Background: an optimization exercise with open tools, aiming at small area and a short achievable clock period. Do not read the settings as production practice. The RTL was checked by simulation tests, not by an equivalence proof against the original design. Not every run is shown, and edits may drop behaviour that the tests do not exercise. Power and IR drop assume default switching activity.

==> flow/config.mk <==
export PLATFORM = sky130hd
export DESIGN_NAME = RISCV_pipeline
export DESIGN_NICKNAME = RISCV_pipeline
export VERILOG_FILES = /design/flow/design.v
export SDC_FILE = /design/flow/constraint.sdc
export NUM_CORES = 4
export LEC_CHECK = 0
export CAP_MARGIN = 20
export CORE_MARGIN = 2
export CORE_UTILIZATION = 40
export SLEW_MARGIN = 20
==> flow/constraint.sdc <==
create_clock -name core_clock -period 16.0 [get_ports {clk}]
set_input_delay 3.2000 -clock core_clock [delete_from_list [all_inputs] [get_ports {clk}]]
set_output_delay 3.2000 -clock core_clock [all_outputs]
set_load 0.01 [all_outputs]
==> flow/design.v <==
module DFlipFlop
(input clk, input rst, input D, output reg Q);
always @ (posedge clk or posedge rst)
if (rst) begin
Q <= 1'b0;
end else begin
Q <= D;
end
endmodule
 module mux2x1( input s, input in1, input in2, output out);
assign out = (s? in2 : in1);
endmodule
module nreg #(parameter n = 8) (input [n-1:0] D, output [n-1:0] Q, input load, input rst, input clk);
wire [n-1:0] out; 
genvar i;
generate
for (i=0; i<n; i=i+1) begin: mygenloop
mux2x1 minst( .s(load),  .in1(Q[i]), .in2(D[i]), .out(out[i]));
DFlipFlop dinst( .clk(clk),  .rst(rst),  .D(out[i]), .Q(Q[i]));
end
endgenerate
endmodule
module nmux2x1#(parameter n=8)(input s, input [n-1:0] in1, input [n-1:0] in2, output [n-1:0] out);
genvar i;
generate
for (i=0; i<n; i=i+1) begin: mygenloop
mux2x1 minst( .s(s),  .in1(in1[i]), .in2(in2[i]), .out(out[i]));
end
endgenerate
endmodule
module mux4x1 #(parameter n = 8) (
    input [1:0] s,                 
    input [n-1:0] in0, in1, in2, in3, 
    output reg [n-1:0] out         
);
    always @(*) begin
        case (s)
            2'b00: out = in0;
            2'b01: out = in1;
            2'b10: out = in2;
            2'b11: out = in3;
            default: out = {n{1'b0}};
        endcase
    end
endmodule
module fulladder(input A, input B, input cin, output cout, output sum );
assign {cout, sum} = A + B + cin;
endmodule
module rca(
    A, B,
    sum,
    overflow
);
    parameter n=32;
    input [n-1:0] A, B;
    output [n:0] sum;
    output overflow; 
    wire [n:0] c;
    wire [31:0] sum_temp;
    genvar i;
    assign c[0] = 0;
    generate
        for (i=0; i<=31; i=i+1) begin: mygenloop
            fulladder fa(.A(A[i]), .B(B[i]), .cin(c[i]), .sum(sum_temp[i]), .cout(c[i+1]));
        end
    endgenerate
    assign overflow = (A[31] == B[31]) && (sum_temp[31] != A[31]);
    assign sum = sum_temp;
endmodule
module alu #(parameter n = 32)(
    input [n-1:0] A,
    input [n-1:0] B,
    input [3:0] sel,
    output reg [n-1:0] result,
    output wire cf, zf, vf, sf,
    input [4:0] shamt,
    input [2:0] funct3,
    output reg branch_taken 
);
    wire [n-1:0] AND = A & B;
    wire [n-1:0] OR = A | B;
    wire [n-1:0] XOR = A ^ B;
    wire [n-1:0] SLL = A << shamt;
    wire [n-1:0] SRL = A >> shamt;
    wire [n-1:0] SRA = A >>> shamt;
    wire [n-1:0] add, sub;
    wire [n-1:0] SLT = ($signed(A) < $signed(B)) ? 32'b1 : 32'b0;     
    wire [n-1:0] SLTU = (A < B) ? 32'b1 : 32'b0;                       
    rca adder( A, B, add, cf);
    wire cf_sub;
    rca subber( A, B, sub, cf_sub);
    assign zf = (result == 0);
    assign sf = result[n-1];
    assign vf = (A[n-1] ^ B[n-1]) ^ result[n-1] ^ cf;
    always @(*) begin
        branch_taken = 1'b0; 
        result = {n{1'b0}};
        case(sel)
            4'b0000: result = AND;
            4'b0001: result = OR;
            4'b0010: result = add;
            4'b0100: result = sub;
            4'b0011: result = XOR;
            4'b0100: result = A - B;
            4'b0101: result = SLL;
            4'b0110: result = SRL;
            4'b0111: result = SRA;
            4'b1000: result = SLT;
            4'b1001: result = SLTU;
            4'b1010: begin  
                case (funct3)
                    3'b000: branch_taken = (A == B);                 
                    3'b001: branch_taken = (A != B);                 
                    3'b100: branch_taken = ($signed(A) < $signed(B));  
                    3'b101: branch_taken = ($signed(A) >= $signed(B));  
                    3'b110: branch_taken = (A < B);                  
                    3'b111: branch_taken = (A >= B);                 
                    default: branch_taken = 1'b0;
                endcase
            end
            default: result = 32'b0;
        endcase
    end
endmodule
module aluctrl(input [1:0] aluop, input [2:0] inst, input in, output reg [3:0] alusel);
    always @(*) begin
        casez ({aluop, inst, in})
            6'b00????: alusel = 4'b0010;  
            6'b01????: alusel = 4'b1010;  
            6'b100000: alusel = 4'b0010;  
            6'b100001: alusel = 4'b0100;  
            6'b10010?: alusel = 4'b1000;  
            6'b10011?: alusel = 4'b1001;  
            6'b10111?: alusel = 4'b0000;  
            6'b10100?: alusel = 4'b0011;  
            6'b101101: alusel = 4'b0001;
            6'b101100: alusel = 4'b0001;  
            6'b101110: alusel = 4'b0000;  
            6'b100010: alusel = 4'b0101;  
            6'b101010: alusel = 4'b0110;  
            6'b101011: alusel = 4'b0111;  
            default: alusel = 4'b0000;    
        endcase
    end
endmodule
module control(input rst, input [4:0] in, output reg branch, mr, mwrite, alusrc, regwr, output reg [1:0] aluop, output reg [1:0] mtoreg, output reg jal, jalr);
    always @ (*) begin
    if (rst) {branch, mr, mtoreg, aluop, mwrite, alusrc, regwr, jal, jalr} = 11'd0;
    else
        case (in)
            5'b01100: begin  
                branch = 0; mr = 0; mtoreg = 2'b01; aluop = 2'b10; mwrite = 0; alusrc = 0; regwr = 1; jal = 0; jalr =0 ;
            end
            5'b00000: begin  
                branch = 0; mr = 1; mtoreg = 2'b10; aluop = 2'b00; mwrite = 0; alusrc = 1; regwr = 1; jal = 0; jalr =0 ;
            end
            5'b01000: begin  
                branch = 0; mr = 0; mtoreg = 2'b00; aluop = 2'b00; mwrite = 1; alusrc = 1; regwr = 0; jal = 0; jalr =0 ;
            end
            5'b11000: begin  
                branch = 1; mr = 0; mtoreg = 2'b00; aluop = 2'b01; mwrite = 0; alusrc = 0;  regwr = 0; jal = 0; jalr =0 ;
            end
            5'b11011: begin  
                branch = 0; mr = 0; mtoreg = 2'b01; aluop = 2'b00; mwrite = 0; alusrc = 1;  regwr = 1; jal = 1; jalr = 0;
            end
            5'b11001: begin  
                branch = 0; mr = 0; mtoreg = 2'b00; aluop = 2'b00; mwrite = 0; alusrc = 1; regwr = 1; jalr = 1; jal = 0;
            end
            5'b00101: begin  
                branch = 0; mr = 0; mtoreg = 2'b11; aluop = 2'b10; mwrite = 0; alusrc = 1; regwr = 1; jal = 0; jalr =0 ;
            end
            5'b01101: begin  
                branch = 0; mr = 0; mtoreg = 2'b11; aluop = 2'b00; mwrite = 0; alusrc = 1;  regwr = 1; jal = 0; jalr =0 ;
            end
            5'b00100: begin  
                branch = 0; mr = 0; mtoreg = 2'b01 ; aluop = 2'b10 ; mwrite = 0; alusrc = 1;  regwr = 1; jal = 0; jalr =0 ;
            end
            5'b00011: begin  
                branch = 0; mr = 0; mtoreg = 2'b00 ; aluop = 2'b00 ; mwrite = 0; alusrc = 0;  regwr = 0; jal = 0; jalr = 0 ;
                end
            5'b11100: begin  
                branch = 0; mr = 0; mtoreg = 2'b00 ; aluop = 2'b00 ; mwrite = 0; alusrc = 0;  regwr = 0; jal = 0; jalr = 0 ;
                end
            default: begin 
                branch = 0; mr = 0; mtoreg = 2'b00; aluop = 2'b00; mwrite = 0; alusrc = 0;  regwr = 0; jal = 0; jalr =0 ;
            end
        endcase
    end
endmodule
module ImmGen (output reg [31:0] gen_out, input [31:0] inst);
always @ (*) begin
gen_out = 32'b0;
if(inst[6] == 1)
 gen_out = {{21{inst[31]}}, inst[7], inst[30:25], inst[11:8]};
else
if(inst[5] == 1) 
gen_out = {{20{inst[31]}}, inst[31:25], inst[11:7]};
if(inst[5] == 0)
     gen_out = (inst[31]? {20'b1 ,inst[31:20]}: {20'b0 ,inst[31:20]});
end
endmodule
module regfile(
input wsig, input clk, input rst, input [4:0] radd1 , input [4:0] radd2, input [4:0] wadd, 
 input [31:0] wdata,  output  [31:0] rdata1 , output  [31:0] rdata2 
    );
    integer i;
    reg [31:0] register [31:0];
  wire wr = wsig == 1 & wadd != 0;
  assign    rdata1 = (wr && wadd == radd1) ? wdata : register[radd1];
  assign  rdata2 = (wr && wadd == radd2) ? wdata : register[radd2];
    always @ (posedge clk) begin
    if(rst == 0) begin
    if(wr) 
    register[wadd] <= wdata;
    end
   else  
   begin
    for(i = 0; i<32; i=i+1) 
    register[i] <= 0;
    end
    end
endmodule
module forward(
input [4:0] ID_EX_rs1, 
input [4:0] ID_EX_rs2, 
input [4:0] EX_MEM_rd, 
input [4:0] MEM_WB_rd,
 input EX_MEM_regwr, 
 input MEM_WB_regwr,
 output reg [1:0] forwardA,
 output reg [1:0] forwardB);
 always @ (*) begin
 if( (EX_MEM_regwr && EX_MEM_rd != 0) && EX_MEM_rd == ID_EX_rs1) begin
 forwardA = 2'b10;
 end
 else 
 if((( MEM_WB_regwr && MEM_WB_rd != 0) && ( MEM_WB_rd == ID_EX_rs1)) 
&& !(EX_MEM_regwr && (EX_MEM_rd != 0) && (EX_MEM_rd == ID_EX_rs1)))
 forwardA = 2'b01;
 else 
 forwardA = 2'b00;
 if( (EX_MEM_regwr && EX_MEM_rd != 0) && EX_MEM_rd == ID_EX_rs2)
 forwardB = 2'b10;
 else 
  if((MEM_WB_regwr && (MEM_WB_rd != 0)
 && (MEM_WB_rd == ID_EX_rs2))
 && !(EX_MEM_regwr && EX_MEM_rd != 0 && EX_MEM_rd == ID_EX_rs2))
    forwardB = 2'b01;
  else 
 forwardB = 2'b00;
 end
endmodule
module StallUnit(input [4:0] IF_ID_rs1_addr, IF_ID_rs2_addr, ID_EX_rd_addr, input ID_EX_MemRead, output reg stall);
always @* begin
    if((IF_ID_rs1_addr == ID_EX_rd_addr | IF_ID_rs2_addr == ID_EX_rd_addr) & ID_EX_MemRead & (ID_EX_rd_addr != 0 ))
        stall = 1;
    else
        stall = 0; 
end
endmodule
module DataMem(
    input MemRead, 
    input [2:0] funct3,
    input [31:0] word,
    output reg [31:0] data_out
);
    always @(*) begin
        if (MemRead) begin
            case (funct3)
                3'b000: data_out = {{24{word[7]}}, word[7:0]};      
                3'b001: data_out = {{16{word[15]}}, word[15:0]};    
                3'b010: data_out = word;                            
                3'b100: data_out = {24'b0, word[7:0]};              
                3'b101: data_out = {16'b0, word[15:0]};             
                default: data_out = word;
            endcase
        end else begin
            data_out = 32'b0;
        end
    end
endmodule
module RISCV_pipeline ( input rst, input clk,
    output [5:0] mem_addr, output mem_we, output [31:0] mem_wdata, input [31:0] mem_rdata );
wire [31:0] instr;
wire [31:0] pc_out;
wire [31:0] imm_out;
wire branch, mr, mwrite, alusrc, regwr, jal, jalr; 
wire [1:0] mtoreg;       
wire [1:0] aluop; 
wire [31:0] rdata1  , rdata2;
reg flusher;
wire [31:0] B;    
wire [3:0] alusel;
wire [31:0] alures; 
wire zero;  
wire [31:0] data_mem_out;    
wire [31:0] data_mux_out; 
wire [31:0] shift_out; 
wire [31:0] temp_pc; 
wire [31:0] temp_pc2;
wire overflow;           
wire pcsrc;               
reg [31:0] result_pc;
wire load = 1;  
wire cf, zf, vf, sf;
wire [4:0] shamt;
wire branch_taken;
wire [31:0] IF_ID_PC, IF_ID_Inst;
wire [31:0] ID_EX_PC, ID_EX_RegR1, ID_EX_RegR2, ID_EX_Imm;
wire [10:0] ID_EX_Ctrl;
wire [3:0] ID_EX_Func;
wire [4:0] ID_EX_Rs1, ID_EX_Rs2, ID_EX_Rd;
wire [31:0] EX_MEM_BranchAddOut, EX_MEM_ALU_out, EX_MEM_RegR2;
wire [7:0] EX_MEM_Ctrl;
wire [4:0] EX_MEM_Rd;
wire EX_MEM_Zero;
wire [31:0] EX_MEM_PC;
wire [31:0] EX_MEM_temp_pc;
wire [31:0] MEM_WB_Mem_out, MEM_WB_ALU_out;
wire [4:0] MEM_WB_Ctrl;
wire [4:0] MEM_WB_Rd;
wire [31:0] MEM_WB_PC;
wire [31:0] MEM_WB_temp_pc; 
wire [1:0] forwardA, forwardB;
wire [31:0] fmux_out, smux_out;
wire [31:0] auipc;
wire [31:0] up_imm;      
wire [31:0] EX_MEM_Jal_tar, EX_MEM_Jalr_tar;         
wire stall;
wire [5:0] choose_mem;
wire [10:0] ctrl_to_ID_EX;
wire ender;
wire [31:0] dummyval;
assign ender = !dummyval[20] && dummyval[6:0] == 7'b1110011;
nreg #(32) PC(result_pc, pc_out, !stall && !EX_MEM_Ctrl[3] && !ender, rst, clk);
assign dummyval = EX_MEM_Ctrl[3] | flusher ? 32'b00000000000000000000000000110011 : data_mem_out[31:0];
nreg #(64) IF_ID (
    .D({pc_out, dummyval}),     
    .Q({IF_ID_PC, IF_ID_Inst}), 
    .load(!stall), 
    .rst(rst), 
    .clk(clk));         
control ctrl(rst,  IF_ID_Inst[6:2], branch, mr, mwrite, alusrc, regwr, aluop, mtoreg, jal, jalr);
 regfile regs( .wsig(MEM_WB_Ctrl[4]) ,  .clk(clk),  .rst(rst), .radd1(IF_ID_Inst[19:15]) , .radd2(IF_ID_Inst[24:20]), .wadd(MEM_WB_Rd), 
  .wdata(data_mux_out),  .rdata1(rdata1) , .rdata2(rdata2));
  ImmGen immgen(.gen_out(imm_out), .inst(IF_ID_Inst));
 nreg #(158) ID_EX(
    .D({ctrl_to_ID_EX, IF_ID_PC, rdata1, rdata2, imm_out, {IF_ID_Inst[14:12], IF_ID_Inst[30]}, IF_ID_Inst[19:15], IF_ID_Inst[24:20], IF_ID_Inst[11:7]}),
    .Q({ID_EX_Ctrl,ID_EX_PC,ID_EX_RegR1,ID_EX_RegR2, ID_EX_Imm, ID_EX_Func,ID_EX_Rs1,ID_EX_Rs2,ID_EX_Rd}),    
    .load(load), 
    .rst(rst), 
    .clk(clk));
  StallUnit staller(.IF_ID_rs1_addr(IF_ID_Inst[19:15]), .IF_ID_rs2_addr(IF_ID_Inst[24:20]), .ID_EX_rd_addr(ID_EX_Rd),  .ID_EX_MemRead(ID_EX_Ctrl[9]), .stall(stall)); 
 nmux2x1#(11) hazard_mux(stall | flusher, {branch, mr, mtoreg, mwrite, alusrc, regwr, aluop, jal, jalr}, 11'd0, ctrl_to_ID_EX);      
rca rca_inst( ID_EX_PC, ID_EX_Imm, temp_pc2, overflow);
  forward forward(
        ID_EX_Rs1, 
        ID_EX_Rs2, 
        EX_MEM_Rd, 
        MEM_WB_Rd,
         EX_MEM_Ctrl[7],         
         MEM_WB_Ctrl[4],         
        forwardA,
        forwardB);
    mux4x1 #(32) first_mux4x1(
    forwardA,                 
   ID_EX_RegR1, data_mux_out, EX_MEM_ALU_out, 32'b0, 
    fmux_out        
);
   mux4x1 #(32) second_mux4x1(
    forwardB,                 
    ID_EX_RegR2, EX_MEM_ALU_out, data_mux_out, 32'b0,              
    smux_out        
);
  nmux2x1#(32) mux_reg(ID_EX_Ctrl[5], smux_out, ID_EX_Imm, B);
  aluctrl aluctrl(ID_EX_Ctrl[3:2], ID_EX_Func[3:1], ID_EX_Func[0] , alusel );
  alu #(32) aluinst(fmux_out,  B, alusel, alures, cf, zf, vf, sf, ID_EX_Rs2, ID_EX_Func[3:1], branch_taken );
   wire [31:0] jal_target = ID_EX_PC + ID_EX_Imm;
   wire [31:0] jalr_target = (ID_EX_RegR1 + ID_EX_Imm) & ~1;
 wire [2:0] EXMEMfunc;
 wire [7:0] ID_EX_Ctrl_In;
 assign ID_EX_Ctrl_In = flusher ? 8'd0 : {ID_EX_Ctrl[4], ID_EX_Ctrl[8:7], ID_EX_Ctrl[10], ID_EX_Ctrl[9], ID_EX_Ctrl[6], ID_EX_Ctrl[1], ID_EX_Ctrl[0]};
  nreg #(209) EX_MEM(
  .D({{ID_EX_Func[3:1], ID_EX_Ctrl_In}, ID_EX_PC, temp_pc2, branch_taken, alures, ID_EX_RegR2, ID_EX_Rd, jal_target, jalr_target}),
  .Q({EXMEMfunc, EX_MEM_Ctrl, EX_MEM_PC, EX_MEM_BranchAddOut, EX_MEM_Zero, EX_MEM_ALU_out, EX_MEM_RegR2, EX_MEM_Rd, EX_MEM_Jal_tar, EX_MEM_Jalr_tar}), 
  .load(load), 
  .rst(rst), 
  .clk(clk));       
 nmux2x1#(6) mem_choose(EX_MEM_Ctrl[3], pc_out[7:2], EX_MEM_ALU_out, choose_mem);
 wire [2:0] funct_in;
 assign funct_in = EX_MEM_Ctrl[3] ? EXMEMfunc : 3'b010;
  DataMem data_mem( .MemRead(1'b1), .funct3(funct_in), .word(mem_rdata), .data_out(data_mem_out));
  assign mem_addr = choose_mem[5:0];
  assign mem_we = EX_MEM_Ctrl[2];
  assign mem_wdata = EX_MEM_RegR2;
  assign pcsrc = (EX_MEM_Ctrl[4] & EX_MEM_Zero);
  nreg #(106) MEM_WB(
  .D({{EX_MEM_Ctrl[7], EX_MEM_Ctrl[6:5], EX_MEM_Ctrl[1], EX_MEM_Ctrl[0]}, EX_MEM_PC, data_mem_out, EX_MEM_ALU_out, EX_MEM_Rd}),
  .Q({MEM_WB_Ctrl, MEM_WB_PC, MEM_WB_Mem_out, MEM_WB_ALU_out, MEM_WB_Rd}),     
  .load(load), 
  .rst(rst), 
  .clk(clk));
   mux4x1 #(32) data_mux ( MEM_WB_Ctrl[3:2], pc_out+4, MEM_WB_ALU_out, MEM_WB_Mem_out,    32'd0,  data_mux_out);
always @* begin
if (EX_MEM_Ctrl[1]) begin flusher = 1; result_pc = jal_target; end
else if (EX_MEM_Ctrl[0]) begin flusher = 1; result_pc = jalr_target; end
else if (EX_MEM_Ctrl[4]) begin flusher = 1; result_pc = EX_MEM_BranchAddOut; end
else begin
flusher = 0;
result_pc = pc_out + 4;
end
end
endmodule
==> flow/run.sh <==
#!/bin/bash
# synth_recipe.tcl (not shown) runs the flow's synth.tcl, then flattens the netlist and writes it again
# the make line also repeats each setting of config.mk as NAME=value (left out here)
make -C /OpenROAD-flow-scripts/flow DESIGN_CONFIG=/design/flow/config.mk WORK_HOME=/design/flow/orfs CLKGATE_MAP_FILE= SYNTH_SCRIPT=/design/flow/synth_recipe.tcl finish
==> flow_summary.toml, run 1 <==
[sta]
fin_tns_setup_ps = 0
setup-violations-final = 0
tightest_slew_ps = 1210
setup_ws_ps = 609
holdWs_ps = 353
min_period_ps = 15390

[global_routing]
grt_max_degree = 130
use_met1_pct = 39.9
top_usage_layer = "met2"
grtUsageMet3_pct = 6.46

[critical_path]
required_ps = 16690
critPathCaptureType = "flip-flop"
rr_worst_depth = 45
worstReg2RegStart = "MEM_WB.mygenloop[2].dinst.Q"
regToRegEndpoint = "EX_MEM.mygenloop[131].dinst.Q"
cp_num_buf_inv = 3

[pwr]
p_comb_share_pct = 22.9
pg_comb_mw = 2.40
power_sequential_mw = 4.08
sw_frac_of_total_pct = 34.1

[layout]
stdcell_area_um2 = 86900

[status]
status = "finished clean"

[synthesis]
synth_cell_types = 92
avgSynthCellArea_um2 = 10.5
ys_seq_elements = 1440
async_flop_share_pct = 28.9

[drt]
drt_iter0_markers = 7584
drt_first_pass_iters = 6

[clock_network]
cts_max_path_buffers = 3

[placement]
dp_hpwl_mm = 203
run 1: registers in the layout, summed over array words and instances (netlist names):
| register | count |
|---|---|
| regs.register | 1024 |
| MEM_WB.mygenloop.dinst.Q | 72 |
| ID_EX.mygenloop.dinst.Q | 138 |
| IF_ID.mygenloop.dinst.Q | 62 |
| EX_MEM.mygenloop.dinst.Q | 112 |
| PC.mygenloop.dinst.Q | 32 |
run 1: cell type report:
type,count,share of cell area (%)
tap,2542,3.66
clock buffer,237,5.46
multi-input combinational,5074,50.7
sequential,1440,35.6
timing repair buffer,311,2.98
inverter,123,0.543
antenna,11,0.0317
clock inverter,66,1.06
run 1: kinds of logic after synthesis:
kind of cell | after synthesis
xor+xnor | 112
compound gates | 1947
buf+inv | 929
mux | 838
fa+ha+maj | 219
flops | 1440
simple gates | 1958
run 1: Yosys cell counts (44+ instances only):
master	n
nor3_1	60
mux4_2	680
a21o_1	47
xnor2_1	67
dfxtp_1	1024
a31oi_1	44
xor2_1	45
fa_1	61
nand2_1	285
mux2i_1	85
ha_1	158
buf_1	67
nand3_1	66
a211oi_1	1097
mux2_2	71
clkbuf_1	690
dfrtp_1	416
nor2b_1	119
a21oi_1	226
inv_1	118
nor2_1	1195
o21ai_0	177
run_1/floorplan.png
Pins as bars on the die edge. Tap cells in gray.
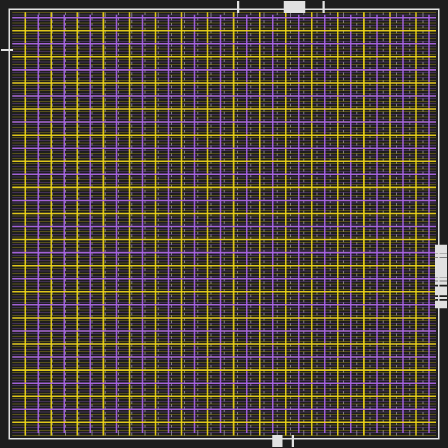
VDD -> purple
VSS -> yellow
met5 straps = 32
tap cells = 2,542
met1 rails = 163
signal pins = 73

run_1/class_map.png
Scale bar: 100 um.
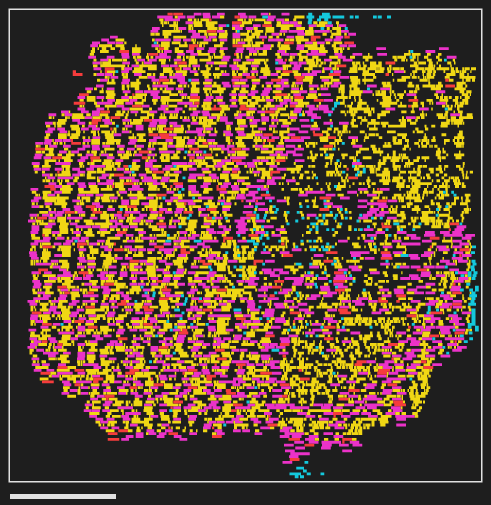
registers -> magenta  # cells 1,440
remaining buffers and delay cells -> cyan  # cells 311
remaining logic cells -> yellow  # cells 5,197
clock drivers and dummy loads -> red  # cells 303

run_1/clock_wires.png
Scale bar: 100 um.
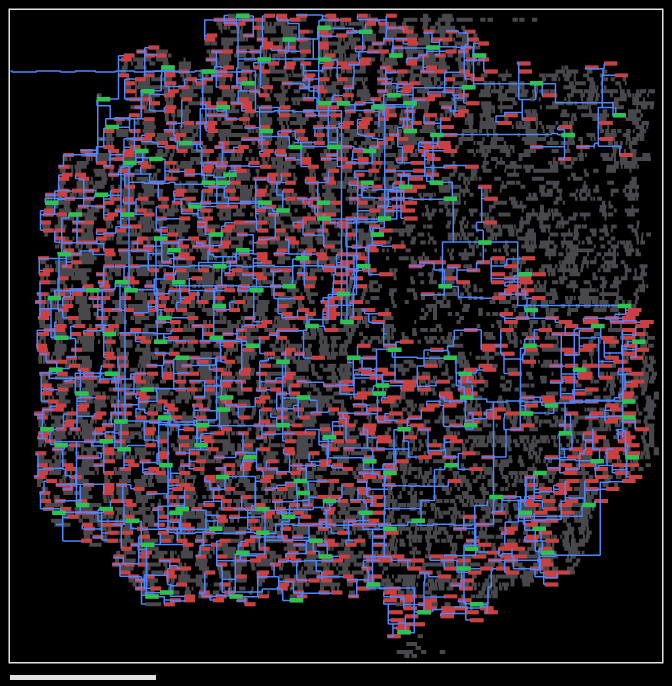
clock wires -> blue  # length 19,900 um
flip-flops -> red  # count 1,440
clock-net drivers -> green  # count 164
routed clock nets = 165
flops lie = widely spread

--- run 2 (changed files replaced; the others as in run 1) ---
==> flow/design.v <==
module RISCV_pipeline ( input rst, input clk,
    output [5:0] mem_addr, output mem_we, output [31:0] mem_wdata, input [31:0] mem_rdata );
reg  [31:0] pc;
reg  [5:0]  addr_q;
reg  [31:0] d_pc, d_inst;                  
reg         x_br, x_mr, x_mw, x_regwr, x_jal, x_jalr;    
reg  [1:0]  x_mtoreg;
reg         x_useimm, x_op10;
reg  [31:0] x_pc, x_r1, x_r2;
reg  [10:0] x_imm_lo;                      
reg         x_imm_s;                       
reg         x_imm_hi;                      
reg  [2:0]  x_f3;
reg         x_in30;
reg  [4:0]  x_shamt, x_rd;
reg         x_fa_m, x_fa_w, x_fb_m, x_fb_w;
reg         m_br, m_mr, m_mw, m_regwr, m_jal, m_jalr;    
reg  [1:0]  m_mtoreg;
reg  [2:0]  m_f3;
reg  [31:0] m_alu, m_r2;
reg  [4:0]  m_rd;
reg         w_regwr;                       
reg  [4:0]  w_rd;
reg  [31:0] w_val;
reg         rst_q;
wire flush    = m_jal | m_jalr | m_br;
wire bubble_f = m_mr | flush;
wire ecall    = ~bubble_f & ~mem_rdata[20] & (mem_rdata[6:0] == 7'b1110011);
wire stall;
wire pc_en    = ~stall & ~m_mr & ~ecall;
wire [31:0] sum;
wire [31:0] pc_seq = pc + 32'd4;
wire [31:0] pc_tgt = m_jal  ? sum :
                     m_jalr ? {sum[31:1], 1'b0} :
                     m_br   ? m_alu : pc_seq;
wire [31:0] pc_nx  = pc_en ? pc_tgt : pc;
always @(posedge clk or posedge rst)
  if (rst) pc <= 32'd0; else pc <= pc_nx;
always @(posedge clk or posedge rst)
  if (rst) d_inst <= 32'd0;
  else if (!stall) d_inst <= bubble_f ? 32'h00000033 : mem_rdata;
always @(posedge clk)
  if (!stall) d_pc <= pc;
wire [4:0] op  = d_inst[6:2];
wire [4:0] rs1 = d_inst[19:15];
wire [4:0] rs2 = d_inst[24:20];
wire [4:0] rd  = d_inst[11:7];
reg c_br, c_mr, c_mw, c_alusrc, c_regwr, c_jal, c_jalr, c_op10;
reg [1:0] c_mtoreg;
always @* begin
  {c_br, c_mr, c_mw, c_alusrc, c_regwr, c_jal, c_jalr, c_op10} = 8'd0;
  c_mtoreg = 2'b00;
  case (op)
    5'b01100: begin c_mtoreg = 2'b01; c_op10 = 1; c_regwr = 1; end                  
    5'b00000: begin c_mr = 1; c_mtoreg = 2'b10; c_alusrc = 1; c_regwr = 1; end      
    5'b01000: begin c_mw = 1; c_alusrc = 1; end                                     
    5'b11000: begin c_br = 1; end                                                   
    5'b11011: begin c_mtoreg = 2'b01; c_alusrc = 1; c_regwr = 1; c_jal = 1; end     
    5'b11001: begin c_alusrc = 1; c_regwr = 1; c_jalr = 1; end                      
    5'b00101: begin c_mtoreg = 2'b11; c_op10 = 1; c_alusrc = 1; c_regwr = 1; end    
    5'b01101: begin c_mtoreg = 2'b11; c_alusrc = 1; c_regwr = 1; end                
    5'b00100: begin c_mtoreg = 2'b01; c_op10 = 1; c_alusrc = 1; c_regwr = 1; end    
    default: ;
  endcase
end
assign stall = x_mr & (x_rd != 5'd0) & ((rs1 == x_rd) | (rs2 == x_rd));
wire kill = stall | flush;
wire        w_we = w_regwr & (w_rd != 5'd0);
reg  [31:0] rf [1:31];
integer i;
always @(posedge clk)
  if (rst_q) begin
    for (i = 1; i < 32; i = i + 1) rf[i] <= 32'd0;
  end else if (w_we)
    rf[w_rd] <= w_val;
always @(posedge clk) rst_q <= rst;
wire [31:0] rf1 = (rs1 == 5'd0) ? 32'd0 : rf[rs1];
wire [31:0] rf2 = (rs2 == 5'd0) ? 32'd0 : rf[rs2];
wire [31:0] r1  = (w_we && w_rd == rs1) ? w_val : rf1;
wire [31:0] r2  = (w_we && w_rd == rs2) ? w_val : rf2;
wire ex_regwr_nx = x_regwr & ~flush;
wire fa_m = ex_regwr_nx & (x_rd != 5'd0) & (x_rd == rs1);
wire fa_w = ~fa_m & m_regwr & (m_rd != 5'd0) & (m_rd == rs1);
wire fb_m = ex_regwr_nx & (x_rd != 5'd0) & (x_rd == rs2);
wire fb_w = ~fb_m & m_regwr & (m_rd != 5'd0) & (m_rd == rs2);
always @(posedge clk or posedge rst)
  if (rst) begin
    {x_br, x_mr, x_mw, x_regwr, x_jal, x_jalr, x_useimm, x_op10} <= 8'd0;
    x_mtoreg <= 2'b00;
  end else if (kill) begin
    {x_br, x_mr, x_mw, x_regwr, x_jal, x_jalr, x_useimm, x_op10} <= 8'd0;
    x_mtoreg <= 2'b00;
  end else begin
    {x_br, x_mr, x_mw, x_regwr, x_jal, x_jalr, x_useimm, x_op10} <=
      {c_br, c_mr, c_mw, c_regwr, c_jal, c_jalr, c_alusrc | c_br, c_op10};
    x_mtoreg <= c_mtoreg;
  end
always @(posedge clk) begin
  x_pc     <= d_pc;
  x_r1     <= r1;
  x_r2     <= r2;
  x_imm_lo <= ~d_inst[5] ? d_inst[30:20] :                            
              d_inst[6] ? {d_inst[7], d_inst[30:25], d_inst[11:8]} :    
                          {d_inst[30:25], d_inst[11:7]};                
  x_imm_s  <= d_inst[31];
  x_imm_hi <= d_inst[5] & d_inst[31];
  x_f3     <= d_inst[14:12];
  x_in30   <= d_inst[30];
  x_shamt  <= rs2;
  x_rd     <= rd;
  x_fa_m   <= fa_m;
  x_fa_w   <= fa_w;
  x_fb_m   <= fb_m;
  x_fb_w   <= fb_w;
end
wire [31:0] imm = {{19{x_imm_hi}}, x_imm_s, x_imm_s, x_imm_lo};
wire a_pc = ~m_jalr & (m_jal | x_br);
wire a_m  = ~m_jalr & ~a_pc & x_fa_m;
wire a_w  = ~m_jalr & ~a_pc & ~x_fa_m & x_fa_w;
wire a_r  = ~a_pc & ~a_m & ~a_w;
wire [31:0] A = ({32{a_pc}} & x_pc) | ({32{a_m}} & m_alu) |
                ({32{a_w}} & w_val) | ({32{a_r}} & x_r1);
wire b_i  = x_useimm | m_jal | m_jalr;
wire b_w  = ~b_i & x_fb_m;                 
wire b_m  = ~b_i & ~x_fb_m & x_fb_w;
wire b_r  = ~b_i & ~x_fb_m & ~x_fb_w;
wire [31:0] B = ({32{b_i}} & imm) | ({32{b_w}} & w_val) |
                ({32{b_m}} & m_alu) | ({32{b_r}} & x_r2);
assign sum = A + B;
wire        slt  = $signed(A) < $signed(B);
wire        sltu = A < B;
wire [31:0] sll  = A << x_shamt;
wire [31:0] srl  = A >> x_shamt;
reg [31:0] res;
always @* begin
  res = sum;
  if (x_op10)
    case (x_f3)
      3'b000: res = sum;
      3'b001: res = x_in30 ? (A & B) : sll;
      3'b010: res = {31'd0, slt};
      3'b011: res = {31'd0, sltu};
      3'b100: res = A ^ B;
      3'b101: res = srl;
      3'b110: res = A | B;
      3'b111: res = A & B;
    endcase
end
always @(posedge clk or posedge rst)
  if (rst) begin
    {m_br, m_mr, m_mw, m_regwr, m_jal, m_jalr} <= 6'd0;
    m_mtoreg <= 2'b00;
    addr_q   <= 6'd0;
  end else begin
    if (flush) begin
      {m_br, m_mr, m_mw, m_regwr, m_jal, m_jalr} <= 6'd0;
      m_mtoreg <= 2'b00;
    end else begin
      {m_br, m_mr, m_mw, m_regwr, m_jal, m_jalr} <= {x_br, x_mr, x_mw, x_regwr, x_jal, x_jalr};
      m_mtoreg <= x_mtoreg;
    end
    addr_q <= (x_mr & ~flush) ? sum[5:0] : pc_nx[7:2];
  end
always @(posedge clk) begin
  m_f3  <= x_f3;
  m_alu <= res;
  m_r2  <= x_r2;
  m_rd  <= x_rd;
end
reg [31:0] ld;
always @* begin
  case (m_f3)
    3'b000: ld = {{24{mem_rdata[7]}}, mem_rdata[7:0]};
    3'b001: ld = {{16{mem_rdata[15]}}, mem_rdata[15:0]};
    3'b100: ld = {24'd0, mem_rdata[7:0]};
    3'b101: ld = {16'd0, mem_rdata[15:0]};
    default: ld = mem_rdata;
  endcase
end
wire [31:0] tgt4 = {pc_tgt[31:2] + 30'd1, pc_tgt[1:0]};
wire [31:0] link = pc_en ? tgt4 : pc_seq;
reg [31:0] wb_nx;
always @* begin
  case (m_mtoreg)
    2'b00: wb_nx = link;
    2'b01: wb_nx = m_alu;
    2'b10: wb_nx = ld;
    default: wb_nx = 32'd0;
  endcase
end
always @(posedge clk or posedge rst)
  if (rst) w_regwr <= 1'b0; else w_regwr <= m_regwr;
always @(posedge clk) begin
  w_rd  <= m_rd;
  w_val <= wb_nx;
end
assign mem_addr  = addr_q;
assign mem_we    = m_mw;
assign mem_wdata = m_r2;
endmodule
run_2/layers.png
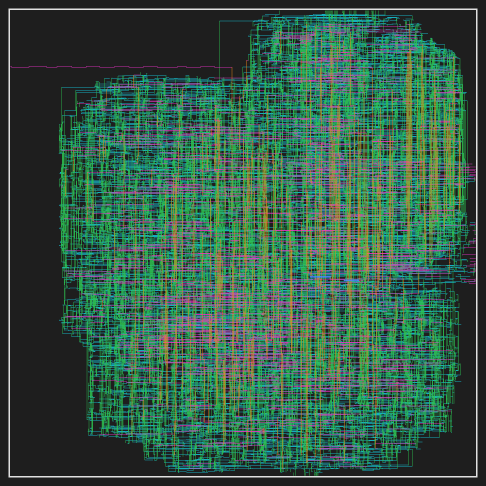
M5 -> blue  # wire length 31.3 um
M1 -> cyan  # wire length 114 mm
M2 -> green  # wire length 133 mm
M4 -> orange  # wire length 18,900 um
M3 -> magenta  # wire length 31.0 mm

==> run 2 against run 1 <==
Against the previous run: still clean on timing, DRC and antenna; register-to-register slack better by 8600 ps; clock-buffer cell count down 38; via count down 13%; final area down 2.1%; clock skew down 9.1 ps; sequential share of layout area up 9.8 points; area after synthesis down 2.0%; wire length down 2.5%; clock power down about 10%; global-route usage about the same.
==> flow_summary.toml, run 2 <==
[status]
status = "finished clean"

[clock_network]
cts.sinks = 1380
clock_latency_ps = 820
cts_max_path_buffers = 3
numCtsBuffers = 153

[layout]
top_register = "rf"
final_util_pct = 44.8
largest_reg_flops = 1024
drive_gt1_share_pct = 19.0
syn_to_final_growth_pct = 11.2
stdcell_area_um2 = 85100

[synthesis]
synth_edf_count = 1056
avgSynthCellArea_um2 = 12.5
async_flop_share_pct = 6.30
synth_area_leader_cell = "edfxtp_1"
netlist.area_leader.share_pct = 41.4
synth_most_common_cell = "edfxtp_1"
synthTopCellsByCount = "1,056 x edfxtp_1, 1,004 x and2_1, 518 x mux4_2"
ys_seq_elements = 1380
synth_cell_types = 94
synthTopCellsByArea = "edfxtp_1 41%, mux4_2 15%, and2_1 8.2%"

[pwr]
p_comb_share_pct = 31.0
pwr-share-seq_pct = 40.0
pg_clk_mw = 3.59
p_leak_nw = 31.2
pg_comb_mw = 3.82
power_sequential_mw = 4.94
p_int_mw = 7.68
sw_frac_of_total_pct = 37.8
p_total_mw = 12.4

[drt]
viasPerCell = 6.36
drt_iter0_markers = 7410
drcViolationCount = 0
drt_first_pass_iters = 6

[worst_hold_path]
hold_path.class = "reg2reg"
holdPathStages = 0
min-delay-start = "d_pc[18]"

[sta]
tightest_slew_ps = 1300
min_period_ps = 6800
hold_violations = 0
holdWs_ps = 322
setup_ws_ps = 9200
fin_tns_setup_ps = 0
setup-violations-final = 0
relSlewSlack_pct = 13.4

[placement]
post-place-ws_ps = 9310
portBuffers = 72
dp_hpwl_mm = 191

[critical_path]
critPathMaxFanout = 64
critPathCaptureType = "flip-flop"
rr_worst_depth = 17
required_ps = 16670
worstReg2RegStart = "m_jal"
regToRegEndpoint = "w_val[31]"

[global_routing]
antenna_found_initial = 32
grtUsageMet3_pct = 6.90
grt_max_degree = 95
top_usage_layer = "met2"
use_met1_pct = 39.9
run_2/floorplan.png
Pins as bars on the die edge. Tap cells in gray.
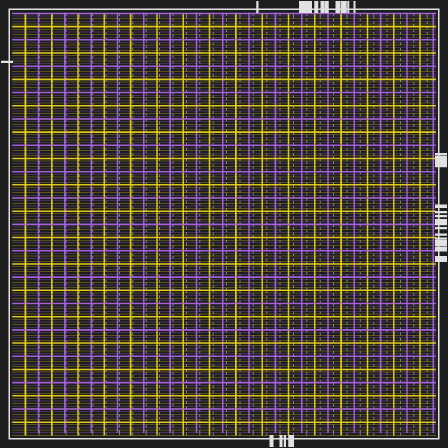
die height: 441 um
Die Width: 441 um
Core Footprint: 190,000 um2

-- run 2: layout make-up --
class,instances,area [um2]
clock inverter,81,774
inverter,104,393
tap,2511,3140
fill,17024,105000
antenna,8,20.0
timing repair buffer,258,2160
multi-input combinational,4079,35700
sequential,1380,38700
clock buffer,199,4250
-- run 2: kinds of logic (layout without fill, tap and decap cells) --
family / Yosys count / after routing / synth area share (%)
adders and majority gates: 99 / 99 / 1.63
and+or+nand+nor: 1964 / 1964 / 14.2
AOI/OAI and AO/OA: 1029 / 1029 / 9.28
buffers and inverters: 682 / 642 / 3.43
xor gates and xnor gates: 96 / 96 / 1.10
muxes: 859 / 859 / 19.9
DFF: 1380 / 1380 / 50.5
other: 1 / 40 / 0.00490
-- run 2: worst max-delay path, stage by stage, from the launching register on --
cell and delay (ps):
dfrtp_1 320, buf_4 490, or3_1 840, nor3_2 50, buf_4 260, a221o_1 380, ha_1 300, fa_1 490
a21o_1 190, a221oi_1 550, o21ai_0 220, xor2_1 350, a22oi_1 240, or4_4 620, nor4_1 630, and3_1 410
and4_1 220, o31ai_1 70
-- run 2: layer usage --
metal	vias up	wire length [um]
li1	22778	-
met1	28084	114000
met2	3279	133000
met3	693	31000
met4	4	18900
met5	-	31
==> run 3: a larger rewrite; changed files in full <==
==> flow/design.v <==
module RISCV_pipeline ( input rst, input clk,
    output [5:0] mem_addr, output mem_we, output [31:0] mem_wdata, input [31:0] mem_rdata );
reg  [31:0] pc;
reg  [5:0]  addr_q;
reg  [31:0] d_pc, d_inst;                  
reg         x_br, x_mr, x_mw, x_regwr, x_jal, x_jalr;    
reg  [1:0]  x_mtoreg;
reg         x_op10;
reg         x_a_pc, x_a_m, x_a_wv, x_a_wp, x_a_r;        
reg         x_b_i, x_b_wv, x_b_wp, x_b_m, x_b_r;         
reg  [31:0] x_pc, x_r1, x_r2;
reg  [10:0] x_imm_lo;                      
reg         x_imm_s;                       
reg         x_imm_hi;                      
reg  [2:0]  x_f3;
reg         x_in30;
reg  [4:0]  x_shamt, x_rd;
reg         m_br, m_mr, m_mw, m_regwr, m_jal, m_jalr;    
reg  [1:0]  m_mtoreg;
reg  [2:0]  m_f3;
reg  [31:0] m_alu, m_r2;
reg  [4:0]  m_rd;
reg         w_regwr, w_00;                 
reg  [4:0]  w_rd;
reg  [31:0] w_val;
reg         rst_q;
wire flush    = m_jal | m_jalr | m_br;
wire bubble_f = m_mr | flush;
wire ecall    = ~bubble_f & ~mem_rdata[20] & (mem_rdata[6:0] == 7'b1110011);
wire stall;
wire pc_en    = ~stall & ~m_mr & ~ecall;
wire [31:0] sum;
wire [31:0] pc_seq = pc + 32'd4;
wire [31:0] pc_tgt = m_jal  ? sum :
                     m_jalr ? {sum[31:1], 1'b0} :
                     m_br   ? m_alu : pc_seq;
wire [31:0] pc_nx  = pc_en ? pc_tgt : pc;
always @(posedge clk or posedge rst)
  if (rst) pc <= 32'd0; else pc <= pc_nx;
always @(posedge clk or posedge rst)
  if (rst) d_inst <= 32'd0;
  else if (!stall) d_inst <= bubble_f ? 32'h00000033 : mem_rdata;
always @(posedge clk)
  if (!stall) d_pc <= pc;
wire [31:0] wb = w_00 ? pc_seq : w_val;
reg  [31:2] s_q;
always @(posedge clk) s_q <= pc_en ? pc[31:2] + 30'd2 : pc_seq[31:2];
wire [31:0] pc4_f = {s_q, pc[1:0]};
wire [4:0] op  = d_inst[6:2];
wire [4:0] rs1 = d_inst[19:15];
wire [4:0] rs2 = d_inst[24:20];
wire [4:0] rd  = d_inst[11:7];
reg c_br, c_mr, c_mw, c_alusrc, c_regwr, c_jal, c_jalr, c_op10;
reg [1:0] c_mtoreg;
always @* begin
  {c_br, c_mr, c_mw, c_alusrc, c_regwr, c_jal, c_jalr, c_op10} = 8'd0;
  c_mtoreg = 2'b00;
  case (op)
    5'b01100: begin c_mtoreg = 2'b01; c_op10 = 1; c_regwr = 1; end                  
    5'b00000: begin c_mr = 1; c_mtoreg = 2'b10; c_alusrc = 1; c_regwr = 1; end      
    5'b01000: begin c_mw = 1; c_alusrc = 1; end                                     
    5'b11000: begin c_br = 1; end                                                   
    5'b11011: begin c_mtoreg = 2'b01; c_alusrc = 1; c_regwr = 1; c_jal = 1; end     
    5'b11001: begin c_alusrc = 1; c_regwr = 1; c_jalr = 1; end                      
    5'b00101: begin c_mtoreg = 2'b11; c_op10 = 1; c_alusrc = 1; c_regwr = 1; end    
    5'b01101: begin c_mtoreg = 2'b11; c_alusrc = 1; c_regwr = 1; end                
    5'b00100: begin c_mtoreg = 2'b01; c_op10 = 1; c_alusrc = 1; c_regwr = 1; end    
    default: ;
  endcase
end
assign stall = x_mr & (x_rd != 5'd0) & ((rs1 == x_rd) | (rs2 == x_rd));
wire kill = stall | flush;
wire        w_we = w_regwr & (w_rd != 5'd0);
wire [31:0] w_d  = rst_q ? 32'd0 : wb;
reg  [31:0] rf [1:31];
genvar g;
generate
  for (g = 1; g < 32; g = g + 1) begin : regs
    wire we_g = rst_q | (w_we & (w_rd == g));
    always @(posedge clk)
      if (we_g) rf[g] <= w_d;
  end
endgenerate
always @(posedge clk) rst_q <= rst;
wire byp1 = w_we & (w_rd == rs1);
wire byp2 = w_we & (w_rd == rs2);
reg [31:0] r1, r2;
integer k;
always @* begin
  r1 = {32{byp1}} & wb;
  r2 = {32{byp2}} & wb;
  for (k = 1; k < 32; k = k + 1) begin
    r1 = r1 | ({32{~byp1 & (rs1 == k)}} & rf[k]);
    r2 = r2 | ({32{~byp2 & (rs2 == k)}} & rf[k]);
  end
end
wire n_jal    = x_jal & ~flush;              
wire n_jalr   = x_jalr & ~flush;             
wire n_br     = c_br & ~kill;                
wire n_00     = (m_mtoreg == 2'b00);         
wire fa_m = x_regwr & ~flush & (x_rd != 5'd0) & (x_rd == rs1);
wire fa_w = m_regwr & (m_rd != 5'd0) & (m_rd == rs1);
wire fb_m = x_regwr & ~flush & (x_rd != 5'd0) & (x_rd == rs2);
wire fb_w = m_regwr & (m_rd != 5'd0) & (m_rd == rs2);
wire na_pc = ~n_jalr & (n_jal | n_br);
wire na_m  = ~n_jalr & ~na_pc & fa_m;
wire na_w  = ~n_jalr & ~na_pc & ~fa_m & fa_w;
wire nb_i  = ((c_alusrc | c_br) & ~kill) | n_jal | n_jalr;
wire nb_w  = ~nb_i & fb_m;                   
wire nb_m  = ~nb_i & ~fb_m & fb_w;
always @(posedge clk or posedge rst)
  if (rst) begin
    {x_br, x_mr, x_mw, x_regwr, x_jal, x_jalr, x_op10} <= 7'd0;
    x_mtoreg <= 2'b00;
    {x_a_pc, x_a_m, x_a_wv, x_a_wp, x_a_r} <= 5'd0;
    {x_b_i, x_b_wv, x_b_wp, x_b_m, x_b_r} <= 5'd0;
  end else begin
    if (kill) begin
      {x_br, x_mr, x_mw, x_regwr, x_jal, x_jalr, x_op10} <= 7'd0;
      x_mtoreg <= 2'b00;
    end else begin
      {x_br, x_mr, x_mw, x_regwr, x_jal, x_jalr, x_op10} <=
        {c_br, c_mr, c_mw, c_regwr, c_jal, c_jalr, c_op10};
      x_mtoreg <= c_mtoreg;
    end
    x_a_pc <= na_pc;
    x_a_m  <= na_m;
    x_a_wv <= na_w & ~n_00;
    x_a_wp <= na_w & n_00;
    x_a_r  <= ~na_pc & ~na_m & ~na_w;
    x_b_i  <= nb_i;
    x_b_wv <= nb_w & ~n_00;
    x_b_wp <= nb_w & n_00;
    x_b_m  <= nb_m;
    x_b_r  <= ~nb_i & ~nb_w & ~nb_m;
  end
always @(posedge clk) begin
  x_pc     <= d_pc;
  x_r1     <= r1;
  x_r2     <= r2;
  x_imm_lo <= ~d_inst[5] ? d_inst[30:20] :                            
              d_inst[6] ? {d_inst[7], d_inst[30:25], d_inst[11:8]} :    
                          {d_inst[30:25], d_inst[11:7]};                
  x_imm_s  <= d_inst[31];
  x_imm_hi <= d_inst[5] & d_inst[31];
  x_f3     <= d_inst[14:12];
  x_in30   <= d_inst[30];
  x_shamt  <= rs2;
  x_rd     <= rd;
end
wire [31:0] imm = {{19{x_imm_hi}}, x_imm_s, x_imm_s, x_imm_lo};
wire [31:0] A = ({32{x_a_pc}} & x_pc)  | ({32{x_a_m}}  & m_alu) |
                ({32{x_a_wv}} & w_val) | ({32{x_a_wp}} & pc4_f) |
                ({32{x_a_r}}  & x_r1);
wire [31:0] B = ({32{x_b_i}}  & imm)   | ({32{x_b_wv}} & w_val) |
                ({32{x_b_wp}} & pc4_f) | ({32{x_b_m}} & m_alu) |
                ({32{x_b_r}}  & x_r2);
assign sum = A + B;
wire [32:0] dif  = {1'b0, A} - {1'b0, B};
wire        sltu = dif[32];
wire        slt  = (A[31] ^ B[31]) ? A[31] : sltu;
wire        s_f001 = (x_f3 == 3'b001);
wire        left   = s_f001 & ~x_in30;
reg  [31:0] a_rev, sh_rev;
integer j;
always @* for (j = 0; j < 32; j = j + 1) a_rev[j] = A[31 - j];
wire [31:0] sh_in = left ? a_rev : A;
wire [31:0] sh    = sh_in >> x_shamt;
always @* for (j = 0; j < 32; j = j + 1) sh_rev[j] = sh[31 - j];
wire o_sum  = ~x_op10 | (x_f3 == 3'b000);
wire o_and  = x_op10 & ((x_f3 == 3'b111) | (s_f001 & x_in30));
wire o_or   = x_op10 & (x_f3 == 3'b110);
wire o_xor  = x_op10 & (x_f3 == 3'b100);
wire o_sll  = x_op10 & left;
wire o_srl  = x_op10 & (x_f3 == 3'b101);
wire o_slt  = x_op10 & (x_f3 == 3'b010);
wire o_sltu = x_op10 & (x_f3 == 3'b011);
wire [31:0] res = ({32{o_sum}} & sum)    | ({32{o_and}} & (A & B)) |
                  ({32{o_or}}  & (A | B)) | ({32{o_xor}} & (A ^ B)) |
                  ({32{o_sll}} & sh_rev) | ({32{o_srl}} & sh) |
                  {31'd0, (o_slt & slt) | (o_sltu & sltu)};
always @(posedge clk or posedge rst)
  if (rst) begin
    {m_br, m_mr, m_mw, m_regwr, m_jal, m_jalr} <= 6'd0;
    m_mtoreg <= 2'b00;
    addr_q   <= 6'd0;
  end else begin
    if (flush) begin
      {m_br, m_mr, m_mw, m_regwr, m_jal, m_jalr} <= 6'd0;
      m_mtoreg <= 2'b00;
    end else begin
      {m_br, m_mr, m_mw, m_regwr, m_jal, m_jalr} <= {x_br, x_mr, x_mw, x_regwr, x_jal, x_jalr};
      m_mtoreg <= x_mtoreg;
    end
    addr_q <= (x_mr & ~flush) ? sum[5:0] : pc_nx[7:2];
  end
always @(posedge clk) begin
  m_f3  <= x_f3;
  m_alu <= res;
  m_r2  <= x_r2;
  m_rd  <= x_rd;
end
reg [31:0] ld;
always @* begin
  case (m_f3)
    3'b000: ld = {{24{mem_rdata[7]}}, mem_rdata[7:0]};
    3'b001: ld = {{16{mem_rdata[15]}}, mem_rdata[15:0]};
    3'b100: ld = {24'd0, mem_rdata[7:0]};
    3'b101: ld = {16'd0, mem_rdata[15:0]};
    default: ld = mem_rdata;
  endcase
end
always @(posedge clk or posedge rst)
  if (rst) begin
    w_regwr <= 1'b0;
    w_00    <= 1'b1;
  end else begin
    w_regwr <= m_regwr;
    w_00    <= (m_mtoreg == 2'b00);
  end
always @(posedge clk) begin
  w_rd  <= m_rd;
  w_val <= m_mtoreg[1] ? (m_mtoreg[0] ? 32'd0 : ld) : m_alu;
end
assign mem_addr  = addr_q;
assign mem_we    = m_mw;
assign mem_wdata = m_r2;
endmodule
run_3/clock_wires.png
Scale bar: 100 um.
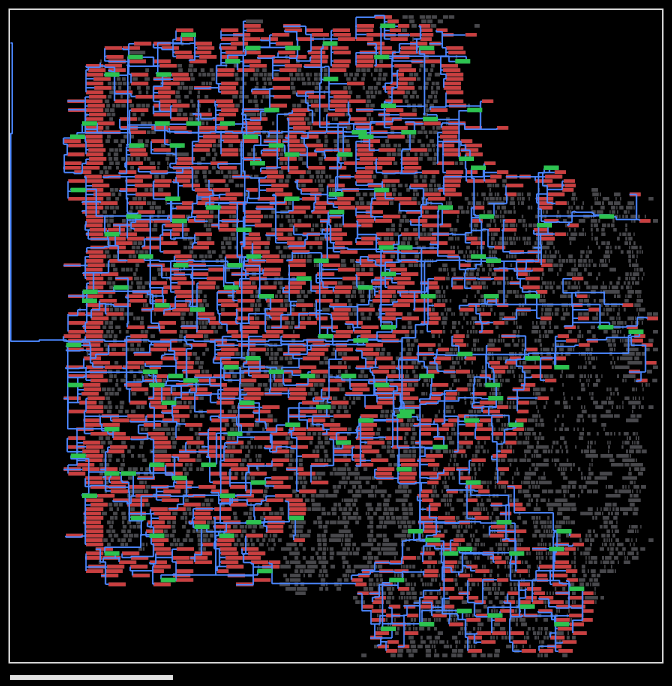
clock wires -> blue  # length 16,400 um
flip-flops -> red  # count 1,384
clock-net drivers -> green  # count 144
routed clock nets = 145
flops lie = widely spread

==> run 3 against run 2 <==
Against the previous run: still clean; wire length grew 3.5%; clock power shrank 4%; non-clock buffer count grew 2; worst setup slack gained 1200 ps; final cell count shrank 16%; global-route usage grew 7.2 points; largest cell class unchanged; highest routed layer unchanged.
==> flow_summary.toml, run 3 <==
[status]
status = "finished clean"

[synthesis]
synth_mux_area_share_pct = 2.49
synth_cell_types = 94
synthXorXnorAreaFrac_pct = 1.59
synthTopCellsByArea = "edfxtp_1 49%, dfxtp_1 8.4%, a22oi_1 6.5%"
ys_seq_elements = 1384
synth_edf_count = 1024
synth_adder_area_share_pct = 1.99
netlist.area_leader.share_pct = 49.0

[placement]
portBuffers = 72

[drt]
drt_first_pass_iters = 14
drcViolationCount = 0

[critical_path]
slowest_stage = "nor2b_1"
path_cells = "clkdlybuf4s50_1 -> nor2_1 -> nand3_1 -> nor4_1 -> a31oi_1 -> and2_1 -> buf_4 -> mux2i_1 -> nor2b_1 -> nand4_1 -> xnor2_1"
crit_family = "simple AND/OR/NAND/NOR gates"
cp_num_buf_inv = 2

[sta]
hold_violations = 0
relSlewSlack_pct = 16.9
setup_ws_ps = 10430
fin_tns_setup_ps = 0

[pwr]
pwr-share-seq_pct = 46.7
pg_comb_mw = 3.32
pg_clk_mw = 3.44

[layout]
stdcell_area_um2 = 71300

[clock_network]
numCtsBuffers = 144

[die]
fp.dieW_um = 400

[worst_hold_path]
hold_path.class = "reg2reg"

[global_routing]
grt_max_degree = 65
run_3/layers.png
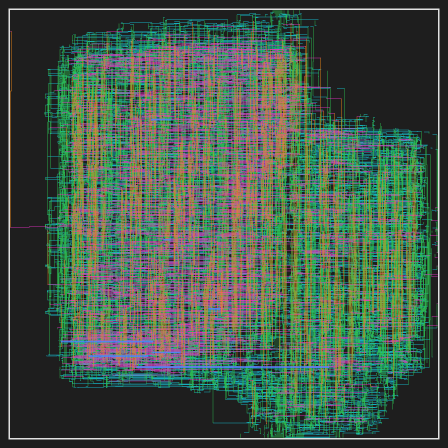
vias: 53,870
wirelength, routed: 307 mm

## run 3: worst paths after layout
| kind | cells after the start | slack [ps] | to | startpoint |
|---|---|---|---|---|
| worst min-delay path | 0 | 340 | x_pc[13] | d_pc[13] |
| worst min register to register | 0 | 340 | x_pc[13] | d_pc[13] |
| min in group asynchronous | 2 | 2930 | d_inst[16] | rst |
| worst max register to register | 13 | 10970 | pc[23] | x_a_wv |
| worst max-delay path | 11 | 10430 | s_q[22] | mem_rdata[20] |
| max in group asynchronous | 3 | 11880 | pc[14] | rst |
## run 3: cell type report
type	instances	area, um2
flip-flops and latches	1384	38400
fillers	14042	84800
diodes	13	32.5
inverters	136	513
well taps	2058	2570
multi-input cells	3119	22800
clock inverters	64	699
repair buffers	260	2130
clock buffers	200	4060
## run 3: per-layer routing
metal / wire [um] / track usage [%]
met1: 101000 / 44.9
met2: 125000 / 53.0
met3: 49100 / 14.3
met4: 31700 / 30.4
met5: 373 / 1.63
--- run 4 (diff from run 3) ---
--- a/flow/design.v
+++ b/flow/design.v
@@ -183,7 +183,6 @@
   if (rst) begin
     {m_br, m_mr, m_mw, m_regwr, m_jal, m_jalr} <= 6'd0;
     m_mtoreg <= 2'b00;
-    addr_q   <= 6'd0;
   end else begin
     if (flush) begin
       {m_br, m_mr, m_mw, m_regwr, m_jal, m_jalr} <= 6'd0;
@@ -192,8 +191,9 @@
       {m_br, m_mr, m_mw, m_regwr, m_jal, m_jalr} <= {x_br, x_mr, x_mw, x_regwr, x_jal, x_jalr};
       m_mtoreg <= x_mtoreg;
     end
-    addr_q <= (x_mr & ~flush) ? sum[5:0] : pc_nx[7:2];
-  end
+  end
+always @(posedge clk)
+  addr_q <= rst ? 6'd0 : (x_mr & ~flush) ? sum[5:0] : pc_nx[7:2];
 always @(posedge clk) begin
   m_f3  <= x_f3;
   m_alu <= res;
==> flow/flow/run.sh (new file) <==
#!/bin/bash
# The standard layout (standard.sh), with three changes to how it is made:
#  - the port buffers are buf_4 (buffer_ports otherwise picks a slow delay cell);
#  - timing repair may change a cell's footprint when it upsizes;
#  - timing repair aims for more setup slack than the clock period needs.
# The design, its synthesis, the clock and the constraints are the standard flow's own.
# make's full output goes to standard.log in this folder.
set -euo pipefail
bash standard.sh \
  MATCH_CELL_FOOTPRINT=0 \
  SETUP_SLACK_MARGIN=11.5 \
  "BUFFER_PORTS_ARGS=-buffer_cell sky130_fd_sc_hd__buf_4" \
  finish > standard.log 2>&1
==> flow/standard.sh (new file) <==
#!/bin/bash
# synth_recipe.tcl (not shown) runs the flow's synth.tcl, then flattens the netlist and writes it again
# the make line also repeats each setting of config.mk as NAME=value (left out here)
make -C /OpenROAD-flow-scripts/flow DESIGN_CONFIG=/design/flow/config.mk WORK_HOME=/design/flow/orfs CLKGATE_MAP_FILE= SYNTH_SCRIPT=/design/flow/synth_recipe.tcl "${@:-finish}"
--- a/flow/config.mk
+++ b/flow/config.mk
@@ -7,5 +7,7 @@
 export LEC_CHECK = 0
 export CAP_MARGIN = 20
 export CORE_MARGIN = 2
-export CORE_UTILIZATION = 40
+export CORE_UTILIZATION = 55
+export CTS_CLUSTER_DIAMETER = 70
+export CTS_CLUSTER_SIZE = 30
 export SLEW_MARGIN = 20
removed: flow/run.sh
run_4/layers.png
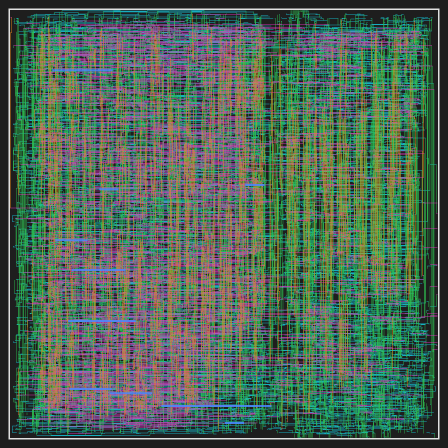
vias: 55,690
Routed wire per std cell: 45.5 um
wirelength, routed: 309 mm

==> run 4 against run 3 <==
Against the previous run: still clean on timing, DRC and antenna; core utilization is 16 points higher; worst setup slack better by 990 ps; non-clock buffer count grew 31; die area down 27%; fmax up 22%; via count increased by 3.4%; critical path depth rose by 1; hold slack worse by 6.0 ps; first-iteration DRC count grew 12%; largest power group unchanged.
==> flow_summary.toml, run 4 <==
[status]
status = "finished clean"

[worst_hold_path]
holdPathStages = 0
min-delay-start = "d_pc[3]"
min_to = "x_pc[3]"

[critical_path]
rr_worst_depth = 12
cp_num_buf_inv = 4
crit_start = "d_inst[23]"
path_cells = "xor2_1 -> a2111oi_2 -> clkbuf_8 -> and2_1 -> buf_6 -> nor3_2 -> buf_4 -> buf_4 -> a221oi_1 -> nand3_1 -> nor4_1 -> o21ai_0"
regToRegEndpoint = "x_r2[17]"
crit_end = "x_r2[17]"
crit_family = "buffers and inverters"
worstReg2RegStart = "d_inst[23]"

[synthesis]
synth_cell_types = 81
synth_edf_count = 1024
synthTopCellsByArea = "edfxtp_1 49%, dfxtp_1 8.6%, a22oi_1 6.8%"
ys_seq_elements = 1384
netlist.area_leader.share_pct = 48.8

[drt]
wl_met2_mm = 126
drcViolationCount = 0
drt_first_pass_iters = 15
wl_met3_mm = 55.1
drt-met1-wl_mm = 96.9

[layout]
fillers = 8888
multi_input_area_um2 = 23600
stdcell_area_um2 = 70300
regArea_um2 = 38400

[pwr]
pg_clk_mw = 2.75
pwr-share-seq_pct = 48.4

[clock_network]
numCtsBuffers = 89

[sta]
fin_tns_setup_ps = 0
relSlewSlack_pct = 12.8

[die]
fp.dieW_um = 342

[global_routing]
grt_max_degree = 66

[placement]
portBuffers = 72
run_4/clock_wires.png
Scale bar: 100 um.
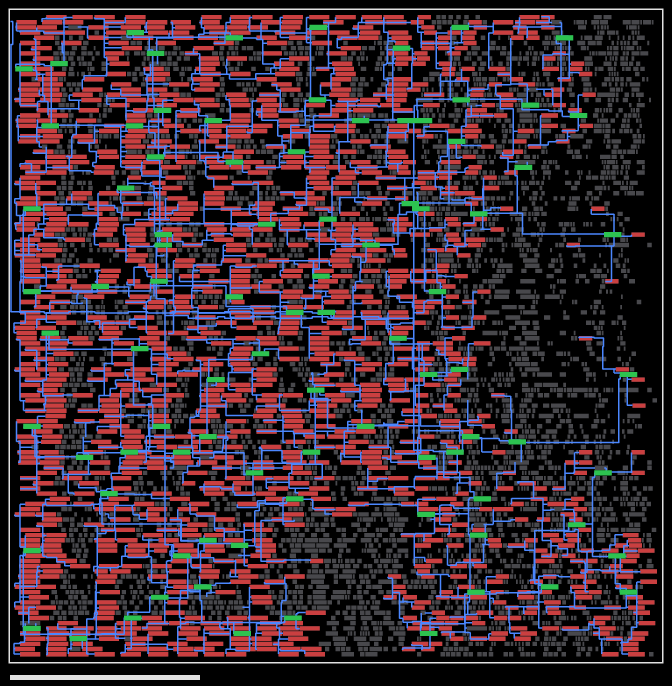
clock-net drivers -> green  # count 89
flip-flops -> red  # count 1,384
clock wires -> blue  # length 14,800 um
flops lie = widely spread

[run 4: layout make-up]
type | count | share of cell area, %
inverters | 132 | 0.710
flip-flops and latches | 1384 | 54.7
repair buffers | 291 | 3.33
clock inverters | 75 | 1.71
clock buffers | 92 | 3.24
multi-input cells | 3292 | 33.6
diodes | 12 | 0.0427
well taps | 1512 | 2.69
[run 4: per-layer routing]
layer  track usage, %  vias up
met5             1.63        -
met4             36.9       20
met3             22.6     1881
met2             73.5     6579
met1             62.3    26504
li1                 -    20706
[run 4: kinds of logic (layout without fill, tap and decap cells)]
family	Yosys count	count (layout)	share of synthesized area (%)
AOI/OAI and AO/OA	1594	1594	19.4
DFF	1384	1384	61.0
and+or+nand+nor	1386	1386	10.6
buffers and inverters	533	590	3.28
adders and majority gates	99	99	1.98
xor gates and xnor gates	116	116	1.61
muxes	97	97	2.14
other	0	12	0
[run 4: metrics by stage]
step                      instances  hold slack [ps]
final                          6790              331
after global routing           6778              352
after CTS                      6768              343
after detailed placement       6597              327
after global placement         6596              324
after floorplan                5209              323
--- run 5 (diff from run 4) ---
--- a/flow/design.v
+++ b/flow/design.v
@@ -6,8 +6,8 @@
 reg         x_br, x_mr, x_mw, x_regwr, x_jal, x_jalr;    
 reg  [1:0]  x_mtoreg;
 reg         x_op10;
-reg         x_a_pc, x_a_m, x_a_wv, x_a_wp, x_a_r;        
-reg         x_b_i, x_b_wv, x_b_wp, x_b_m, x_b_r;         
+reg         x_a_pc, x_a_m, x_a_w, x_a_r;        
+reg         x_b_i, x_b_w, x_b_m, x_b_r;         
 reg  [31:0] x_pc, x_r1, x_r2;
 reg  [10:0] x_imm_lo;                      
 reg         x_imm_s;                       
@@ -43,9 +43,7 @@
 always @(posedge clk)
   if (!stall) d_pc <= pc;
 wire [31:0] wb = w_00 ? pc_seq : w_val;
-reg  [31:2] s_q;
-always @(posedge clk) s_q <= pc_en ? pc[31:2] + 30'd2 : pc_seq[31:2];
-wire [31:0] pc4_f = {s_q, pc[1:0]};
+wire [31:0] pc4_nx = pc_en ? {pc[31:2] + 30'd2, pc[1:0]} : pc_seq;
 wire [4:0] op  = d_inst[6:2];
 wire [4:0] rs1 = d_inst[19:15];
 wire [4:0] rs2 = d_inst[24:20];
@@ -97,7 +95,6 @@
 wire n_jal    = x_jal & ~flush;              
 wire n_jalr   = x_jalr & ~flush;             
 wire n_br     = c_br & ~kill;                
-wire n_00     = (m_mtoreg == 2'b00);         
 wire fa_m = x_regwr & ~flush & (x_rd != 5'd0) & (x_rd == rs1);
 wire fa_w = m_regwr & (m_rd != 5'd0) & (m_rd == rs1);
 wire fb_m = x_regwr & ~flush & (x_rd != 5'd0) & (x_rd == rs2);
@@ -112,8 +109,8 @@
   if (rst) begin
     {x_br, x_mr, x_mw, x_regwr, x_jal, x_jalr, x_op10} <= 7'd0;
     x_mtoreg <= 2'b00;
-    {x_a_pc, x_a_m, x_a_wv, x_a_wp, x_a_r} <= 5'd0;
-    {x_b_i, x_b_wv, x_b_wp, x_b_m, x_b_r} <= 5'd0;
+    {x_a_pc, x_a_m, x_a_w, x_a_r} <= 4'd0;
+    {x_b_i, x_b_w, x_b_m, x_b_r} <= 4'd0;
   end else begin
     if (kill) begin
       {x_br, x_mr, x_mw, x_regwr, x_jal, x_jalr, x_op10} <= 7'd0;
@@ -125,12 +122,10 @@
     end
     x_a_pc <= na_pc;
     x_a_m  <= na_m;
-    x_a_wv <= na_w & ~n_00;
-    x_a_wp <= na_w & n_00;
+    x_a_w  <= na_w;
     x_a_r  <= ~na_pc & ~na_m & ~na_w;
     x_b_i  <= nb_i;
-    x_b_wv <= nb_w & ~n_00;
-    x_b_wp <= nb_w & n_00;
+    x_b_w  <= nb_w;
     x_b_m  <= nb_m;
     x_b_r  <= ~nb_i & ~nb_w & ~nb_m;
   end
@@ -149,12 +144,10 @@
   x_rd     <= rd;
 end
 wire [31:0] imm = {{19{x_imm_hi}}, x_imm_s, x_imm_s, x_imm_lo};
-wire [31:0] A = ({32{x_a_pc}} & x_pc)  | ({32{x_a_m}}  & m_alu) |
-                ({32{x_a_wv}} & w_val) | ({32{x_a_wp}} & pc4_f) |
-                ({32{x_a_r}}  & x_r1);
-wire [31:0] B = ({32{x_b_i}}  & imm)   | ({32{x_b_wv}} & w_val) |
-                ({32{x_b_wp}} & pc4_f) | ({32{x_b_m}} & m_alu) |
-                ({32{x_b_r}}  & x_r2);
+wire [31:0] A = ({32{x_a_pc}} & x_pc) | ({32{x_a_m}} & m_alu) |
+                ({32{x_a_w}}  & w_val) | ({32{x_a_r}} & x_r1);
+wire [31:0] B = ({32{x_b_i}}  & imm)   | ({32{x_b_w}} & w_val) |
+                ({32{x_b_m}}  & m_alu) | ({32{x_b_r}} & x_r2);
 assign sum = A + B;
 wire [32:0] dif  = {1'b0, A} - {1'b0, B};
 wire        sltu = dif[32];
@@ -220,7 +213,7 @@
   end
 always @(posedge clk) begin
   w_rd  <= m_rd;
-  w_val <= m_mtoreg[1] ? (m_mtoreg[0] ? 32'd0 : ld) : m_alu;
+  w_val <= m_mtoreg[1] ? (m_mtoreg[0] ? 32'd0 : ld) : (m_mtoreg[0] ? m_alu : pc4_nx);
 end
 assign mem_addr  = addr_q;
 assign mem_we    = m_mw;
run_5/ir_map.png
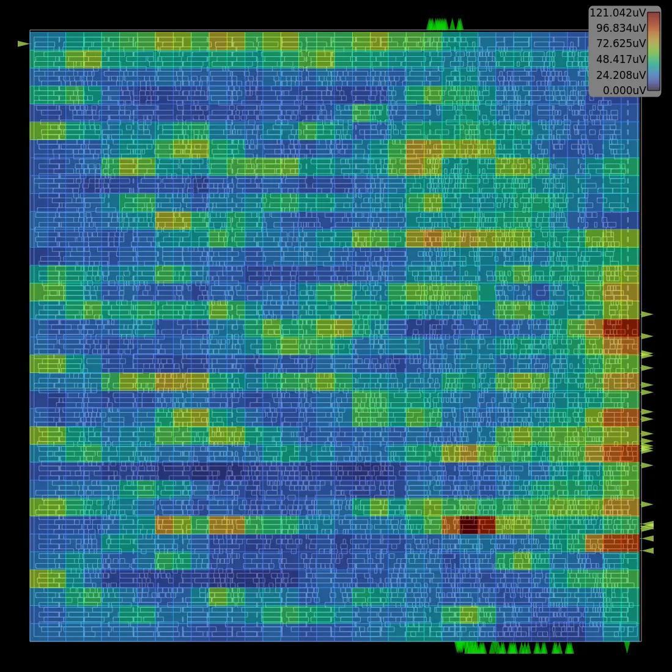
total power: 12.0 mW
internal power consumption: 7.21 mW
NetSw: 4.84 mW

==> run 5 against run 4 <==
Against the previous run: final area decreased by 1.6%; critical path depth is 1 lower; final cell count fell by 2.5%; sequential power decreased by 0.7%; area after synthesis shrank 0.64%; hold slack improved by 6.0 ps; clock power down 2%; clock-buffer cell count rose by 5; clock skew down 8.1 ps; worst setup slack got worse by 180 ps; critical endpoint is now x_r1[31]; largest power group unchanged.
==> flow_summary.toml, run 5 <==
[status]
status = "finished clean"

[drt]
drt-total-wl_mm = 306
drt-met1-wl_mm = 95.5
drt_first_pass_iters = 12
wl_met2_mm = 124
wl_met3_mm = 54.1
wire_per_inst_um = 46.2
drcViolationCount = 0
vias = 55180

[synthesis]
synth_top_family_by_area = "compound AO/OA/AOI/OAI gates"
synth_compound_area_share_pct = 20.3
ys_seq_elements = 1352
synthXorXnorAreaFrac_pct = 1.48
synthTopCellsByArea = "edfxtp_1 49%, dfxtp_1 7.6%, a22oi_1 7.2%"
synth_mux_area_share_pct = 3.14
synth_edf_count = 1024
yosys.area_share.simple_pct = 9.37

[critical_path]
crit_start = "w_rd[3]"
cp_num_buf_inv = 3
regToRegEndpoint = "x_r1[31]"
crit_family = "simple AND/OR/NAND/NOR gates"

[sta]
fin_tns_setup_ps = 0
relSlewSlack_pct = 4.61

[worst_hold_path]
holdPathStages = 0

[layout]
stdcell_area_um2 = 69200

[global_routing]
top_usage_layer = "met2"

[placement]
portBuffers = 72

[pwr]
pwr-share-seq_pct = 48.1
run_5/clock_wires.png
Scale bar: 100 um.
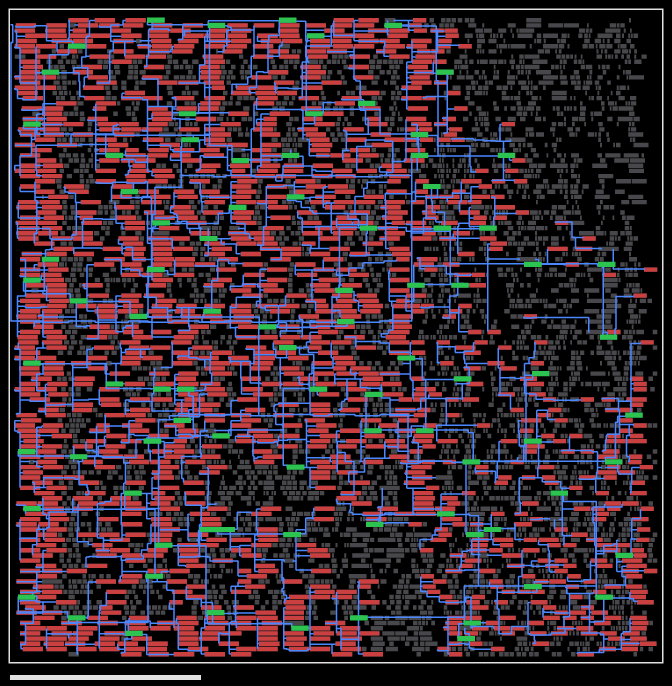
clock-net drivers -> green  # count 87
flip-flops -> red  # count 1,352
clock wires -> blue  # length 14,600 um
flops lie = widely spread
routed clock nets = 88

==> run 5: cell types whose count changed after synthesis, sizes merged, moves of 17 or more <==
cell | before | now
nand2 | 497 | 394
clkbuf | 316 | 238
a222oi | 136 | 63
buf | 85 | 157
a221oi | 168 | 220
nand3 | 162 | 122
a22o | 145 | 180
a22oi | 569 | 602
dfxtp | 269 | 239
mux4 | 28 | 52
nor2b | 47 | 25
nor2 | 240 | 220
a21oi | 113 | 131
o22ai | 22 | 5
==> run 5: final cells by class <==
type                            instances  area (um2)
Sequential cell                      1352       37800
Multi-Input combinational cell       3196       23600
Tap cell                             1500        1880
Clock inverter                         66        1020
Clock buffer                           97        2320
Timing Repair Buffer                  267        2040
Inverter                              126         489
Antenna cell                           18        45.0
Fill cell                            8906       43500
==> run 5: power by group through the flow <==
stage / clock network [mW] / logic (mW) / registers, mW
2_1_floorplan: 0 / 1.93 / 5.33
3_3_place_gp: 0 / 3.31 / 5.77
3_5_place_dp: 0 / 3.31 / 5.77
4_1_cts: 2.67 / 3.33 / 5.70
5_1_grt: 2.81 / 3.64 / 5.80
6_report: 2.69 / 3.55 / 5.80
--- run 6 (diff from run 5) ---
--- a/flow/design.v
+++ b/flow/design.v
@@ -80,8 +80,18 @@
   end
 endgenerate
 always @(posedge clk) rst_q <= rst;
-wire byp1 = w_we & (w_rd == rs1);
-wire byp2 = w_we & (w_rd == rs2);
+reg  byp1, byp2;
+wire [4:0] rs1_nx = stall ? rs1 : bubble_f ? 5'd0 : mem_rdata[19:15];
+wire [4:0] rs2_nx = stall ? rs2 : bubble_f ? 5'd0 : mem_rdata[24:20];
+wire       wwe_nx = m_regwr & (m_rd != 5'd0);
+always @(posedge clk or posedge rst)
+  if (rst) begin
+    byp1 <= 1'b0;
+    byp2 <= 1'b0;
+  end else begin
+    byp1 <= wwe_nx & (m_rd == rs1_nx);
+    byp2 <= wwe_nx & (m_rd == rs2_nx);
+  end
 reg [31:0] r1, r2;
 integer k;
 always @* begin
--- a/flow/flow/run.sh
+++ b/flow/flow/run.sh
@@ -8,6 +8,6 @@
 set -euo pipefail
 bash standard.sh \
   MATCH_CELL_FOOTPRINT=0 \
-  SETUP_SLACK_MARGIN=11.5 \
+  SETUP_SLACK_MARGIN=11.6 \
   "BUFFER_PORTS_ARGS=-buffer_cell sky130_fd_sc_hd__buf_4" \
   finish > standard.log 2>&1
--- a/flow/config.mk
+++ b/flow/config.mk
@@ -8,6 +8,6 @@
 export CAP_MARGIN = 20
 export CORE_MARGIN = 2
 export CORE_UTILIZATION = 55
-export CTS_CLUSTER_DIAMETER = 70
+export CTS_CLUSTER_DIAMETER = 60
 export CTS_CLUSTER_SIZE = 30
 export SLEW_MARGIN = 20
run_6/clock_wires.png
Scale bar: 100 um.
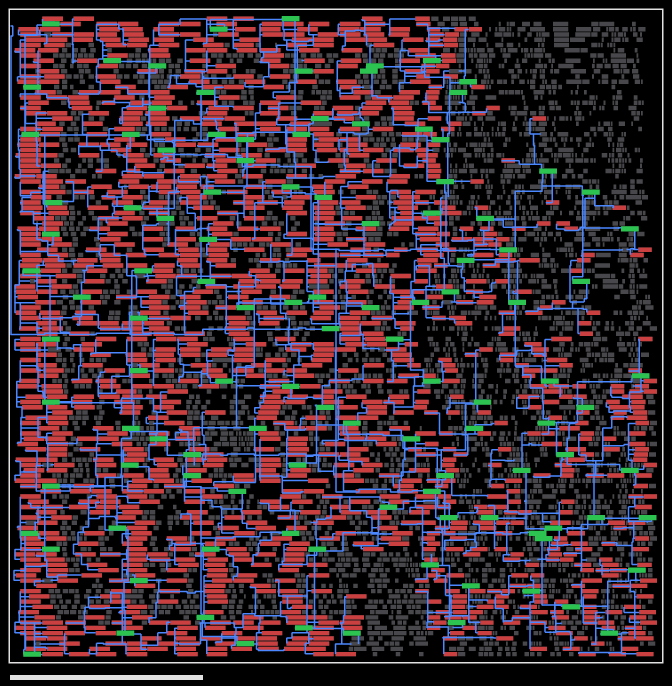
clock-net drivers -> green  # count 114
flip-flops -> red  # count 1,354
clock wires -> blue  # length 15,100 um
routed clock nets = 115
flops lie = widely spread

==> run 6 against run 5 <==
Against the previous run: still clean on timing, DRC and antenna; register-to-register slack improved by 220 ps; final area barely moved; critical path depth is 2 lower; core utilization rose by 1.2 points; area after synthesis fell by 2.1%; clock-buffer cell count grew 23; combinational power fell by 1%; sequential share of layout area increased by 0.11 points; first-iteration DRC count increased by 5.1%; wire length is 2.0% lower; largest cell class unchanged.
==> flow_summary.toml, run 6 <==
[status]
status = "finished clean"

[layout]
nMultiInputCombCells = 3067
inverters = 115
multi_input_area_share_pct = 32.7
regArea_um2 = 37900
layout.non_clock_buffers = 263
buf_share_pct = 3.12
clockNetworkAreaShare_pct = 6.10
antenna_cells = 18
seq_cell_count = 1354
multi_input_area_um2 = 22600
stdcell_area_um2 = 69200
nClkBuffers = 120
sh_seq_area_pct = 54.7

[pwr]
p_int_mw = 7.50
pg_comb_mw = 3.51
power-top-group = "registers"
pwr-share-seq_pct = 46.3
power_sequential_mw = 5.72
p_total_mw = 12.4
switchingPower_mw = 4.85

[synthesis]
synth_edf_count = 1024
ys_seq_elements = 1354
synth_area_leader_cell = "edfxtp_1"
synthTopCellsByArea = "edfxtp_1 50%, dfxtp_1 7.8%, a221oi_1 5.4%"

[drt]
drt-total-wl_mm = 300
vias = 53900
drcViolationCount = 0

[critical_path]
crit_family = "simple AND/OR/NAND/NOR gates"
cp_num_buf_inv = 2

[sta]
relSlewSlack_pct = 10.8
fin_tns_setup_ps = 0

[worst_hold_path]
holdPathStages = 0

[die]
die_area_um2 = 114000

[clock_network]
numCtsBuffers = 114
run_6/layers.png
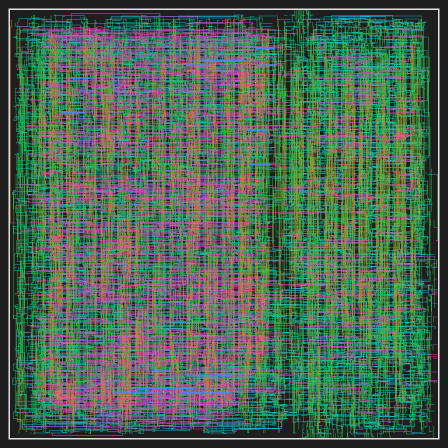
M1 -> cyan  # wire length 94.7 mm
M2 -> green  # wire length 122 mm
M4 -> orange  # wire length 31.1 mm
M3 -> magenta  # wire length 51.5 mm
M5 -> blue  # wire length 294 um

## run 6: per-layer routing
layer  vias to the layer above  wire [um]  part of all wire, %  GRT usage, %
met4                        26      31100                   10          38.6
met2                      6274     122000                   41          74.2
met5                         -        294                0.098         0.468
li1                      19831          -                    -             -
met1                     25798      94700                   32          61.5
met3                      1971      51500                   17          22.6
## run 6: cells by family (layout without fill, tap and decap cells)
group / after synthesis / in the layout / share of synthesized area [%]
muxes: 98 / 98 / 2.21
xor gates and xnor gates: 112 / 112 / 1.60
adders and majority gates: 99 / 99 / 2.03
buffers and inverters: 488 / 595 / 3.01
and+or+nand+nor: 1106 / 1106 / 8.50
AOI/OAI and AO/OA: 1652 / 1652 / 20.9
other: 0 / 18 / 0
DFF: 1354 / 1354 / 61.7
## run 6: how the worst max path moves through the flow
stage                       from   endpoint  cells past startpoint
finish                      byp2   x_r2[29]                      9
global route                m_mw     mem_we                      1
CTS                         m_mw     mem_we                      1
detailed placement  mem_rdata[6]  w_val[23]                      9
global placement    mem_rdata[6]  w_val[23]                      9
floorplan           mem_rdata[6]  w_val[17]                      8
--- run 7 (diff from run 6) ---
--- a/flow/design.v
+++ b/flow/design.v
@@ -92,16 +92,18 @@
     byp1 <= wwe_nx & (m_rd == rs1_nx);
     byp2 <= wwe_nx & (m_rd == rs2_nx);
   end
-reg [31:0] r1, r2;
+reg [31:0] q1, q2;
 integer k;
 always @* begin
-  r1 = {32{byp1}} & wb;
-  r2 = {32{byp2}} & wb;
+  q1 = 32'd0;
+  q2 = 32'd0;
   for (k = 1; k < 32; k = k + 1) begin
-    r1 = r1 | ({32{~byp1 & (rs1 == k)}} & rf[k]);
-    r2 = r2 | ({32{~byp2 & (rs2 == k)}} & rf[k]);
-  end
-end
+    q1 = q1 | ({32{rs1 == k}} & rf[k]);
+    q2 = q2 | ({32{rs2 == k}} & rf[k]);
+  end
+end
+wire [31:0] r1 = byp1 ? wb : q1;
+wire [31:0] r2 = byp2 ? wb : q2;
 wire n_jal    = x_jal & ~flush;              
 wire n_jalr   = x_jalr & ~flush;             
 wire n_br     = c_br & ~kill;                
run_7/clock_wires.png
Scale bar: 100 um.
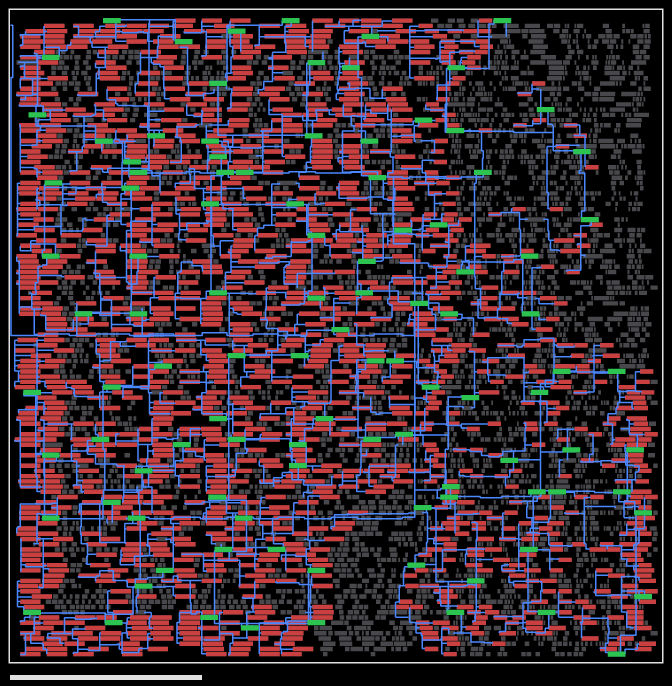
Clk pwr share: 24.7%
Clk power: 3.02 mW
Layout Skew: 65.4 ps

==> run 7 against run 6 <==
Against the previous run: via count fell by 0.65%; area after synthesis rose by 0.60%; worst setup slack improved by 92 ps; total power fell by 1.2%; final cell count rose by 0.86%; wire length fell by 1.8%; flip-flop and latch count did not move; critical path depth fell by 8.
==> flow_summary.toml, run 7 <==
[drt]
drt-met1-wl_mm = 93.4
wl_met2_mm = 121
vias = 53548
dr.max_layer_used = "met5"
drt-total-wl_mm = 294
drcViolationCount = 0
drt_first_pass_iters = 10

[critical_path]
crit_family = "flip-flops"
cp.depth = 1
cp_num_buf_inv = 1
crit_start = "m_r2[25]"
crit_end = "mem_wdata[25]"

[synthesis]
synth_area_leader_cell = "edfxtp_1"
synth_edf_count = 1024
ys_seq_elements = 1354
synthTopCellsByArea = "edfxtp_1 50%, dfxtp_1 7.8%, a22oi_1 5.1%"

[sta]
fin_tns_setup_ps = 0
fin_crit_sh_pct = 27.7
rsz0062_at_grt = "yes"
fmax_mhz = 225

[global_routing]
grt_use_met2_pct = 71.4
grt_pass1_vias = 48501
use_met1_pct = 60.3

[status]
status = "finished clean"

[clock_network]
clock_latency_ps = 770
numCtsBuffers = 105

[pwr]
p_total_mw = 12.2

[layout]
layout_commonest_cell = "edfxtp_1"
stdcell_area_um2 = 69000

[worst_hold_path]
holdPathStages = 0

[die]
die_area_um2 = 115000
run_7/class_map.png
Scale bar: 100 um.
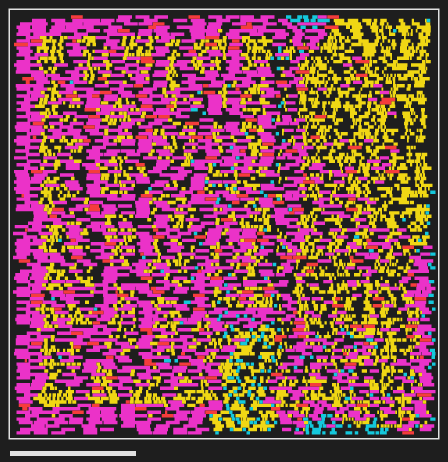
Seq area share: 54.8%
Core Footprint: 111,000 um2
fin util: 62.2%

==> run 7: cells by family after synthesis <==
kind of cell,Yosys count,synth area share [%]
muxes,112,2.57
DFF,1354,61.4
buffers and inverters,494,3.07
AOI/OAI and AO/OA,1690,20.5
xor gates and xnor gates,110,1.56
adders and majority gates,99,2.02
and+or+nand+nor,1160,8.91
==> run 7: power breakdown <==
part	leakage [nW]	total, mW	switching [mW]	internal, mW
registers	13.6	5.78	0.841	4.94
clock network	1.94	3.02	1.60	1.42
logic	9.35	3.41	2.39	1.01
total	24.9	12.2	4.83	7.38
==> run 7: cell type report <==
type | instances | area [um2] | share of cell area, %
sequential | 1354 | 37900 | 54.8
clock inverter | 87 | 1370 | 1.98
tap | 1488 | 1860 | 2.70
antenna | 10 | 25.0 | 0.0363
timing repair buffer | 249 | 1980 | 2.87
multi-input combinational | 3171 | 22800 | 33.1
inverter | 110 | 429 | 0.622
clock buffer | 109 | 2680 | 3.89
==> run 7: timing repair <==
item                                    in CTS  in global routing
endpoints found under the setup margin      26                 70
resized for setup                           31                 35
pin swaps                                    1                  1
buffers inserted                             1                  0
--- run 8 (diff from run 7) ---
--- a/flow/config.mk
+++ b/flow/config.mk
@@ -7,7 +7,7 @@
 export LEC_CHECK = 0
 export CAP_MARGIN = 20
 export CORE_MARGIN = 2
-export CORE_UTILIZATION = 55
+export CORE_UTILIZATION = 58
 export CTS_CLUSTER_DIAMETER = 60
 export CTS_CLUSTER_SIZE = 30
 export SLEW_MARGIN = 20
run_8/floorplan.png
Pins as bars on the die edge. Tap cells in gray.
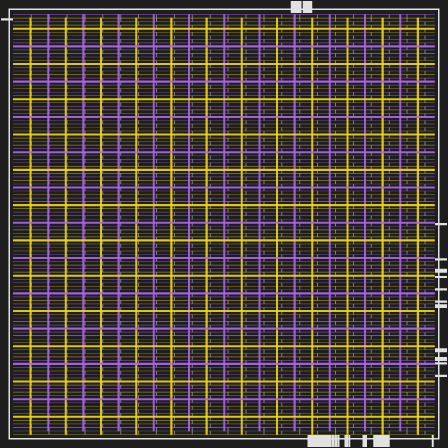
VDD -> purple
VSS -> yellow
met1 rails = 120
rows = 119

==> run 8 against run 7 <==
Against the previous run: the layout now fails its checks (max-capacitance violations, max-slew violations); core utilization increased by 2.9 points; hold slack better by 4.3 ps; non-clock buffer count down 10; clock skew grew 21 ps; wire length decreased by 1.4%; worst setup slack better by 12 ps; via count decreased by 0.25%; flip-flop and latch count is the same; critical path depth unchanged; synthesized cell count unchanged; clock-buffer cell count down 3; clock power decreased by 5%.
==> flow_summary.toml, run 8 <==
[synthesis]
synth_mux_area_share_pct = 2.57
ys_seq_elements = 1354
synth_area_leader_cell = "edfxtp_1"
synthXorXnorAreaFrac_pct = 1.56
synth_top_family_by_area = "compound AO/OA/AOI/OAI gates"
synth_edf_count = 1024
yosys.area_share.simple_pct = 8.91
synth_compound_area_share_pct = 20.5
synthTopCellsByArea = "edfxtp_1 50%, dfxtp_1 7.8%, a22oi_1 5.1%"

[critical_path]
cp_num_buf_inv = 1
crit_family = "flip-flops"

[clock_network]
clock_latency_ps = 770
numCtsBuffers = 101
cts_setup_buffers = 0

[global_routing]
grtUsageMet3_pct = 23.7
grt_use_met2_pct = 74.5
grt_pass1_vias = 49617
grt_use_total_pct = 52.6

[sta]
rsz0062_at_grt = "yes"
fin_skew_ps = 85.9
fmax_mhz = 226
finalMaxSlewViolations = 3
fin_tns_setup_ps = 0

[layout]
final_util_pct = 65.1
multi_input_area_um2 = 22900
layout.cells.non_filler = 6467
regArea_um2 = 37800

[drt]
drt_first_pass_iters = 11
vias = 53414
drcViolationCount = 0
drt-total-wl_mm = 290
wl_met2_mm = 118
drt-met1-wl_mm = 89.2

[die]
num_io_pins = 73
die_area_um2 = 109000

[status]
so_faults = "max-capacitance violations, max-slew violations"
status = "finished with violations"

[flow_run]
cap_violations = 1
run_8/layers.png
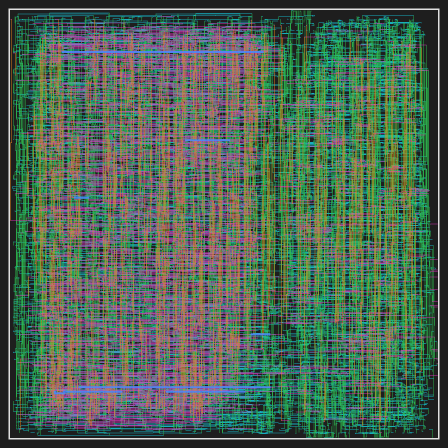
M4 -> orange  # wire length 31.7 mm
M3 -> magenta  # wire length 50.8 mm
M5 -> blue  # wire length 471 um
M2 -> green  # wire length 118 mm
M1 -> cyan  # wire length 89.2 mm

==> run 8: power breakdown <==
group	internal [mW]	switching (mW)	total, mW	leakage, nW
registers	4.94	0.836	5.77	13.6
logic	1.02	2.42	3.44	9.30
clock network	1.37	1.51	2.88	1.82
total	7.33	4.76	12.1	24.7
==> run 8: area by class of cell <==
class	count	area share, %
diodes	10	0.0365
clock buffers	106	3.76
clock inverters	85	1.73
inverters	110	0.626
multi-input cells	3172	33.4
flip-flops and latches	1354	55.2
well taps	1391	2.54
repair buffers	239	2.71
==> run 8: timing repair <==
item                       4_1_cts  5_1_grt
setup endpoints to repair       15       25
gates cloned                     0        1
gates resized for setup         19       31
==> run 8: final timing paths <==
kind | startpoint | endpoint | slack (ps) | cells after the start
setup reg to reg | x_b_i | pc[20] | 11660 | 12
hold reg to reg | d_pc[22] | x_pc[22] | 340 | 0
setup / recovery | m_mw | mem_we | 11580 | 1
min in group asynchronous | rst | pc[4] | 2650 | 2
hold / removal | d_pc[22] | x_pc[22] | 340 | 0
max in group asynchronous | rst | byp2 | 11960 | 3

## Gallery

Floorplan with the power grid.
Pins as bars on the die edge. Tap cells in gray.
image #1
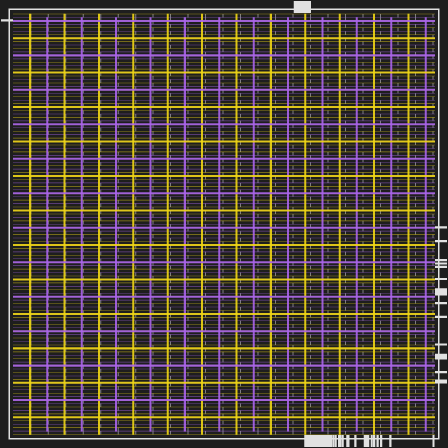
image #2
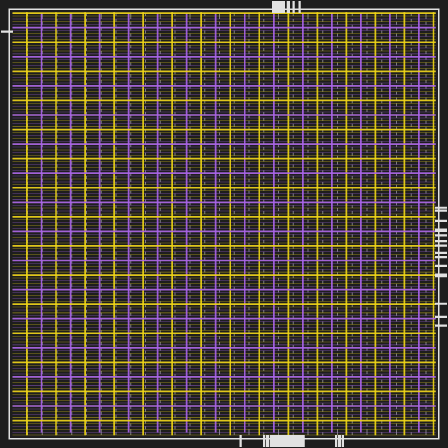
The one with the largest die is image #2.
- image #1 = run 6
- image #2 = run 3


==> screenshots <==
Placed cells, one color a class.
Scale bar: 100 um.
Plate I
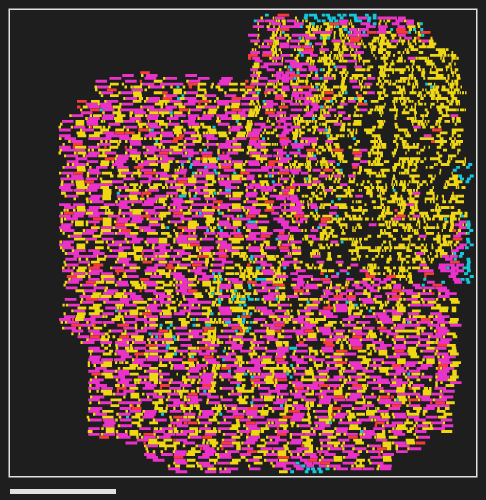
Plate II
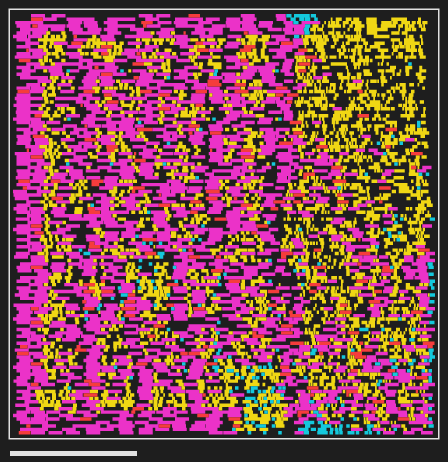
Plate III
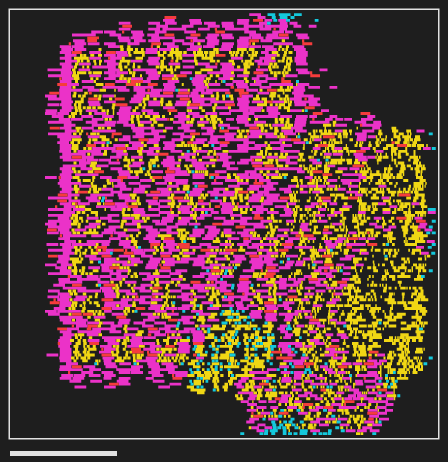
run 2 -> Plate I
run 3 -> Plate III
run 6 -> Plate II

Key to Plate II:
registers -> magenta  # cells 1,354
clock drivers and dummy loads -> red  # cells 217
remaining buffers and delay cells -> cyan  # cells 263
remaining logic cells -> yellow  # cells 3,182

==> port drivers added, routing unchanged <==
How much do the figures lean on ideal ports? The routed layouts below were timed once more, with nothing changed but the port constraints. Step 1 (the two cells are an assumption about what drives the block):
set clk [get_ports {clk}]
set_driving_cell -lib_cell sky130_fd_sc_hd__clkbuf_16 $clk
set_driving_cell -lib_cell sky130_fd_sc_hd__buf_2 [delete_from_list [all_inputs] $clk]
Step 2 also shifts input and output timing later by t, the mid clock arrival at the registers, as if the neighbouring blocks saw the same clock. Three values: ideal ports, drivers, drivers and shift; two values: the first two.
| run | shift t [ns] | setup slack, ns | clock arrival spread, ns | worst slew at a driven data input, ns | pins driven straight from the clock port |
|---|---|---|---|---|---|
| run 1 | 0.919 | 0.609 / 0.609 / 0.609 | 0.046 / 0.046 | 0.05 | 1 |
| run 2 | 0.885 | 9.202 / 9.202 / 9.202 | 0.037 / 0.037 | 0.10 | 1 |
| run 3 | 0.869 | 10.433 / 10.488 / 9.619 | 0.051 / 0.052 | 0.07 | 1 |
| run 4 | 0.794 | 11.425 / 11.425 / 10.830 | 0.060 / 0.060 | 0.04 | 1 |
| run 5 | 0.811 | 11.250 / 11.250 / 10.850 | 0.052 / 0.052 | 0.04 | 1 |
| run 6 | 0.816 | 11.473 / 11.473 / 10.899 | 0.106 / 0.106 | 0.04 | 1 |
| run 7 | 0.812 | 11.565 / 11.490 / 10.903 | 0.066 / 0.067 | 0.04 | 1 |
| run 8 | 0.801 | 11.577 / 11.502 / 10.851 | 0.086 / 0.086 | 0.05 | 1 |
For run 3, which loses most, drivers alone change the setup slack by +0.055 ns; drivers and shift together by -0.814 ns.
